From an optimization exercise on the open Yosys and OpenROAD flow, aimed at small area; shortcuts taken in it are not production practice.
In this exercise RTL edits were held to simulation tests only and were not proved equivalent to the original.
Not every run is shown, and edits may drop behaviour that the tests do not exercise.
In runs 6 and 7 the design's own scripts or RTL, not TritonCTS, make the clock network.
No driver is modelled on the clock port, so clock power and skew are understated where the tree is cut down; a real chip needs a root buffer or a tree.

==> run_1/layer_met1.png <==
Supply wires on this layer in grey. Cells faint in the background.
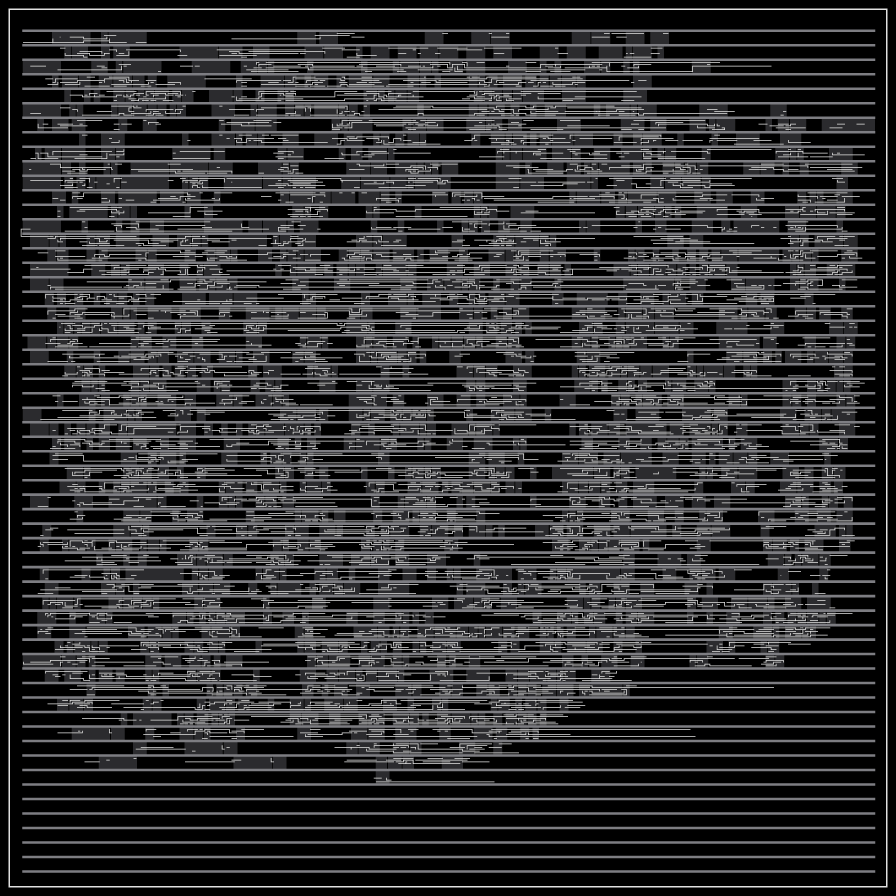
==> run_1/layer_met2.png <==
Cells faint in the background.
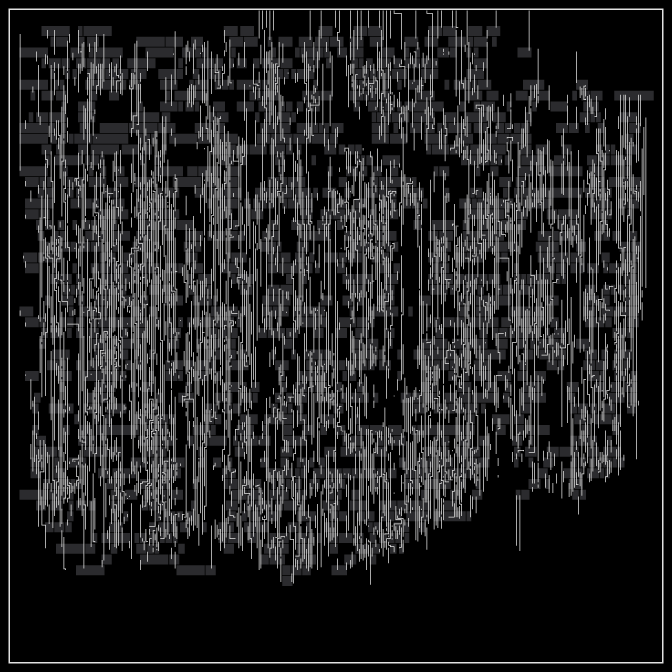
==> run_1/layer_met3.png <==
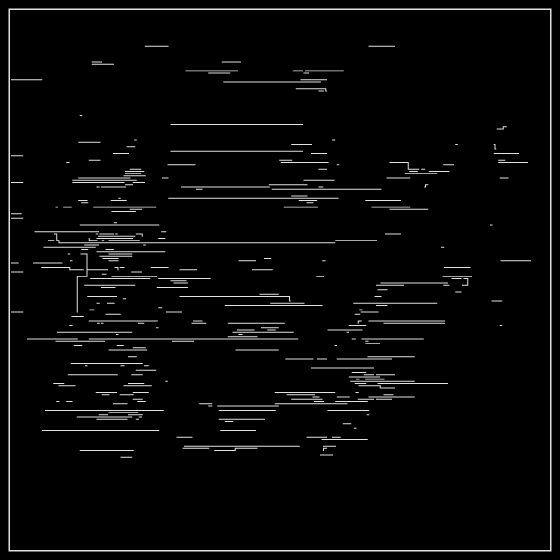
==> run_1/layer_met4.png <==
Scale bar: 50 um. Supply wires on this layer in grey.
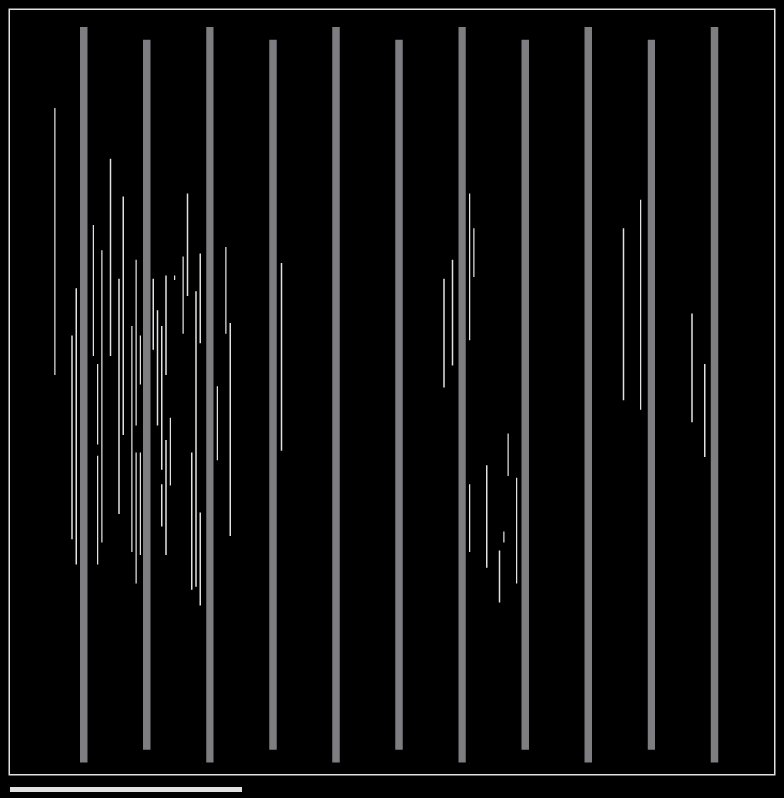
--- run.sh ---
#!/bin/bash
# synth_recipe.tcl (not shown) runs the flow's synth.tcl, then flattens the netlist and writes it again
# the make line also repeats each setting of config.mk as NAME=value (left out here)
make -C /OpenROAD-flow-scripts/flow DESIGN_CONFIG=/design/flow/config.mk WORK_HOME=/design/flow/orfs CLKGATE_MAP_FILE= SYNTH_SCRIPT=/design/flow/synth_recipe.tcl finish
--- config.mk ---
export PLATFORM = sky130hd
export DESIGN_NAME = parking_meter
export DESIGN_NICKNAME = parking_meter
export VERILOG_FILES = /design/flow/design.v
export SDC_FILE = /design/flow/constraint.sdc
export NUM_CORES = 4
export LEC_CHECK = 0
export CAP_MARGIN = 20
export CORE_MARGIN = 2
export CORE_UTILIZATION = 40
export SLEW_MARGIN = 20
--- constraint.sdc ---
create_clock -name core_clock -period 20.0 [get_ports {clk}]
set_input_delay 4.0000 -clock core_clock [delete_from_list [all_inputs] [get_ports {clk}]]
set_output_delay 4.0000 -clock core_clock [all_outputs]
set_load 0.01 [all_outputs]
--- design.v ---
`timescale 1ns / 1ps
module parking_meter(
    input add1,  
    input add2,  
    input add3,  
    input add4,  
    input rst1,  
    input rst2,  
    input clk,   
    input rst,   
    output reg [6:0] led_seg,  
    output reg a1,
    output reg a2,
    output reg a3,
    output reg a4,
    output reg [3:0] val1,
    output reg [3:0] val2,
    output reg [3:0] val3,
    output reg [3:0] val4
    );
    parameter ZERO = 2'b00;      
    parameter LT_180 = 2'b01;    
    parameter GTE_180 = 2'b10;   
    reg [2:0] current_state;
    reg [2:0] next_state;
    reg [13:0] tm;  
    reg [6:0] count_100;  
    reg [1:0] digit_idx;  
    reg display_on;  
    always @ (posedge clk)
    begin
        if (rst) begin
			current_state <= ZERO;
        end else begin
            current_state <= next_state;
		end
    end
    always @ (*)
    begin
        if (tm == 0)
            next_state = ZERO;
        else if (tm < 180)
            next_state = LT_180;
        else 
            next_state = GTE_180;
    end
    always @ (posedge clk)
    begin
        if (rst) begin
            tm <= 0;
            count_100 <= 0;
            display_on <= 0;
            digit_idx <= 0;
        end else if (add1) begin
            if (tm + 60 < 9999)
                tm <= tm + 60;
            else 
                tm <= 9999;
        end else if (add2) begin
            if (tm + 120 < 9999) 
                tm <= tm + 120;
            else 
                tm <= 9999;
        end else if (add3) begin
            if (tm + 180 < 9999) 
                tm <= tm + 180;
            else 
                tm <= 9999;
        end else if (add4) begin
            if (tm + 300 < 9999) 
                tm <= tm + 300;
            else 
                tm <= 9999;
        end else if (rst1) begin
            tm <= 16;
        end else if (rst2) begin
            tm <= 150;
        end else begin
            if (count_100 == 100) begin
                count_100 <= 0;
                if (tm > 0) tm <= tm - 1;
                else tm <= tm;
            end else begin
                count_100 <= count_100 + 1;
            end
        end
        if (current_state == ZERO) begin    
            if (count_100 <= 12)
                digit_idx <= 0;
            else if (count_100 <= 25)
                digit_idx <= 1;
            else if (count_100 <= 37)
                digit_idx <= 2;
            else if (count_100 <= 50)
                digit_idx <= 3;
            else 
                digit_idx <= 0;
        end
        else begin  
            if (count_100 <= 25)
                digit_idx <= 0;
            else if (count_100 <= 50)
                digit_idx <= 1;
            else if (count_100 <= 75)
                digit_idx <= 2;
            else 
                digit_idx <= 3;            
        end
        if (current_state == ZERO) begin
            if (count_100 <= 50)
                display_on <= 1;
            else 
                display_on <= 0;
        end else if (current_state == LT_180) begin
            if (tm % 2 == 0)
                display_on <= 1;
            else 
                display_on <= 0;
        end else begin  
            display_on <= 1;
        end
    end
    always @(*)
    begin
        val1 = tm % 10;
        val2 = (tm / 10) % 10;
        val3 = (tm / 100) % 10;
        val4 = (tm / 1000) % 10;
        a1 = 0;
        a2 = 0;
        a3 = 0;
        a4 = 0;
        if (display_on) begin
            case (digit_idx)
                0:  begin
                    a1 = 1;
                    led_seg = illuminate(val1);
                end
                1:  begin
                    a2 = 1;
                    led_seg = illuminate(val2);
                end
                2:  begin
                    a3 = 1;
                    led_seg = illuminate(val3);
                end
                3:  begin
                    a4 = 1;
                    led_seg = illuminate(val4);
                end
                default: led_seg = 7'b0000001;
            endcase
        end else begin
            led_seg = 7'b0000001;
        end
    end
    function [6:0] illuminate (input [3:0] digit);
    begin
        case (digit)
            1: illuminate = 7'b1001111;
            2: illuminate = 7'b0010010;
            3: illuminate = 7'b0000110;
            4: illuminate = 7'b1001100;
            5: illuminate = 7'b0100100;
            6: illuminate = 7'b0100000;
            7: illuminate = 7'b0001111;
            8: illuminate = 7'b0000000;
            9: illuminate = 7'b0000100;
            default: illuminate = 7'b0000001;  
        endcase
    end 
    endfunction
endmodule
==> flow_summary.toml, run 1 <==
[timing]
finalClockSkew_ns = 0.0145
tightest_slew_ns = 1.04
hold_viol_final = 0

[finish]
seq_area_frac = 0.0480
fin_util = 0.429
comb.multi_input.count = 1387
clk_share = 0.00969
dominant_cells = "multi-input combinational cells"
antennaDiodeCount = 0
multi_input_area_sq_mm = 0.00910
nClkBuffers = 3
multi_input_area_share = 0.839
drive_gt1_frac = 0.0732

[worst_setup_path]
critical_path.max_stage_delay_ns = 0.97
required_ns = 16.00

[grt]
antenna_found_initial = 1
grt_pass1_wl_um = 57400
grt_pass1_vias = 11000

[clock_network]
cts-resized-gates = 0
cts.sinks = 26
post_cts_buffers = 0
cts_htree_levels = 1
clockBufferDepth = 2

[synth]
synth_top_family_by_area = "compound AO/OA/AOI/OAI gates"
ys_seq_elements = 26
synth-main-ff-cell = "dfxtp_1"
ys_async_sr_fraction = 0
synthSimpleGateAreaFrac = 0.315
synth-edff-count = 0

[drt]
detail-route-antenna-nets = 0
drt-initial-drc-count = 1117
avgViaCountPerCell = 6.62

[place]
gp_congestion = 0.975
pre_cts_ws_ns = 3.79
placed_area_sq_mm = 0.0107

[min_path]
min_path_type = "register to register"

[floorplan]
die-area_sq_mm = 0.0270
initial_core_util = 0.407
ios = 35
tap-cell-count = 330
num_rows = 58

[flow_run]
drv_cap = 0

[status]
outcome = "complete, no violations"
## Picture notes: layer_met1.png
- wire length on this layer: 16100 um
- share of all routed wire: 45%
- nets with wire on the layer: 1476
Routed WL: 36100 um
met1 Use GR: 0.351
routed vias: 12300

## Picture notes: layer_met2.png
- wire length on this layer: 16400 um
- nets with wire on the layer: 1319
- main direction: vertical
- share of all routed wire: 45%
- longest straight run: 77.2 um
M2 GR Usage: 0.427

## Picture notes: layer_met3.png
- share of all routed wire: 6.4%
- wire length on this layer: 2290 um
- nets with wire on the layer: 175
GRT met3 Usage: 0.0203

## Picture notes: layer_met4.png
- nets with wire on the layer: 40
- share of all routed wire: 3.6%
- main direction: vertical
- wire length on this layer: 1300 um
- longest straight run: 63.2 um

[run 1: sequential cells by signal, summed over array words and instances, names as in the netlist]
signal	count
current_state	2
display_on	1
digit_idx	2
tm	14
count_100	7
[run 1: worst max path at each step]
stage / start / to / slack (ns) / depth (start not counted)
after floorplan: tm[12] / led_seg[2] / 7.16 / 37
after global placement: tm[11] / led_seg[2] / 4.23 / 35
after detailed placement: tm[11] / led_seg[2] / 3.79 / 35
after CTS: tm[11] / led_seg[2] / 3.43 / 35
after global routing: tm[11] / led_seg[2] / 2.60 / 35
final: tm[11] / led_seg[2] / 3.56 / 35
[run 1: cell usage in the layout, fill, tap and decap left out, types with 9 or more instances in the layout]
master / instances
xnor2_1: 61
mux2i_1: 23
o22ai_1: 16
nor3_1: 57
a22o_1: 9
o21a_1: 10
o311ai_0: 13
nor2_1: 183
buf_4: 17
a31oi_1: 21
or4_1: 10
dfxtp_1: 26
and2_1: 23
ha_1: 53
a21o_1: 17
nor2b_1: 17
nand2b_1: 15
xor2_1: 15
inv_1: 50
or2_2: 9
nand2_1: 154
and3_1: 20
maj3_1: 10
a211oi_1: 29
o211ai_1: 16
clkdlybuf4s50_1: 34
nand3_1: 59
o31ai_1: 14
nor4_1: 10
or3_1: 16
a221oi_1: 13
mux2_2: 9
nand4_1: 21
o32ai_1: 13
a21oi_1: 126
o21ai_0: 117
[run 1: per-layer routing]
metal / GRT usage / share of wire
met1: 0.351 / 0.45
met3: 0.0203 / 0.063
met5: 0 / 0.00033
met2: 0.427 / 0.45
met4: 0.0921 / 0.036
[run 1: synth_stat cells (23+ instances only)]
cell type  number  area, sq um
a211oi_1       29          218
dfxtp_1        26          521
mux2i_1        23          230
nor2_1        183          687
nand3_1        59          295
o21ai_0       117          586
inv_1          50          188
xnor2_1        61          534
nor3_1         58          290
clkbuf_1       63          236
ha_1           53          663
a21oi_1       126          631
and2_1         23          144
nand2_1       154          578
[run 1: critical path: cells and delay by family, from the launching register on]
kind            cells  cell delay [ns]
flops               1             0.31
xor+xnor            1             0.28
compound gates     13             3.16
mux                 4             1.05
simple gates       12             5.66
buf+inv             3             1.04
fa+ha+maj           2             0.61
--- run 2 (diff from run 1) ---
==> design.v (replaced) <==
module parking_meter(
    input add1,  
    input add2,  
    input add3,  
    input add4,  
    input rst1,  
    input rst2,  
    input clk,
    input rst,
    output reg [6:0] led_seg,  
    output reg a1,
    output reg a2,
    output reg a3,
    output reg a4,
    output [3:0] val1,
    output [3:0] val2,
    output [3:0] val3,
    output [3:0] val4
    );
    reg [3:0] d0, d1, d2, d3;    
    reg [1:0] q;
    reg       h;
    reg [3:0] r;
    reg       st_zero;           
    reg       st_low;            
    assign val1 = d0;
    assign val2 = d1;
    assign val3 = d2;
    assign val4 = d3;
    wire tm_zero = (d0 == 0) && (d1 == 0) && (d2 == 0) && (d3 == 0);
    wire tm_lt180 = (d3 == 0) && ((d2 == 0) || (d2 == 1 && d1 <= 7));
    wire any_add = add1 | add2 | add3 | add4;
    reg [3:0] a_t;
    reg [1:0] b_h;
    always @(*) begin
        if (add1)      begin a_t = 4'd6; b_h = 2'd0; end
        else if (add2) begin a_t = 4'd2; b_h = 2'd1; end
        else if (add3) begin a_t = 4'd8; b_h = 2'd1; end
        else           begin a_t = 4'd0; b_h = 2'd3; end
    end
    wire [4:0] s1 = d1 + a_t;
    wire       c1 = (s1 >= 10);
    wire [3:0] n1 = c1 ? s1 - 10 : s1[3:0];
    wire [4:0] s2 = d2 + b_h + c1;
    wire       c2 = (s2 >= 10);
    wire [3:0] n2 = c2 ? s2 - 10 : s2[3:0];
    wire [4:0] s3 = d3 + c2;
    wire       sat = (s3 >= 10);
    function [3:0] bcd_dec(input [3:0] d);
    begin
        bcd_dec[0] = ~d[0];
        bcd_dec[1] = d[0] ? d[1] : (~d[1] & (d[2] | d[3]));
        bcd_dec[2] = (d[0] | d[1]) ? d[2] : (~d[2] & d[3]);
        bcd_dec[3] = (d[0] | d[1] | d[2]) ? d[3] : ~d[3];
    end
    endfunction
    wire b0 = (d0 == 0);
    wire b1 = b0 && (d1 == 0);
    wire b2 = b1 && (d2 == 0);
    wire [3:0] m0 = bcd_dec(d0);
    wire [3:0] m1 = b0 ? bcd_dec(d1) : d1;
    wire [3:0] m2 = b1 ? bcd_dec(d2) : d2;
    wire [3:0] m3 = b2 ? bcd_dec(d3) : d3;
    wire r_end = r[3] & r[2];            
    wire wrap = r_end & h & q[1] & q[0];  
    always @(posedge clk) begin
        if (rst) begin
            st_zero <= 1;
            st_low <= 0;
        end else begin
            st_zero <= tm_zero;
            st_low <= !tm_zero && tm_lt180;
        end
        if (rst) begin
            {d3, d2, d1, d0} <= 16'h0000;
            {q, h, r} <= 0;
        end else if (any_add) begin
            if (sat) {d3, d2, d1, d0} <= 16'h9999;
            else {d3, d2, d1} <= {s3[3:0], n2, n1};
        end else if (rst1) begin
            {d3, d2, d1, d0} <= 16'h0016;
        end else if (rst2) begin
            {d3, d2, d1, d0} <= 16'h0150;
        end else begin
            if (wrap && !tm_zero) {d3, d2, d1, d0} <= {m3, m2, m1, m0};
            if (r_end) begin
                {q, h} <= {q, h} + 1;
                r <= {3'b000, h & ~wrap};
            end else begin
                r <= r + 1;
            end
        end
        if (st_zero) begin
            a1 <= ~q[1] & ~q[0] & ~h;
            a2 <= ~q[1] & ~q[0] &  h;
            a3 <= ~q[1] &  q[0] & ~h;
            a4 <= ~q[1] &  q[0] &  h;
        end else begin
            a1 <= (~st_low | ~d0[0]) & (q == 0);
            a2 <= (~st_low | ~d0[0]) & (q == 1);
            a3 <= (~st_low | ~d0[0]) & (q == 2);
            a4 <= (~st_low | ~d0[0]) & (q == 3);
        end
    end
    wire [3:0] x = ({4{a1}} & d0) | ({4{a2}} & d1) | ({4{a3}} & d2) | ({4{a4}} & d3);
    always @(*) begin
        led_seg[6] = ~(x[3] | x[1] | (x[2] & x[0]) | (~x[2] & ~x[0]));
        led_seg[5] = ~(~x[2] | (~x[1] & ~x[0]) | (x[1] & x[0]));
        led_seg[4] = ~(x[2] | ~x[1] | x[0]);
        led_seg[3] = ~(x[3] | (~x[2] & ~x[0]) | (~x[2] & x[1]) | (x[1] & ~x[0]) | (x[2] & ~x[1] & x[0]));
        led_seg[2] = ~((~x[2] & ~x[0]) | (x[1] & ~x[0]));
        led_seg[1] = ~(x[3] | (~x[1] & ~x[0]) | (x[2] & ~x[1]) | (x[2] & ~x[0]));
        led_seg[0] = ~(x[3] | (x[2] & ~x[1]) | (~x[2] & x[1]) | (x[1] & ~x[0]));
    end
endmodule
==> run_2/layer_met2.png <==
Cells faint in the background.
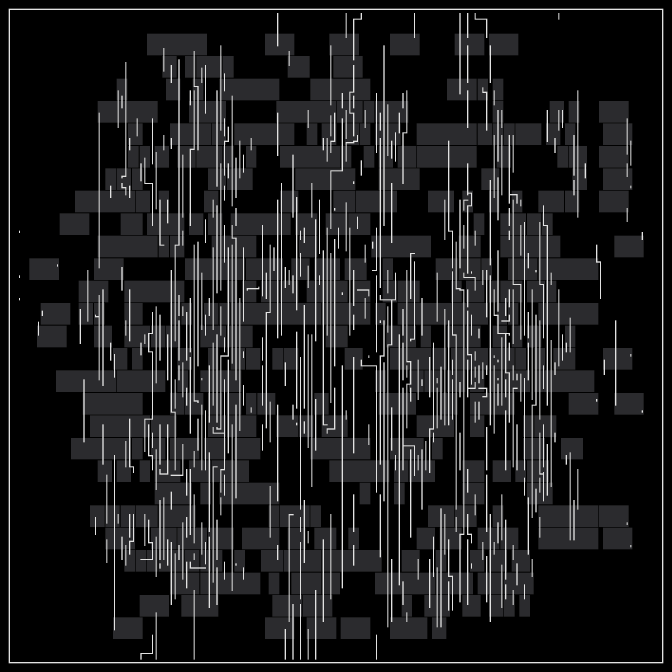
- main direction: vertical
- wire length on this layer: 2750 um
- share of all routed wire: 46%
- longest straight run: 34.2 um
routed vias: 2273
Routed WL: 5920 um

==> run_2/layer_met1.png <==
Supply wires on this layer in grey. Cells faint in the background.
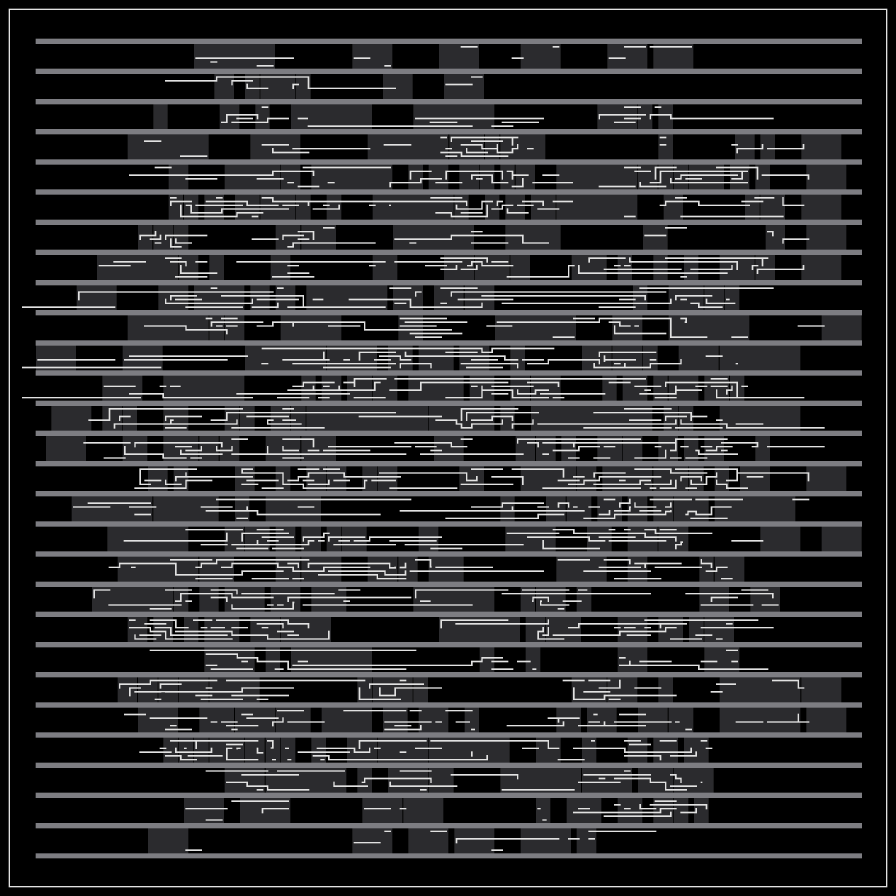
- wire length on this layer: 2800 um
- main direction: horizontal
- longest straight run: 23.9 um
- nets with wire on the layer: 318
met1 Use GR: 0.274

==> run 2 against run 1 <==
Highest routed layer is now met4. Sequential share of layout area rose by 16 points. Synthesized cell count decreased by 81%. Via count is 82% lower. Non-clock buffer count is 17 lower. Global-route usage decreased by 5.4 points. Design area is 74% lower. First-iteration DRC count is 88% lower. Die area shrank 77%. Hold slack got worse by 0.044 ns. Clock skew decreased by 0.0089 ns.
==> flow_summary.toml, run 2 <==
[worst_setup_path]
worstSetupPathType = "input port to register"
required_ns = 20.22
cp.buffers_inverters = 3
critical_path.max_stage_delay_ns = 0.63
cp_num_cells = 23
cp_top_family = "adder cells"

[grt]
grt_pass1_wl_um = 10300
grt_pass1_vias = 2201
antenna_found_initial = 0

[synth]
synth-main-ff-cell = "dfxtp_1"
yosysTopAreaCellShare = 0.258
synthTopCellsByArea = "dfxtp_1 26%, ha_1 6.1%, nor2_1 6.0%"
ys_seq_elements = 29
synthSimpleGateAreaFrac = 0.277
synth_top_family_by_area = "compound AO/OA/AOI/OAI gates"
synth.most_common_cell = "nor2_1"
syn_inst = 296
ys_seq_area_frac = 0.258
synth-edff-count = 0
synthAdderAreaFrac = 0.0879
ys_async_sr_fraction = 0
yosysTopAreaCell = "dfxtp_1"
synth.distinct_cells = 59
synthTopCellsByCount = "36 x nor2_1, 29 x dfxtp_1, 25 x nand2_1"
avgSynthCellArea_sq_um = 7.60

[drt]
drt-initial-drc-count = 137
detail-route-antenna-nets = 0
drc = 0
avgViaCountPerCell = 5.70

[place]
hpwl_um = 4290
placed_area_sq_mm = 0.00263
port_buffers = 34
placed_cells = 391
gp_congestion = 0.861
pre_cts_ws_ns = 9.89

[timing]
tightest_slew_ns = 0.895
finalClockSkew_ns = 0.00559
rsz0062_at_grt = "false"
hold_viol_final = 0
fmax_mhz = 101
slew-limit-headroom = 0.403

[clock_network]
cts.sinks = 29
cts-resized-gates = 0
post_cts_buffers = 0
tritoncts = "built"
clockBufferDepth = 2

[min_path]
whs_path_depth = 2
min_path_type = "register to register"

[floorplan]
num_rows = 27
die-area_sq_mm = 0.00624
ios = 35
die_height_um = 79.0
initial_core_util = 0.411

[status]
outcome = "complete, no violations"

[flow_run]
drv_cap = 0

[finish]
final_cell_mix = "36 x nor2_1, 34 x clkdlybuf4s50_1, 29 x dfxtp_1"
finalInstanceArea_sq_mm = 0.00277
antennaDiodeCount = 0
nNetsFinal = 348
syn_to_final_growth_pct = 23.1
fin_util = 0.506
final_common_cell = "nor2_1"
drive_gt1_frac = 0.0612
==> run_2/layer_met3.png <==
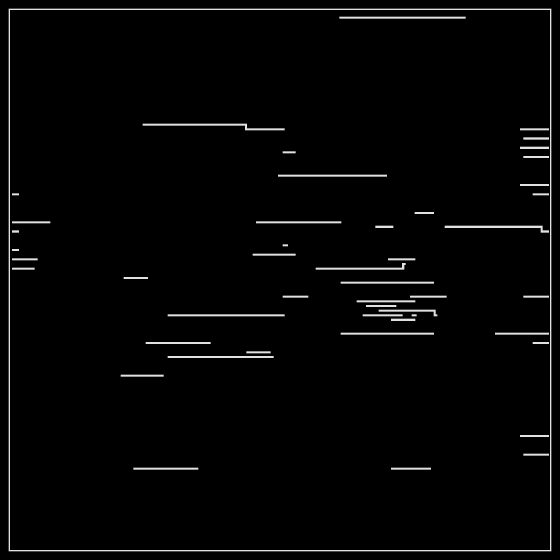
- longest straight run: 18.2 um
- nets with wire on the layer: 37
GRT met3 Usage: 0.0455

==> run_2/clock_tree.png <==
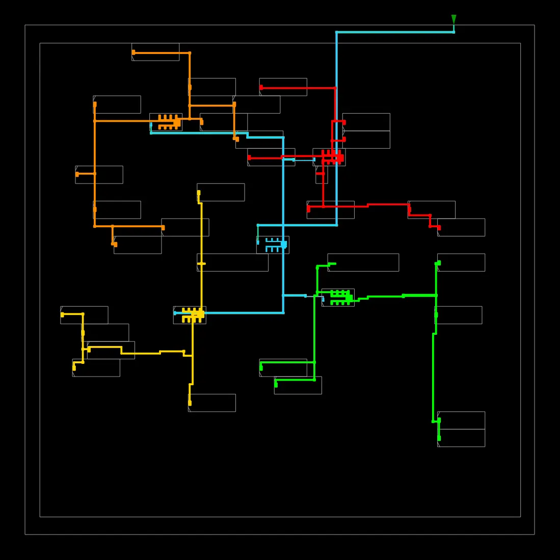
Max H-tree Level: 2
root buf cell: clkbuf_8
CTS buffer count: 5
flip-flop and latch count: 29

==> run 2: changes by cell type after synthesis, sizes merged, moves of 36 or more <==
cell    change
a21oi     -106
nor3       -46
xnor2      -59
o21ai     -105
nand2     -131
nand3      -54
nor2      -153
clkbuf     -54
ha         -42
buf        -36
inv        -37
==> run 2: kinds of logic (layout without fill, tap and decap cells) <==
group	count (synthesis)	after routing
AO/OA/AOI/OAI	93	93
XOR/XNOR	8	8
adder cells (fa/ha/maj)	14	14
buffers and inverters	30	61
flip-flops	29	29
multiplexers	3	3
AND/OR/NAND/NOR	119	119
==> run 2: routing by layer <==
| metal | share of wire | up-vias | wire length [um] | global-route usage |
|---|---|---|---|---|
| met1 | 0.47 | 1045 | 2800 | 0.274 |
| met4 | 0.012 | 0 | 72 | 0.0707 |
| met5 | 0 | - | 0 | 0 |
| li1 | - | 1151 | - | - |
| met2 | 0.46 | 68 | 2750 | 0.322 |
| met3 | 0.051 | 9 | 301 | 0.0455 |
==> run 2: path summary, 6_finish.rpt <==
check	start	to	slack, ns
hold / removal	r[1]	r[1]	0.48
hold reg to reg	r[1]	r[1]	0.48
setup reg to reg	d1[1]	d1[0]	14.04
setup / recovery	add1	d1[0]	10.08
==> run 2: layout make-up <==
type                            instances  area (sq um)  area share
Multi-Input combinational cell        237          1550       0.559
Sequential cell                        29           581       0.210
Timing Repair Buffer                   35           348       0.126
Tap cell                               72          90.1      0.0325
Clock buffer                            5          68.8      0.0249
Inverter                               18          67.6      0.0244
Clock inverter                          3          65.1      0.0235
==> run 2: worst register-to-register path, delay by kind of cell (launching register included) <==
family	cells	cell delay [ns]
adders and majority gates	8	2.49
xor gates and xnor gates	1	0.17
and+or+nand+nor	3	0.82
buffers and inverters	2	0.13
DFF	1	0.48
AOI/OAI and AO/OA	7	1.82
--- run 3 (diff from run 2) ---
==> flow/run.sh (new file) <==
#!/bin/bash
# Own layout flow: the standard flow with three changes.
#  1. Synthesis maps the logic for area: ABC gets an area script (see abc_area.script here)
#     instead of ORFS's delay script, and the adder-extraction step is skipped. Everything
#     else in the standard synthesis (synth_recipe.tcl) is kept, so the registers are the same.
#  2. Port buffers are the smallest buffer, sky130_fd_sc_hd__buf_1.
#  3. CTS uses small clock buffers and no dummy loads.
# Each tool's output goes to a log file in the work folder.
set -euo pipefail
W=$(pwd)
F=$W/flow

# synthesis script: the standard flow's, with the abc command given the area script
{
  echo "proc abc {args} {"
  echo "  set i [lsearch -exact \$args -script]"
  echo "  if {\$i >= 0} { set args [lreplace \$args \$i [expr {\$i+1}] -script $F/abc_area.script] }"
  echo "  set j [lsearch -exact \$args -D]"
  echo "  if {\$j >= 0} { set args [lreplace \$args \$j [expr {\$j+1}]] }"
  echo "  yosys abc {*}\$args"
  echo "}"
  cat "$W/synth_recipe.tcl"
} > "$W/area_synth.tcl"
sed "s#SYNTH_SCRIPT=[^ ]*#SYNTH_SCRIPT=$W/area_synth.tcl ADDER_MAP_FILE=#" "$W/standard.sh" > "$W/area_standard.sh"

export BUFFER_PORTS_ARGS="-buffer_cell sky130_fd_sc_hd__buf_1"
export CTS_ARGS="-sink_clustering_enable -repair_clock_nets -dont_use_dummy_load -sink_clustering_size 40 -sink_clustering_max_diameter 300 -root_buf sky130_fd_sc_hd__clkbuf_8 -buf_list sky130_fd_sc_hd__clkbuf_8"

bash "$W/area_standard.sh" finish > "$W/flow_make.log" 2>&1
==> flow/abc_area.script (new file) <==
strash
&get -n
&deepsyn -T 15
&put
dch -f
amap
==> standard.sh (new file) <==
#!/bin/bash
# synth_recipe.tcl (not shown) runs the flow's synth.tcl, then flattens the netlist and writes it again
# the make line also repeats each setting of config.mk as NAME=value (left out here)
make -C /OpenROAD-flow-scripts/flow DESIGN_CONFIG=/design/flow/config.mk WORK_HOME=/design/flow/orfs CLKGATE_MAP_FILE= SYNTH_SCRIPT=/design/flow/synth_recipe.tcl "${@:-finish}"
--- a/config.mk
+++ b/config.mk
@@ -8,4 +8,4 @@
 export CAP_MARGIN = 20
 export CORE_MARGIN = 2
-export CORE_UTILIZATION = 40
+export CORE_UTILIZATION = 75
 export SLEW_MARGIN = 20
removed: run.sh
==> run_3/layer_met4.png <==
Scale bar: 20 um. Supply wires on this layer in grey.
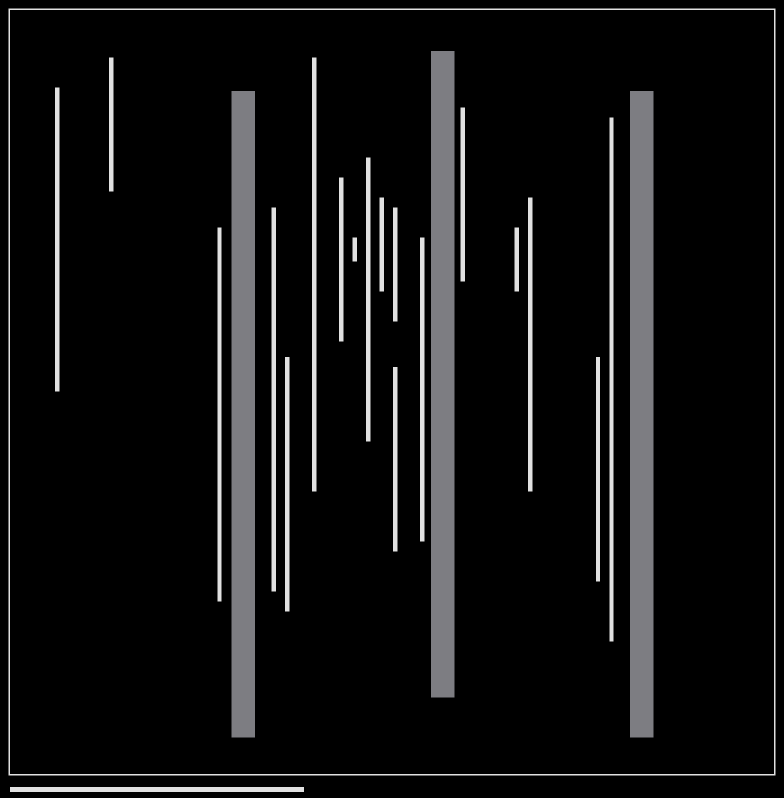
- longest straight run: 35.4 um
- wire length on this layer: 290 um
- nets with wire on the layer: 17
Routed WL: 5580 um
routed vias: 2167

==> run_3/clock_tree.png <==
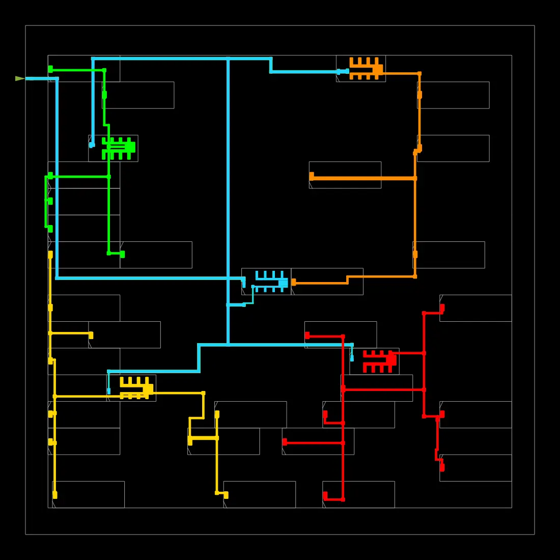
Sink Count: 29

==> run 3 against run 2 <==
Synthesized cell count down 12%. First-iteration DRC count grew 74%. Design area down 29%. Critical path type unchanged. Highest routed layer unchanged.
==> flow_summary.toml, run 3 <==
[synth]
ys_async_sr_fraction = 0
synth-main-ff-cell = "dfxtp_1"
synthTopCellsByCount = "58 x nor2_1, 42 x clkinv_1, 29 x dfxtp_1"
synth-edff-count = 0
ys_seq_area_frac = 0.336
syn_inst = 260
synth.distinct_cells = 29

[flow_run]
drv_cap = 0

[status]
outcome = "complete, no violations"

[finish]
syn_to_final_growth_pct = 13.4
antennaDiodeCount = 0
finalInstanceArea_sq_mm = 0.00196
final_common_cell = "nor2_1"
nNetsFinal = 309

[timing]
fmax_mhz = 128
finalClockSkew_ns = 0.0159
slew-limit-headroom = 0.485
tightest_slew_ns = 0.765
rsz0062_at_grt = "false"
hold_viol_final = 0

[place]
gp_congestion = 1.05
pre_cts_ws_ns = 12.77
port_buffers = 34
placed_area_sq_mm = 0.00189

[min_path]
min_path_type = "register to register"
min-delay-start = "r[1]"
min_to = "r[1]"

[drt]
drt-initial-drc-count = 239
drc = 0
avgViaCountPerCell = 6.63

[clock_network]
cts_buffers = 5
cts_htree_levels = 2
post_cts_buffers = 0

[grt]
grt_pass1_vias = 1875
antenna_found_initial = 0

[worst_setup_path]
r2r_slack_ns = 15.84
rr_startpoint = "d0[2]"
worstSetupPathType = "input port to register"

[floorplan]
initial_core_util = 0.789
ios = 35
die-area_sq_mm = 0.00270
num_rows = 17
==> run_3/layer_met1.png <==
Supply wires on this layer in grey. Cells faint in the background.
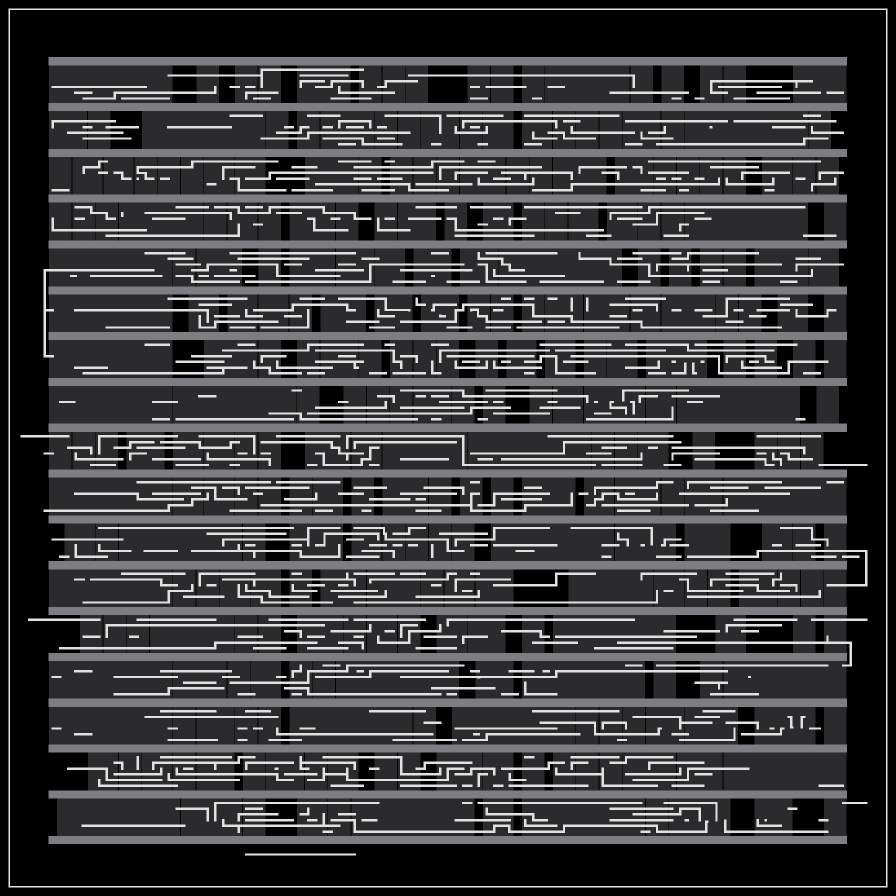
- main direction: horizontal
- nets with wire on the layer: 280
- wire length on this layer: 2010 um
- share of all routed wire: 36%
- longest straight run: 17.9 um
met1 Use GR: 0.532

==> run_3/layer_met2.png <==
Cells faint in the background.
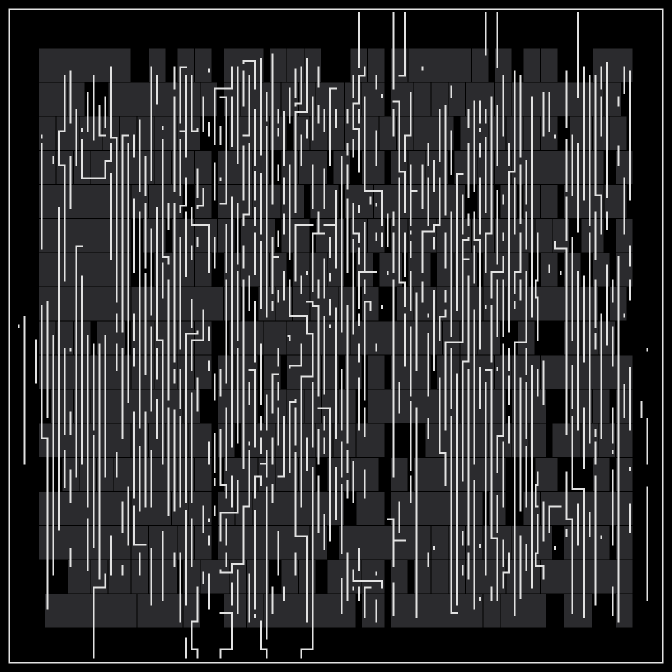
- longest straight run: 29.1 um
- share of all routed wire: 43%
- wire length on this layer: 2390 um
M2 GR Usage: 0.717

## run 3: cell types whose count changed after synthesis, moves of 8 or more
cell	previous run	this run
clkinv_1	0	42
inv_1	18	0
nor2_1	36	58
clkbuf_1	8	0
a21oi_1	22	13
ha_1	11	0
## run 3: how the worst max path moves through the flow
stage,from,endpoint,cells past startpoint
floorplan,add1,d0[3],17
global placement,add1,d0[3],18
detailed placement,add1,d0[3],18
CTS,add1,d3[0],15
global route,add1,d3[0],15
finish,add1,d3[0],15
## run 3: cell type report
cell class	instances	area [sq um]
Tap cell	28	35.0
Timing Repair Buffer	34	128
Sequential cell	29	581
Fill cell	116	231
Inverter	42	158
Multi-Input combinational cell	189	990
Clock buffer	5	68.8
## run 3: kinds of logic (layout without fill, tap and decap cells)
| logic type | count (synthesis) | in the layout | share of synthesized area |
|---|---|---|---|
| and+or+nand+nor | 112 | 112 | 0.276 |
| AOI/OAI and AO/OA | 76 | 76 | 0.292 |
| buffers and inverters | 42 | 81 | 0.0912 |
| DFF | 29 | 29 | 0.336 |
| xor gates and xnor gates | 1 | 1 | 0.00507 |
## run 3: routing by layer
| metal | track usage | vias up | share of wire |
|---|---|---|---|
| li1 | - | 1001 | - |
| met1 | 0.532 | 932 | 0.36 |
| met2 | 0.717 | 196 | 0.43 |
| met3 | 0.121 | 38 | 0.16 |
| met4 | 0.219 | 0 | 0.052 |
| met5 | 0 | - | 0 |
## run 3: stage by stage
step,std cells,hold WS [ns]
finish,327,0.507
CTS,327,0.502
detailed placement,322,0.482
global placement,322,0.458
floorplan,260,0.441
global route,327,0.505
## run 3: worst max-delay path, cell delays in order
cell	delay [ns]
buf_1	0.18
nor2_1	0.21
clkinv_1	0.14
nor2_1	0.16
clkinv_1	0.12
nor2_1	0.32
clkinv_1	0.15
or2_0	0.29
nor2_1	0.23
clkinv_1	0.23
nor2_1	0.31
nand2_1	0.09
o21ai_0	0.52
clkinv_1	0.33
a222oi_1	0.64
==> run 4: a larger rewrite; changed files in full <==
==> design.v <==
module parking_meter(
    input add1,  
    input add2,  
    input add3,  
    input add4,  
    input rst1,  
    input rst2,  
    input clk,
    input rst,
    output reg [6:0] led_seg,  
    output reg a1,
    output reg a2,
    output reg a3,
    output reg a4,
    output [3:0] val1,
    output [3:0] val2,
    output [3:0] val3,
    output [3:0] val4
    );
    reg [3:0] d0, d1, d2, d3;    
    reg [1:0] q;
    reg       h;
    reg [3:0] r;
    reg       st_zero;           
    reg       st_low;            
    assign val1 = d0;
    assign val2 = d1;
    assign val3 = d2;
    assign val4 = d3;
    wire z0 = (d0 == 4'd0);
    wire z1 = (d1 == 4'd0);
    wire z2 = (d2 == 4'd0);
    wire z3 = (d3 == 4'd0);
    wire tm_zero = z0 & z1 & z2 & z3;
    wire tm_lt180 = z3 & ~d2[3] & ~d2[2] & ~d2[1] & (~d2[0] | ~d1[3]);
    wire any_add = add1 | add2 | add3 | add4;
    wire ld_add  = ~rst & any_add;
    wire ld_16   = ~rst & ~any_add & rst1;
    wire ld_150  = ~rst & ~any_add & ~rst1 & rst2;
    wire counting = ~rst & ~any_add & ~rst1 & ~rst2;
    wire [2:0] t = d1[3:1];
    reg  [2:0] tn;
    reg        c1;
    always @(*) begin
        if (add1) begin          
            c1 = t[1] | t[2];
            tn = {t[0] & ~t[1], ~t[0] & ~t[1], (t[0] & t[1]) | (~t[0] & ~t[1] & ~t[2])};
        end else if (add2) begin  
            c1 = t[2];
            tn = {t[1] & t[0], t[1] ^ t[0], ~t[0] & ~t[2]};
        end else if (add3) begin  
            c1 = t[0] | t[1] | t[2];
            tn = {~t[0] & ~t[1] & ~t[2], (t[1] & t[0]) | t[2], ~t[0] & (t[1] | t[2])};
        end else begin           
            c1 = 1'b0;
            tn = t;
        end
    end
    wire [1:0] k = add1 ? {1'b0, c1} : (add2 | add3) ? {c1, ~c1} : 2'd3;
    wire [4:0] s2 = d2 + k;
    wire       c2 = (s2 >= 10);
    wire [3:0] n2 = c2 ? s2 - 10 : s2[3:0];
    wire [3:0] n3 = c2 ? d3 + 1 : d3;
    wire       sat = c2 & d3[3] & d3[0];
    wire ld_9   = ld_add & sat;
    wire ld_sum = ld_add & ~sat;
    function [3:0] dec_flip(input [3:0] d, input z);
    begin
        dec_flip[0] = 1'b1;
        dec_flip[1] = ~d[0] & ~z;
        dec_flip[2] = ~d[0] & ~d[1] & ~z;
        dec_flip[3] = ~d[0] & ~d[1] & ~d[2];
    end
    endfunction
    wire r_end = r[3] & r[2];             
    wire wrap = r_end & h & q[1] & q[0];   
    wire e0 = counting & wrap & ~tm_zero;
    wire e1 = e0 & z0;
    wire e2 = e1 & z1;
    wire e3 = e2 & z2;
    always @(posedge clk) begin
        st_zero <= rst | tm_zero;
        st_low <= ~rst & ~tm_zero & tm_lt180;
        d0 <= ({4{ld_9}} & 4'd9) | ({4{ld_16}} & 4'd6)
            | ({4{ld_sum | counting}} & (d0 ^ ({4{e0}} & dec_flip(d0, z0))));
        d1 <= ({4{ld_9}} & 4'd9) | ({4{ld_16}} & 4'd1) | ({4{ld_150}} & 4'd5)
            | ({4{ld_sum}} & {tn, d1[0]})
            | ({4{counting}} & (d1 ^ ({4{e1}} & dec_flip(d1, z1))));
        d2 <= ({4{ld_9}} & 4'd9) | ({4{ld_150}} & 4'd1)
            | ({4{ld_sum}} & n2)
            | ({4{counting}} & (d2 ^ ({4{e2}} & dec_flip(d2, z2))));
        d3 <= ({4{ld_9}} & 4'd9)
            | ({4{ld_sum}} & n3)
            | ({4{counting}} & (d3 ^ ({4{e3}} & dec_flip(d3, z3))));
        if (rst) begin
            {q, h, r} <= 7'd0;
        end else if (counting) begin
            if (r_end) begin
                {q, h} <= {q, h} + 3'd1;
                r <= {3'b000, h & ~wrap};
            end else begin
                r <= r + 4'd1;
            end
        end
        if (st_zero) begin
            a1 <= ~q[1] & ~q[0] & ~h;
            a2 <= ~q[1] & ~q[0] &  h;
            a3 <= ~q[1] &  q[0] & ~h;
            a4 <= ~q[1] &  q[0] &  h;
        end else begin
            a1 <= (~st_low | ~d0[0]) & (q == 2'd0);
            a2 <= (~st_low | ~d0[0]) & (q == 2'd1);
            a3 <= (~st_low | ~d0[0]) & (q == 2'd2);
            a4 <= (~st_low | ~d0[0]) & (q == 2'd3);
        end
    end
    wire [3:0] x = ({4{a1}} & d0) | ({4{a2}} & d1) | ({4{a3}} & d2) | ({4{a4}} & d3);
    always @(*) begin
        led_seg[6] = ~(x[3] | x[1] | (x[2] & x[0]) | (~x[2] & ~x[0]));
        led_seg[5] = ~(~x[2] | (~x[1] & ~x[0]) | (x[1] & x[0]));
        led_seg[4] = ~(x[2] | ~x[1] | x[0]);
        led_seg[3] = ~(x[3] | (~x[2] & ~x[0]) | (~x[2] & x[1]) | (x[1] & ~x[0]) | (x[2] & ~x[1] & x[0]));
        led_seg[2] = ~((~x[2] & ~x[0]) | (x[1] & ~x[0]));
        led_seg[1] = ~(x[3] | (~x[1] & ~x[0]) | (x[2] & ~x[1]) | (x[2] & ~x[0]));
        led_seg[0] = ~(x[3] | (x[2] & ~x[1]) | (~x[2] & x[1]) | (x[1] & ~x[0]));
    end
endmodule
==> flow/run.sh <==
#!/bin/bash
# Own layout flow: the standard flow with three changes.
#  1. Synthesis maps the logic for area: ABC gets an area script (see abc_area.script here)
#     instead of ORFS's delay script, and the adder-extraction step is skipped. Everything
#     else in the standard synthesis (synth_recipe.tcl) is kept, so the registers are the same.
#  2. Port buffers are the smallest buffer, sky130_fd_sc_hd__buf_1.
#  3. CTS uses small clock buffers and no dummy loads.
# Each tool's output goes to a log file in the work folder.
set -euo pipefail
W=$(pwd)
F=$W/flow

# synthesis script: the standard flow's, with the abc command given the area script
{
  echo "proc abc {args} {"
  echo "  set i [lsearch -exact \$args -script]"
  echo "  if {\$i >= 0} { set args [lreplace \$args \$i [expr {\$i+1}] -script $F/abc_area.script] }"
  echo "  set j [lsearch -exact \$args -D]"
  echo "  if {\$j >= 0} { set args [lreplace \$args \$j [expr {\$j+1}]] }"
  echo "  yosys abc {*}\$args"
  echo "}"
  cat "$W/synth_recipe.tcl"
} > "$W/area_synth.tcl"
sed "s#SYNTH_SCRIPT=[^ ]*#SYNTH_SCRIPT=$W/area_synth.tcl ADDER_MAP_FILE=#" "$W/standard.sh" > "$W/area_standard.sh"

export BUFFER_PORTS_ARGS="-buffer_cell sky130_fd_sc_hd__buf_1"
export CTS_ARGS="-sink_clustering_enable -repair_clock_nets -dont_use_dummy_load -root_buf sky130_fd_sc_hd__clkbuf_4 -buf_list sky130_fd_sc_hd__clkbuf_4"

bash "$W/area_standard.sh" finish > "$W/flow_make.log" 2>&1
==> flow/abc_area.script <==
strash
&get -n
&deepsyn -I 10 -J 100 -T 1000
&put
dch -f
amap
==> config.mk <==
export PLATFORM = sky130hd
export DESIGN_NAME = parking_meter
export DESIGN_NICKNAME = parking_meter
export VERILOG_FILES = /design/flow/design.v
export SDC_FILE = /design/flow/constraint.sdc
export NUM_CORES = 4
export LEC_CHECK = 0
export CAP_MARGIN = 20
export CORE_AREA = 2.3 2.72 59.34 59.84
export DIE_AREA = 0 0 61.64 62.56
export SLEW_MARGIN = 20
==> run_4/clock_tree.png <==
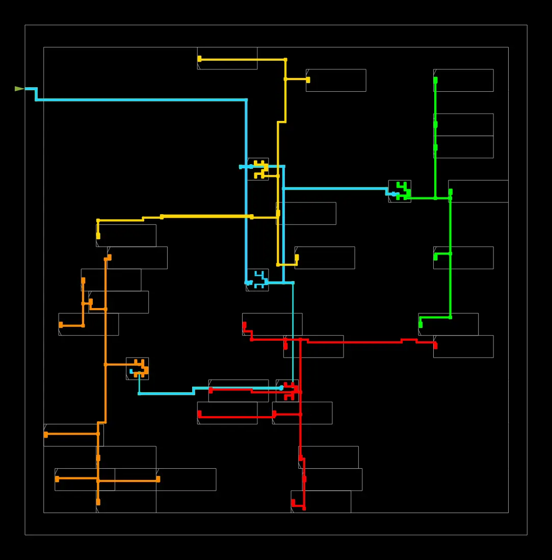
root buf cell: clkbuf_4

==> run_4/layer_met3.png <==
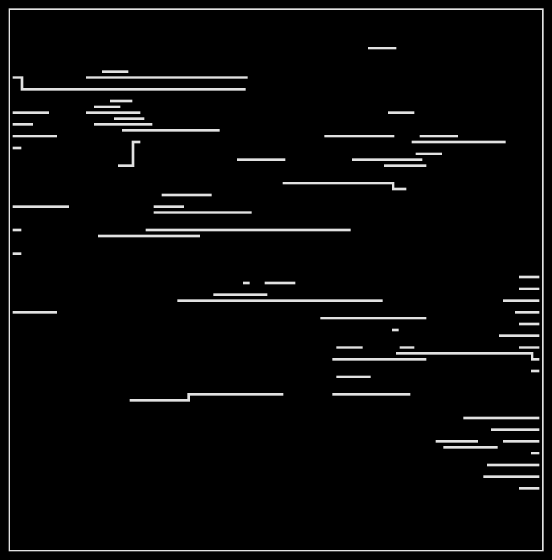
- nets with wire on the layer: 57
- share of all routed wire: 9.5%
routed vias: 1781
GRT met3 Usage: 0.0642
Routed WL: 4180 um

==> run 4 against run 3 <==
Still clean. Design area is 7.9% lower. Critical path depth up 11. Non-clock buffer count stayed put. First-iteration DRC count shrank 14%. Final cell count decreased by 3.1%. Synthesized cell count decreased by 11%. Largest cell class unchanged.
==> flow_summary.toml, run 4 <==
[place]
gp_congestion = 0.925
placed_area_sq_mm = 0.00177
port_buffers = 34

[min_path]
min-delay-start = "h"
min_path_type = "register to register"
min_to = "h"

[timing]
rsz0062_at_grt = "false"
tightest_slew_ns = 0.503
finalClockSkew_ns = 0.0218
layout_min_cycle_time_ns = 8.24
holdWs_ns = 0.487
finalMaxSlewViolations = 0
slew-limit-headroom = 0.661
tns_ns = 0
hold_viol_final = 0
fmax_mhz = 121

[clock_network]
tritoncts = "built"
cts_htree_levels = 2
holdBufCountCts = 0
cts_buffers = 5
cts.sinks = 29
clk_latency_ns = 0.33
post_cts_buffers = 0

[synth]
yosysTopAreaCell = "dfxtp_1"
synth.distinct_cells = 36
yosys_warnings = 1
synth.most_common_cell = "nor2_1"
synth_area_sq_mm = 0.00158
syn_inst = 232
synth-main-ff-cell = "dfxtp_1"
synthTopCellsByCount = "58 x nor2_1, 36 x clkinv_1, 29 x dfxtp_1"
avgSynthCellArea_sq_um = 6.82
synth-edff-count = 0
ys_seq_area_frac = 0.367
ys_async_sr_fraction = 0

[floorplan]
die-area_sq_mm = 0.00386
ios = 35
die_w_um = 61.6
num_rows = 21

[finish]
finalInstanceArea_sq_mm = 0.00181
syn_to_final_growth_pct = 14.1
final_common_cell = "nor2_1"
antennaDiodeCount = 0
nNetsFinal = 281
drive_gt1_frac = 0.0185

[worst_setup_path]
cp_max_fo = 6
required_ns = 20.20
r2r_slack_ns = 16.48
rr_startpoint = "d1[2]"
worstSetupPathType = "input port to register"

[drt]
met3_length_um = 398
met2_length_um = 1740
wl_met1_um = 1960
top_layer = "met4"
first_pass_iters = 6
drc = 0
avgViaCountPerCell = 5.62
drt-initial-drc-count = 205

[grt]
grt_pass1_vias = 1590
antenna_found_initial = 0
grt_max_degree = 10
grt_pass1_wl_um = 7090

[status]
outcome = "complete, no violations"

[flow_run]
drv_cap = 0
==> run_4/cell_density.png <==
Scale bar: 20 um. 6 x 6 tiles, from dark blue (low) to red (high), 0 to 100% covered.
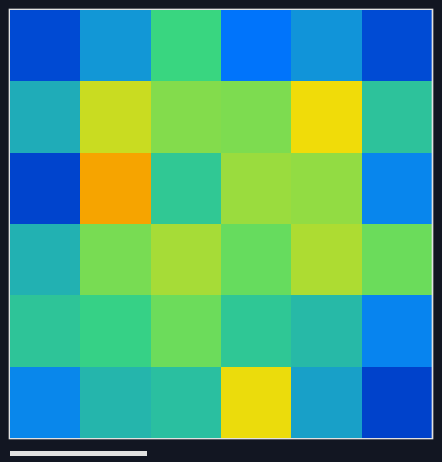
- tiles over 75% full: 2.8%
- emptiest ninth of the die: south-east
- fullest tile: 81%
- mean over tiles: 45%
Finished Core Util: 0.554
initial core utilization: 0.486
area of the core: 0.00326 sq mm

==> run_4/layer_met1.png <==
Supply wires on this layer in grey. Cells faint in the background.
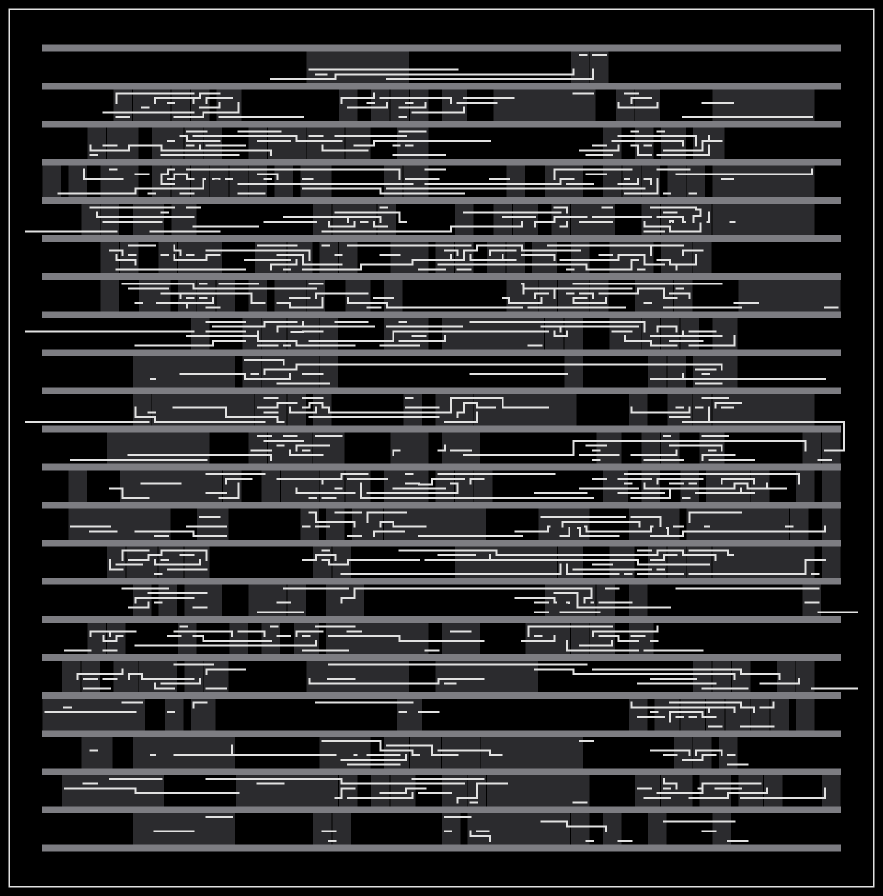
- share of all routed wire: 47%
- longest straight run: 30.4 um
met1 Use GR: 0.342

-- run 4: cells by family after synthesis --
family                 count (synthesis)  synth area share
AO/OA/AOI/OAI                         60             0.255
buffers and inverters                 36            0.0854
flip-flops                            29             0.367
AND/OR/NAND/NOR                      107             0.293
-- run 4: worst max-delay path by stage --
stage                     cells after the start  startpoint     to  slack (ns)
final                                        26        add1  d2[2]       11.76
after global routing                         26        add1  d2[2]       10.98
after CTS                                    26        add1  d2[2]       11.82
after detailed placement                     26        add1  d2[2]       11.52
after global placement                       26        add1  d2[2]       11.71
after floorplan                              25        add2  d2[2]       12.24
-- run 4: through the flow --
step,setup WS (ns),cells
after floorplan,12.24,232
after global placement,11.71,312
after detailed placement,11.52,312
after CTS,11.82,317
after global routing,10.98,317
final,11.76,317
-- run 4: critical path, cell delays in order --
cell      delay [ns]
buf_1           0.13
nor2_1          0.19
clkinv_1        0.11
nor2_1          0.15
clkinv_1        0.13
or3_1           0.38
nor2_1          0.13
clkinv_1        0.09
nor2_1          0.33
nand3_1         0.21
nor2_1          0.23
nand2_1         0.10
nor2_1          0.18
clkinv_1        0.11
nor2_1          0.15
nand2_1         0.08
or2_0           0.25
nor2_1          0.22
nand4_1         0.21
nor2_1          0.18
clkinv_1        0.10
nor2_1          0.17
nor2_1          0.09
o22ai_1         0.20
nand2_1         0.08
a222oi_1        0.24
-- run 4: layout make-up --
cell class / count / area (sq um)
fill: 345 / 1450
multi-input combinational: 167 / 867
sequential: 29 / 581
inverter: 36 / 135
timing repair buffer: 34 / 128
tap: 46 / 57.6
clock buffer: 5 / 37.5
-- run 4: per-layer routing --
layer | up-vias | track usage
li1 | 888 | -
met1 | 788 | 0.342
met2 | 98 | 0.343
met3 | 7 | 0.0642
met4 | 0 | 0.0771
met5 | - | 0
--- run 5 (diff from run 4) ---
--- a/config.mk
+++ b/config.mk
@@ -7,5 +7,5 @@
 export LEC_CHECK = 0
 export CAP_MARGIN = 20
-export CORE_AREA = 2.3 2.72 59.34 59.84
-export DIE_AREA = 0 0 61.64 62.56
+export CORE_AREA = 2.3 2.72 57.5 59.84
+export DIE_AREA = 0 0 59.8 62.56
 export SLEW_MARGIN = 20
==> run_5/layer_met2.png <==
Cells faint in the background.
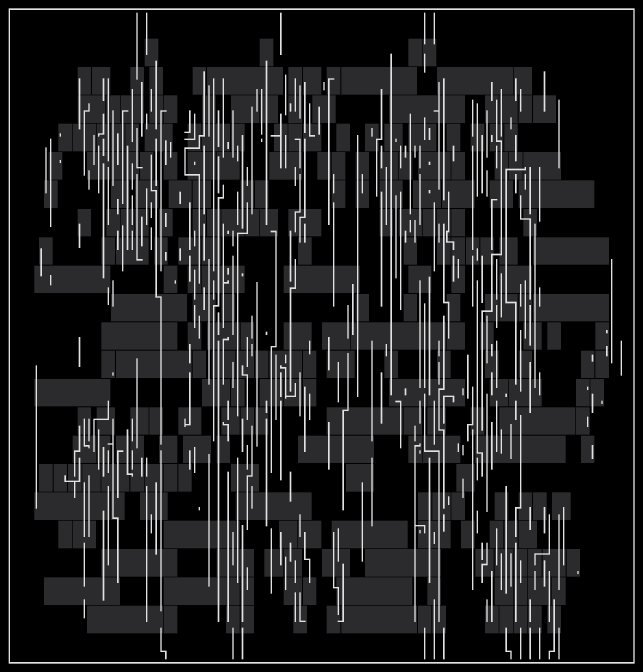
- share of all routed wire: 45%
- nets with wire on the layer: 248
- longest straight run: 32.6 um
- wire length on this layer: 1820 um
- main direction: vertical
routed vias: 1727
Routed WL: 4080 um
M2 GR Usage: 0.375

==> run_5/layer_met1.png <==
Supply wires on this layer in grey. Cells faint in the background.
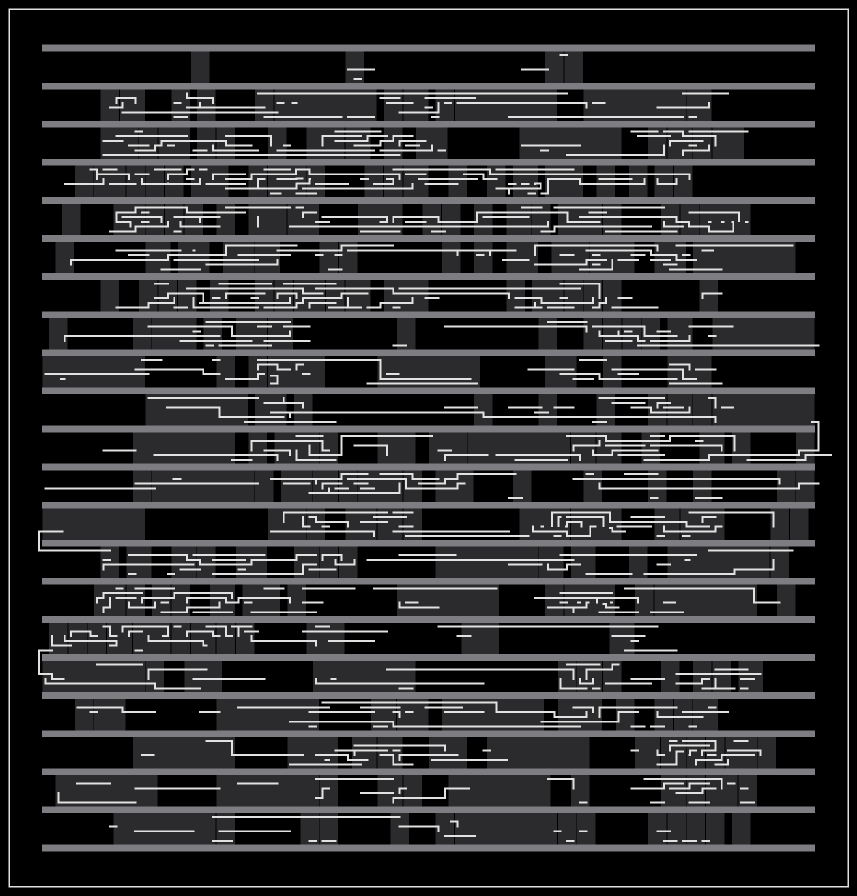
- share of all routed wire: 46%
- wire length on this layer: 1860 um
- main direction: horizontal
- longest straight run: 22.1 um
- nets with wire on the layer: 249
met1 Use GR: 0.336

==> run 5 against run 4 <==
First-iteration DRC count fell by 23%. Hold slack better by 0.013 ns. Routed wire length decreased by 2.4%. Count of clock-buffer cells in the layout unchanged. Synthesized area stayed put. Design area shrank 0.83%. Synthesized cell count is the same. Clock skew fell by 0.0053 ns. Register-to-register slack better by 0.13 ns. Fmax is 0.75% higher.
==> flow_summary.toml, run 5 <==
[synth]
synthTopCellsByCount = "58 x nor2_1, 36 x clkinv_1, 29 x dfxtp_1"
syn-num-nets = 240
ys_seq_area_frac = 0.367
synth.distinct_cells = 36
synth_area_sq_mm = 0.00158
yosys_warnings = 1
ys_async_sr_fraction = 0
syn_inst = 232
synth.most_common_cell = "nor2_1"
synth-main-ff-cell = "dfxtp_1"
yosysTopAreaCell = "dfxtp_1"
synth-edff-count = 0

[timing]
tightest_slew_ns = 0.487
layout_min_cycle_time_ns = 8.18
rsz0062_at_grt = "false"
hold_viol_final = 0
finalClockSkew_ns = 0.0165
finalMaxSlewViolations = 0
tns_ns = 0

[worst_setup_path]
worstSetupPathType = "input port to register"
crit_path_start = "add1"
r2r_slack_ns = 16.61
crit_path_end = "d2[2]"
required_ns = 20.22
cp_max_fo = 6
rr_startpoint = "d1[2]"

[drt]
wl_met1_um = 1860
top_layer = "met4"
avgViaCountPerCell = 5.66
drc = 0
first_pass_iters = 5
drt-initial-drc-count = 158
met2_length_um = 1820

[finish]
final_common_cell = "nor2_1"
nNetsFinal = 281
final-instance-count-excl-fill = 305
antennaDiodeCount = 0
drive_gt1_frac = 0.0185
nFillCells = 326

[status]
outcome = "complete, no violations"

[clock_network]
root_buffer = "clkbuf_4"
cts_htree_levels = 2
tritoncts = "built"
holdBufCountCts = 0
post_cts_buffers = 0
cts.sinks = 29
cts_buffers = 5

[grt]
grt_max_degree = 10
antenna_found_initial = 0
gr-total-overflow = 0
grt_pass1_wl_um = 7130
grt_pass1_vias = 1598

[place]
gp_congestion = 0.892
hpwl_um = 3230
placed_cells = 300

[floorplan]
num_rows = 21
ios = 35
die_w_um = 59.8

[flow_run]
drv_cap = 0

[min_path]
min_path_type = "register to register"
==> run_5/cell_density.png <==
Scale bar: 20 um. 6 x 6 tiles, from dark blue (low) to red (high), 0 to 100% covered.
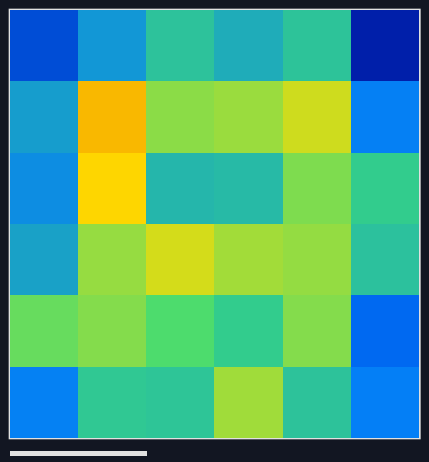
- mean over tiles: 47%
- tiles over 75% full: 5.6%
- fullest tile: 79%
Finished Core Util: 0.568
area of the core: 0.00315 sq mm
initial core utilization: 0.502

==> run_5/clock_tree.png <==
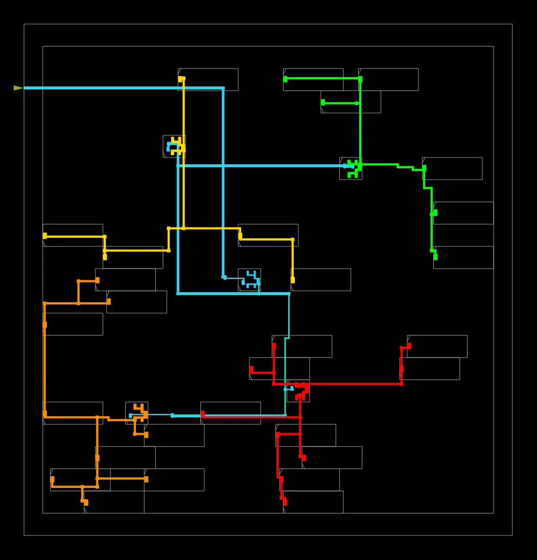

run 5: cell families (layout without fill, tap and decap cells):
group / Yosys count / count (layout) / share of synthesized area
AOI/OAI and AO/OA: 60 / 60 / 0.255
DFF: 29 / 29 / 0.367
and+or+nand+nor: 107 / 107 / 0.293
buffers and inverters: 36 / 75 / 0.0854
run 5: area by class of cell:
cell class / count / area (sq um) / area share
well taps: 34 / 42.5 / 0.0238
inverters: 36 / 135 / 0.0755
repair buffers: 34 / 128 / 0.0713
flip-flops and latches: 29 / 581 / 0.324
clock buffers: 5 / 37.5 / 0.0210
multi-input cells: 167 / 867 / 0.484
run 5: critical path, cell delays in order:
cell	delay [ns]
buf_1	0.13
nor2_1	0.17
clkinv_1	0.11
nor2_1	0.13
clkinv_1	0.13
or3_1	0.38
nor2_1	0.15
clkinv_1	0.10
nor2_1	0.32
nand3_1	0.20
nor2_1	0.22
nand2_1	0.10
nor2_1	0.18
clkinv_1	0.11
nor2_1	0.16
nand2_1	0.09
or2_0	0.25
nor2_1	0.23
nand4_1	0.22
nor2_1	0.18
clkinv_1	0.10
nor2_1	0.16
nor2_1	0.09
o22ai_1	0.20
nand2_1	0.08
a222oi_1	0.22
run 5: how the worst min path moves through the flow:
stage | start | to | cells past startpoint
global placement | r[3] | r[3] | 2
detailed placement | r[3] | r[3] | 2
floorplan | h | h | 1
global route | r[1] | r[1] | 2
finish | r[2] | r[2] | 2
CTS | h | h | 1
run 5: metrics by stage:
stage	worst slack, ns	hold WS, ns	cell area (sq um)
final	11.82	0.499	1790
after CTS	11.83	0.503	1790
after global routing	11.09	0.522	1790
after detailed placement	11.52	0.481	1750
after floorplan	12.24	0.445	1580
after global placement	11.74	0.471	1750
run 5: layer usage:
| layer | track usage | up-vias |
|---|---|---|
| li1 | - | 892 |
| met1 | 0.336 | 765 |
| met2 | 0.375 | 65 |
| met3 | 0.0642 | 5 |
| met4 | 0.0667 | 0 |
| met5 | 0 | - |
--- run 6 (diff from run 5) ---
--- a/flow/run.sh
+++ b/flow/run.sh
@@ -1,9 +1,10 @@
 #!/bin/bash
-# Own layout flow: the standard flow with three changes.
-#  1. Synthesis maps the logic for area: ABC gets an area script (see abc_area.script here)
-#     instead of ORFS's delay script, and the adder-extraction step is skipped. Everything
-#     else in the standard synthesis (synth_recipe.tcl) is kept, so the registers are the same.
+# Own layout flow: the standard flow (standard.sh) with these changes.
+#  1. Synthesis maps the logic for area: ABC runs abc_area.script (here) instead of
+#     ORFS's delay script, and the adder-extraction step is skipped. The rest of the
+#     standard synthesis (synth_recipe.tcl) is kept, so the registers are the same.
 #  2. Port buffers are the smallest buffer, sky130_fd_sc_hd__buf_1.
-#  3. CTS uses small clock buffers and no dummy loads.
+#  3. After CTS, clock_post_cts.tcl (here) replaces the clock tree by one
+#     clkbuf_16 that drives every flip-flop.
 # Each tool's output goes to a log file in the work folder.
 set -euo pipefail
@@ -26,4 +27,5 @@
 export BUFFER_PORTS_ARGS="-buffer_cell sky130_fd_sc_hd__buf_1"
 export CTS_ARGS="-sink_clustering_enable -repair_clock_nets -dont_use_dummy_load -root_buf sky130_fd_sc_hd__clkbuf_4 -buf_list sky130_fd_sc_hd__clkbuf_4"
+export POST_CTS_TCL="$F/clock_post_cts.tcl"
 
 bash "$W/area_standard.sh" finish > "$W/flow_make.log" 2>&1
==> flow/abc_area.script (replaced) <==
strash
&get -n
&deepsyn -I 10 -J 100 -T 1000
&put
dch -f
amap
strash
dch -f
amap
==> flow/clock_post_cts.tcl (new file) <==
# Run by ORFS after CTS (POST_CTS_TCL): replace the clock tree that CTS built by a
# single clkbuf_16. The clock port drives that one buffer, and it drives the clock
# pin of every flip-flop, so every register's clock arrives through the same buffer.
# The buffer is put at the flip-flops' centroid, then placement is legalized again.
set block [ord::get_db_block]
set clk [$block findNet clk]
set master [[ord::get_db] findMaster sky130_fd_sc_hd__clkbuf_16]
# the tree: every buffer the clock port reaches through buffers; the sinks: the rest
set tree {}
set sinks {}
set front [list $clk]
while {[llength $front]} {
  set net [lindex $front 0]
  set front [lrange $front 1 end]
  foreach it [$net getITerms] {
    if {![$it isInputSignal]} continue
    set inst [$it getInst]
    if {[string match "sky130_fd_sc_hd__clkbuf_*" [[$inst getMaster] getName]]} {
      lappend tree $inst
      foreach o [$inst getITerms] {
        if {[$o isOutputSignal] && [$o getNet] ne "NULL"} { lappend front [$o getNet] }
      }
    } else {
      lappend sinks $it
    }
  }
}
set xs 0
set ys 0
foreach it $sinks {
  set b [[$it getInst] getBBox]
  set xs [expr {$xs + ([$b xMin] + [$b xMax]) / 2}]
  set ys [expr {$ys + ([$b yMin] + [$b yMax]) / 2}]
  $it disconnect
}
foreach inst $tree {
  set nets {}
  foreach o [$inst getITerms] {
    if {[$o isOutputSignal] && [$o getNet] ne "NULL"} { lappend nets [$o getNet] }
  }
  odb::dbInst_destroy $inst
  foreach net $nets {
    if {[llength [$net getITerms]] == 0} { odb::dbNet_destroy $net }
  }
}
set net [odb::dbNet_create $block clknet_root]
$net setSigType CLOCK
foreach it $sinks { $it connect $net }
set inst [odb::dbInst_create $block $master clkbuf_root]
[$inst findITerm A] connect $clk
[$inst findITerm X] connect $net
set n [llength $sinks]
$inst setLocation [expr {$xs / $n}] [expr {$ys / $n}]
$inst setPlacementStatus PLACED
puts "clock_post_cts: removed [llength $tree] clock-tree buffers; clkbuf_root drives $n clock pins"
detailed_placement
check_placement -verbose
estimate_parasitics -placement
report_clock_skew
==> run_6/cell_density.png <==
Scale bar: 20 um. 6 x 6 tiles, from dark blue (low) to red (high), 0 to 100% covered.
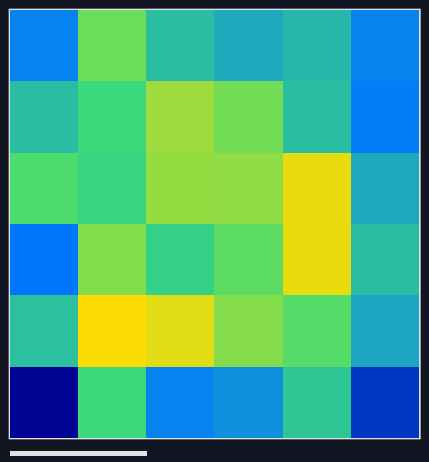
- fullest tile: 75%
- mean over tiles: 46%
- nearly empty tiles: 2.8%
Finished Core Util: 0.556
initial core utilization: 0.494

==> run_6/layer_met2.png <==
Cells faint in the background.
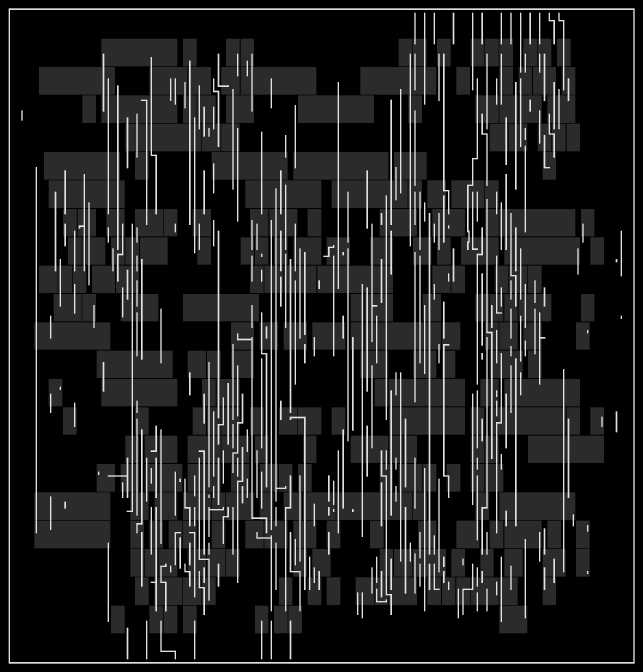
- share of all routed wire: 48%
- wire length on this layer: 1880 um
Routed WL: 3940 um
routed vias: 1691
M2 GR Usage: 0.368

==> run 6 against run 5 <==
Global-route usage decreased by 2.4 points. Still clean on timing, DRC and antenna. Fmax decreased by 0.63%. Largest cell class unchanged. Clock skew decreased by 0.013 ns. Sequential share of layout area increased by 0.69 points. Worst setup slack got worse by 0.052 ns. Via count decreased by 2.1%. Hold slack got worse by 0.027 ns.
==> flow_summary.toml, run 6 <==
[synth]
synth.most_common_cell = "nor2_1"
syn_inst = 221
ys_async_sr_fraction = 0
synthTopCellsByArea = "dfxtp_1 37%, nor2_1 10%, clkinv_1 7.0%"
synth.distinct_cells = 33
ys_seq_area_frac = 0.373
synthTopCellsByCount = "42 x nor2_1, 29 x clkinv_1, 29 x dfxtp_1"
avgSynthCellArea_sq_um = 7.05
ys_seq_elements = 29
yosysTopAreaCellShare = 0.373
syn-num-nets = 229
synth-edff-count = 0
yosys_warnings = 1
synth_area_sq_mm = 0.00156
synth-main-ff-cell = "dfxtp_1"
yosysTopAreaCell = "dfxtp_1"

[finish]
final_common_cell = "nor2_1"
drive_gt1_frac = 0.00391
finalInstanceArea_sq_mm = 0.00175
final-instance-count-excl-fill = 290
antennaDiodeCount = 0
nNetsFinal = 267
nFillCells = 347
final_cell_mix = "42 x nor2_1, 34 x buf_1, 29 x clkinv_1, 29 x dfxtp_1, 21 x nand2_1"
syn_to_final_growth_pct = 12.5

[worst_setup_path]
setup.worst_path.start_class = "input port"
cp_max_fo = 6
endpoint_kind = "register"
r2r_slack_ns = 16.38
worstPathArrival_ns = 8.31
critPathSlowestCell = "or3_1"
r2r_cells = 19
cp_common_cell = "nor2_1"
crit_path_cell_trace = "buf_1 -> nor2_1 -> clkinv_1 -> nor2_1 -> clkinv_1 -> or3_1 -> nor2_1 -> clkinv_1 -> nor2_1 -> and3_1 -> nand2_1 -> nor2_1 -> nand2_1 -> nor2_1 -> nand2_1 -> or3_1 -> or2_0 -> nor2_1 -> clkinv_1 -> nor2_1 -> nor2_1 -> o22ai_1 -> nand2_1 -> a222oi_1"
critical_path.max_stage_delay_ns = 0.44
worstSetupPathType = "input port to register"
rr_startpoint = "d1[3]"
required_ns = 20.08
rr_endpoint = "d3[2]"

[place]
hpwl_um = 3250
placed_area_sq_mm = 0.00173
pre_cts_ws_ns = 11.62
port_buffers = 34
gp_congestion = 0.897
placed_cells = 289

[timing]
layout_min_cycle_time_ns = 8.24
tns_ns = 0
tightest_slew_ns = 0.584
slew-limit-headroom = 0.610
fmax_mhz = 121
finalMaxSlewViolations = 0
finalSetupViolCount = 0
timing.final.ws_setup_ns = 11.77
min_period_over_period = 0.412
finalClockSkew_ns = 0.00304
hold_viol_final = 0
rsz0062_at_grt = "false"

[floorplan]
ios = 35
die_height_um = 62.6
core_sq_mm = 0.00315
die_w_um = 59.8
die-area_sq_mm = 0.00374
num_rows = 21

[drt]
drc = 0
first_pass_iters = 4
detail-route-antenna-nets = 0
avgViaCountPerCell = 5.83
avgRoutedWirePerCell_um = 13.6
drt-initial-drc-count = 90

[grt]
grt_max_degree = 30
antenna_found_initial = 0
grt_pass1_vias = 1537
grt_pass1_wl_um = 6760
gr-total-overflow = 0
grt.total_usage = 0.221

[status]
outcome = "complete, no violations"

[min_path]
whs_path_depth = 1
min-delay-start = "q[0]"
min_to = "a1"
min_path_type = "register to register"

[clock_network]
clk_latency_ns = 0.17
path_clk_slew_ns = 0.11
cts.sinks = 29

[flow_run]
drv_cap = 0
==> run_6/layer_met3.png <==
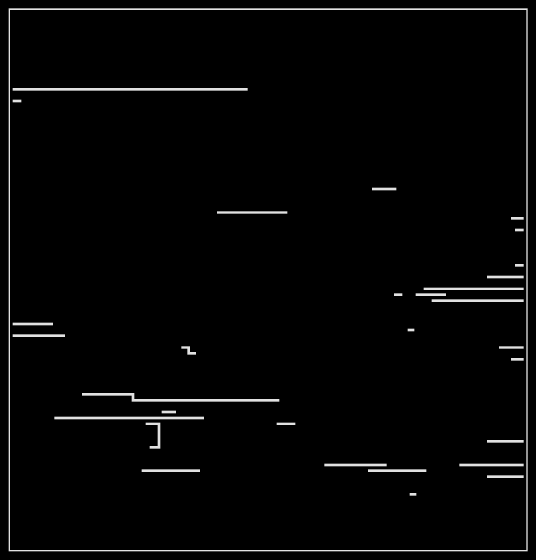
- wire length on this layer: 169 um
- share of all routed wire: 4.3%
- nets with wire on the layer: 27
- longest straight run: 26.9 um
- main direction: horizontal
GRT met3 Usage: 0.0269

==> run_6/layer_met1.png <==
Supply wires on this layer in grey. Cells faint in the background.
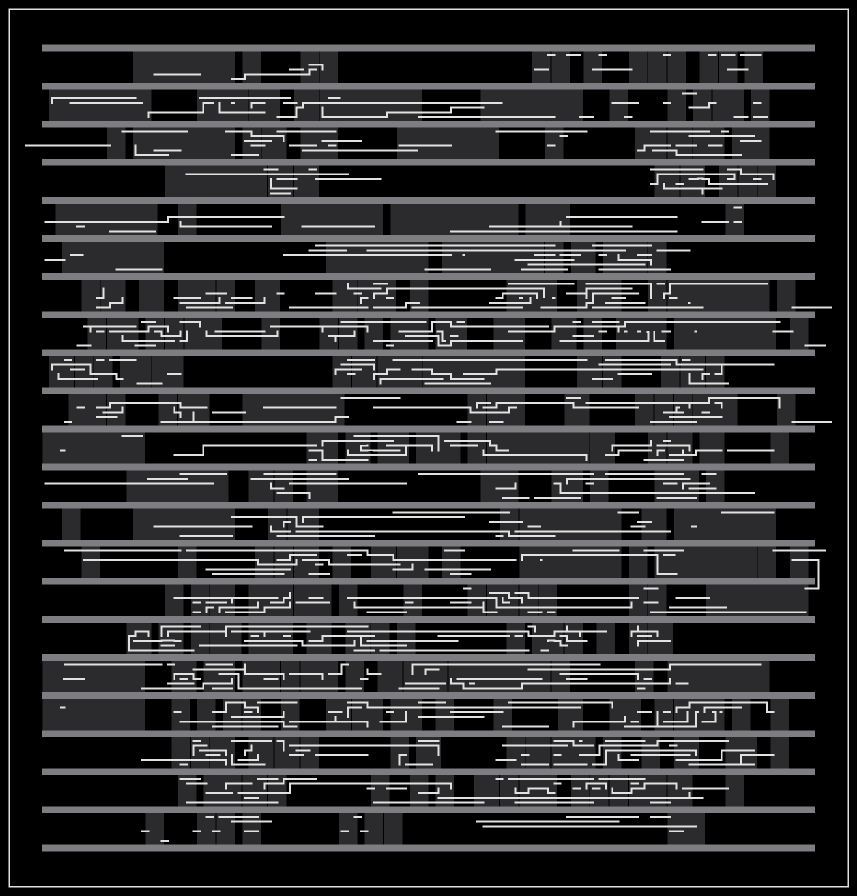
- nets with wire on the layer: 240
- share of all routed wire: 47%
- main direction: horizontal
- wire length on this layer: 1860 um
met1 Use GR: 0.306

-- run 6: how the worst max path moves through the flow --
stage / slack, ns / start / cells after the start / endpoint
floorplan: 12.25 / add2 / 23 / d2[2]
global placement: 11.77 / add1 / 24 / d2[2]
detailed placement: 11.62 / add1 / 24 / d2[2]
global route: 11.11 / add1 / 24 / d2[2]
finish: 11.77 / add1 / 24 / d2[2]
-- run 6: through the flow --
stage,hold slack (ns),util
after floorplan,0.432,-
after detailed placement,0.455,0.548
final,0.473,0.556
after global placement,0.452,0.548
after global routing,0.504,0.556
-- run 6: final cells by class --
type	instances	area, sq um	area share
well taps	34	42.5	0.0243
plain buffers	1	25.0	0.0143
inverters	29	109	0.0621
flip-flops and latches	29	581	0.331
repair buffers	34	128	0.0728
multi-input cells	163	868	0.495
-- run 6: routing by layer --
layer / GRT usage / wire length, um / vias to the layer above
met5: 0 / 0 / -
met4: 0.0361 / 31 / 0
met3: 0.0269 / 169 / 4
met2: 0.368 / 1880 / 43
met1: 0.306 / 1860 / 777
li1: - / - / 867
-- run 6: cell families after synthesis --
family / Yosys count / share of synthesized area
DFF: 29 / 0.373
and+or+nand+nor: 97 / 0.281
AOI/OAI and AO/OA: 66 / 0.276
buffers and inverters: 29 / 0.0699
-- run 6: critical path: cells and delay by family --
family | cells | cell delay [ns]
AOI/OAI and AO/OA | 2 | 0.42
and+or+nand+nor | 17 | 3.34
buffers and inverters | 5 | 0.55
--- run 7 (diff from run 6) ---
==> flow/abc_area.script (replaced) <==
strash
&get -n
&deepsyn -I 10 -J 100 -T 1000
&put
dch -f
amap -m
strash
dch -f
amap -m
==> run_7/cell_density.png <==
Scale bar: 20 um. 6 x 6 tiles, from dark blue (low) to red (high), 0 to 100% covered.
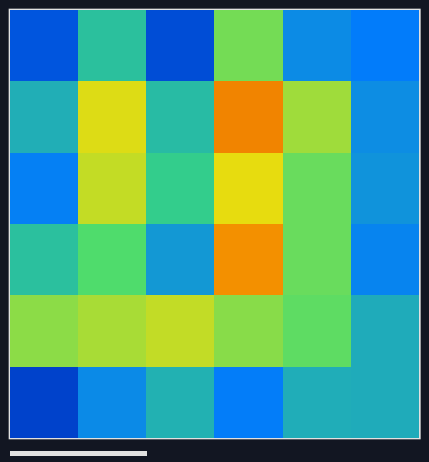
- fullest tile: 85%
- emptiest ninth of the die: north-east
- tiles over 75% full: 5.6%
- mean over tiles: 46%
- densest ninth of the die: centre
Finished Core Util: 0.555
initial core utilization: 0.493

==> run_7/layer_met2.png <==
Cells faint in the background.
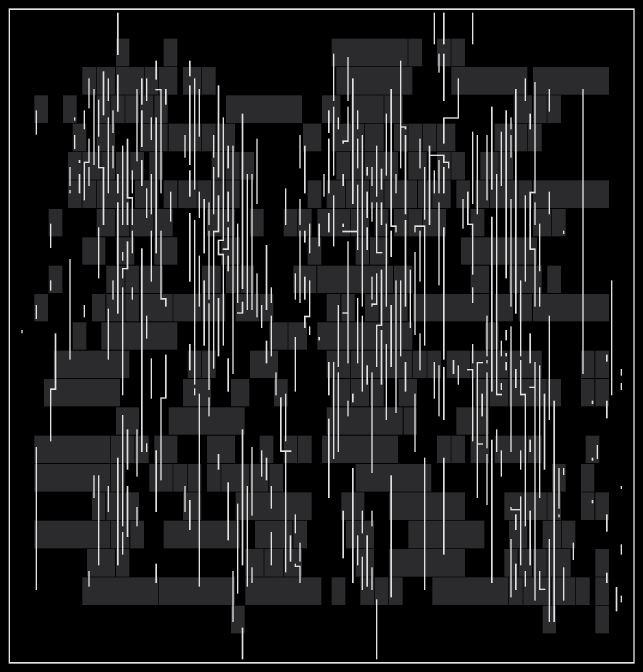
- wire length on this layer: 1680 um
- nets with wire on the layer: 228
- longest straight run: 27.2 um
- share of all routed wire: 43%
M2 GR Usage: 0.356
routed vias: 1649

==> run 7 against run 6 <==
Still clean. Synthesized area down 0.24%. Register-to-register slack worse by 0.04 ns. Final cell count up 0.69%. Critical endpoint unchanged. Largest cell class unchanged.
==> flow_summary.toml, run 7 <==
[status]
outcome = "complete, no violations"

[drt]
drc = 0
first_pass_iters = 4
drt-initial-drc-count = 135
avgRoutedWirePerCell_um = 13.3
avgViaCountPerCell = 5.65
detail-route-antenna-nets = 0

[floorplan]
ios = 35
die_height_um = 62.6
num_rows = 21
die-area_sq_mm = 0.00374
die_w_um = 59.8
core_sq_mm = 0.00315

[timing]
finalSetupViolCount = 0
layout_min_cycle_time_ns = 8.45
finalClockSkew_ns = 0.00386
finalMaxSlewViolations = 0
tightest_slew_ns = 0.567
timing.final.ws_setup_ns = 11.55
min_period_over_period = 0.423
hold_viol_final = 0
slew-limit-headroom = 0.622
rsz0062_at_grt = "false"
fmax_mhz = 118
tns_ns = 0

[finish]
antennaDiodeCount = 0
syn_to_final_growth_pct = 12.6
nNetsFinal = 269
final_cell_mix = "47 x nor2_1, 34 x buf_1, 31 x clkinv_1"
final_common_cell = "nor2_1"
nFillCells = 302
drive_gt1_frac = 0.00388

[synth]
syn_inst = 223
ys_seq_elements = 29
synth_compound_area_frac = 0.279
yosys_warnings = 1
synthTopCellsByArea = "dfxtp_1 37%, nor2_1 11%, clkinv_1 7.5%"
synthAdderAreaFrac = 0
yosysTopAreaCellShare = 0.374
synth.most_common_cell = "nor2_1"
synthSimpleGateAreaFrac = 0.273
syn-num-nets = 231
yosysTopAreaCell = "dfxtp_1"
synth-main-ff-cell = "dfxtp_1"
ys_seq_area_frac = 0.374
synth.distinct_cells = 31
synth-edff-count = 0
ys_async_sr_fraction = 0
avgSynthCellArea_sq_um = 6.97
synthTopCellsByCount = "47 x nor2_1, 31 x clkinv_1, 29 x dfxtp_1"
synth_area_sq_mm = 0.00155
synthMuxAreaShare = 0
synth_xor_area_frac = 0
synth_top_family_by_area = "compound AO/OA/AOI/OAI gates"

[min_path]
min-delay-start = "q[0]"
min_path_type = "register to register"

[worst_setup_path]
crit_path_start = "add1"
setup.worst_path.start_class = "input port"
rr_startpoint = "d1[3]"
cp_max_fo = 7
endpoint_kind = "register"
worstSetupPathType = "input port to register"
required_ns = 20.08
worstPathArrival_ns = 8.53

[place]
hpwl_um = 3150
gp_congestion = 0.934
pre_cts_ws_ns = 11.43
port_buffers = 34

[grt]
grt.total_usage = 0.219
gr-total-overflow = 0
grt_pass1_vias = 1503
grt_max_degree = 30
grt_pass1_wl_um = 6610
antenna_found_initial = 0

[flow_run]
drv_cap = 0

[clock_network]
cts.sinks = 29
clk_latency_ns = 0.16
path_clk_slew_ns = 0.10
==> run_7/layer_met1.png <==
Supply wires on this layer in grey. Cells faint in the background.
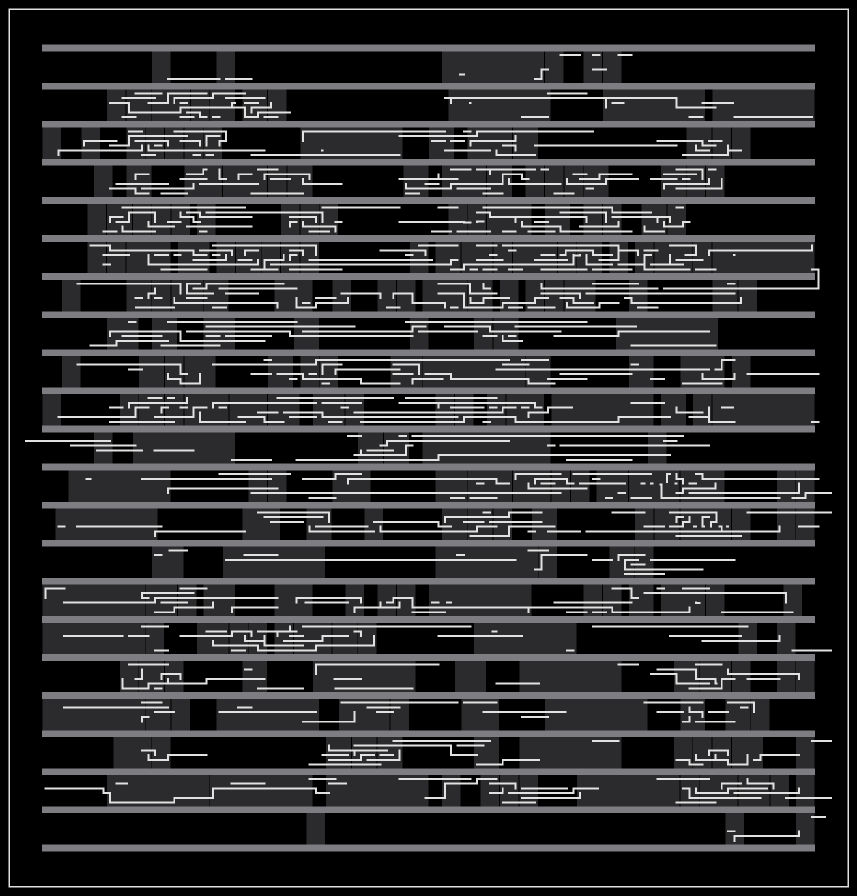
- main direction: horizontal
- share of all routed wire: 50%
- wire length on this layer: 1940 um
Routed WL: 3870 um
met1 Use GR: 0.305

==> run_7/layer_met3.png <==
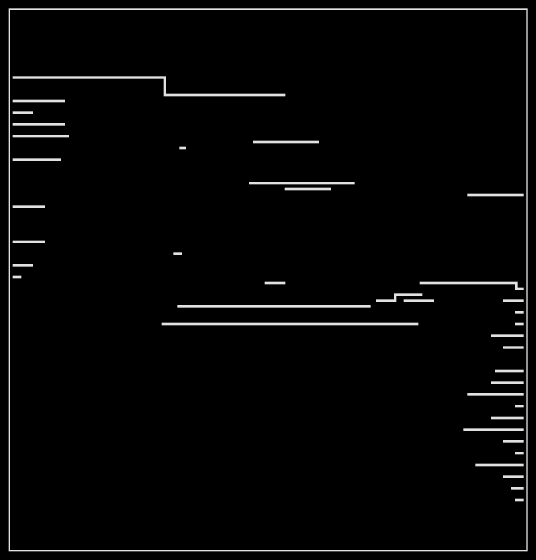
- nets with wire on the layer: 36
- main direction: horizontal
- share of all routed wire: 5.7%
- longest straight run: 29.4 um
- wire length on this layer: 219 um
GRT met3 Usage: 0.0352

run 7: routing by layer:
| layer | vias to the layer above | GRT usage | wire, um |
|---|---|---|---|
| met5 | - | 0 | 0 |
| met1 | 725 | 0.305 | 1940 |
| li1 | 874 | - | - |
| met4 | 0 | 0.0389 | 34 |
| met3 | 4 | 0.0352 | 218 |
| met2 | 46 | 0.356 | 1680 |
run 7: worst max-delay path, stage by stage:
cell	delay, ns
buf_1	0.13
nor2_1	0.19
clkinv_1	0.11
nor2_1	0.18
clkinv_1	0.15
or3_1	0.38
nor2_1	0.13
clkinv_1	0.09
nor2_1	0.35
and3_1	0.25
nand2_1	0.09
nor2_1	0.19
nand2_1	0.11
nor2_1	0.16
nand2_1	0.12
nor3_1	0.25
clkinv_1	0.19
nor2_1	0.22
clkinv_1	0.16
nor3_1	0.26
clkinv_1	0.15
o21ai_0	0.18
a221oi_1	0.18
a221oi_1	0.30
run 7: kinds of logic (layout without fill, tap and decap cells):
group | after synthesis | count (layout)
DFF | 29 | 29
AOI/OAI and AO/OA | 67 | 67
buffers and inverters | 31 | 66
and+or+nand+nor | 96 | 96
run 7: final cells by class:
cell class                      instances  area (sq um)  area share
Multi-Input combinational cell        163           857       0.490
Buffer                                  1          25.0      0.0143
Inverter                               31           116      0.0665
Tap cell                               34          42.5      0.0243
Timing Repair Buffer                   34           128      0.0730
Sequential cell                        29           581       0.332
run 7: final timing paths:
check	to	slack, ns	cells past startpoint
worst max-delay path	d2[2]	11.55	24
worst min-delay path	a1	0.47	1
worst max register to register	d2[2]	16.34	18
worst min register to register	a1	0.47	1
run 7: per-stage QoR:
step                      area (sq um)  utilization  hold slack, ns  std cells
after floorplan                   1550            -           0.432        223
after global placement            1720        0.547           0.448        291
after detailed placement          1720        0.547           0.450        291
after global routing              1750        0.555           0.518        292
final                             1750        0.555           0.466        292

-- separate check: timing with driven ports --
How much do the figures lean on ideal ports? The routed layouts below were timed once more, with nothing changed but the port constraints.
Step 1, drivers: a clkbuf_16 drives clk and a buf_2 each remaining input, both assumed.
Step 2 moves the port delays by t, midway between the first and last clock arrival at a register: inputs arrive t later, outputs are due t later. That takes back most of the time a late clock gives input paths.
a / b / c = ideal ports / drivers / drivers and shift; a / b = the first two.
| run | shift t [ns] | slack for setup (ns) | worst data-port slew with drivers (ns) |
|---|---|---|---|
| run 1 | 0.312 | 3.560 / 3.522 / 3.834 | 0.03 |
| run 2 | 0.309 | 10.078 / 10.083 / 9.774 | 0.03 |
| run 3 | 0.308 | 12.185 / 12.185 / 11.877 | 0.04 |
| run 4 | 0.340 | 11.755 / 11.759 / 11.419 | 0.03 |
| run 5 | 0.345 | 11.817 / 11.820 / 11.475 | 0.03 |
| run 6 | 0.191 | 11.765 / 11.772 / 11.581 | 0.03 |
| run 7 | 0.195 | 11.549 / 11.560 / 11.365 | 0.03 |
After both steps every run listed still meets setup and hold. The setup slack of run 5, which loses most, moves by +0.003 ns with the drivers and by -0.342 ns with both steps.
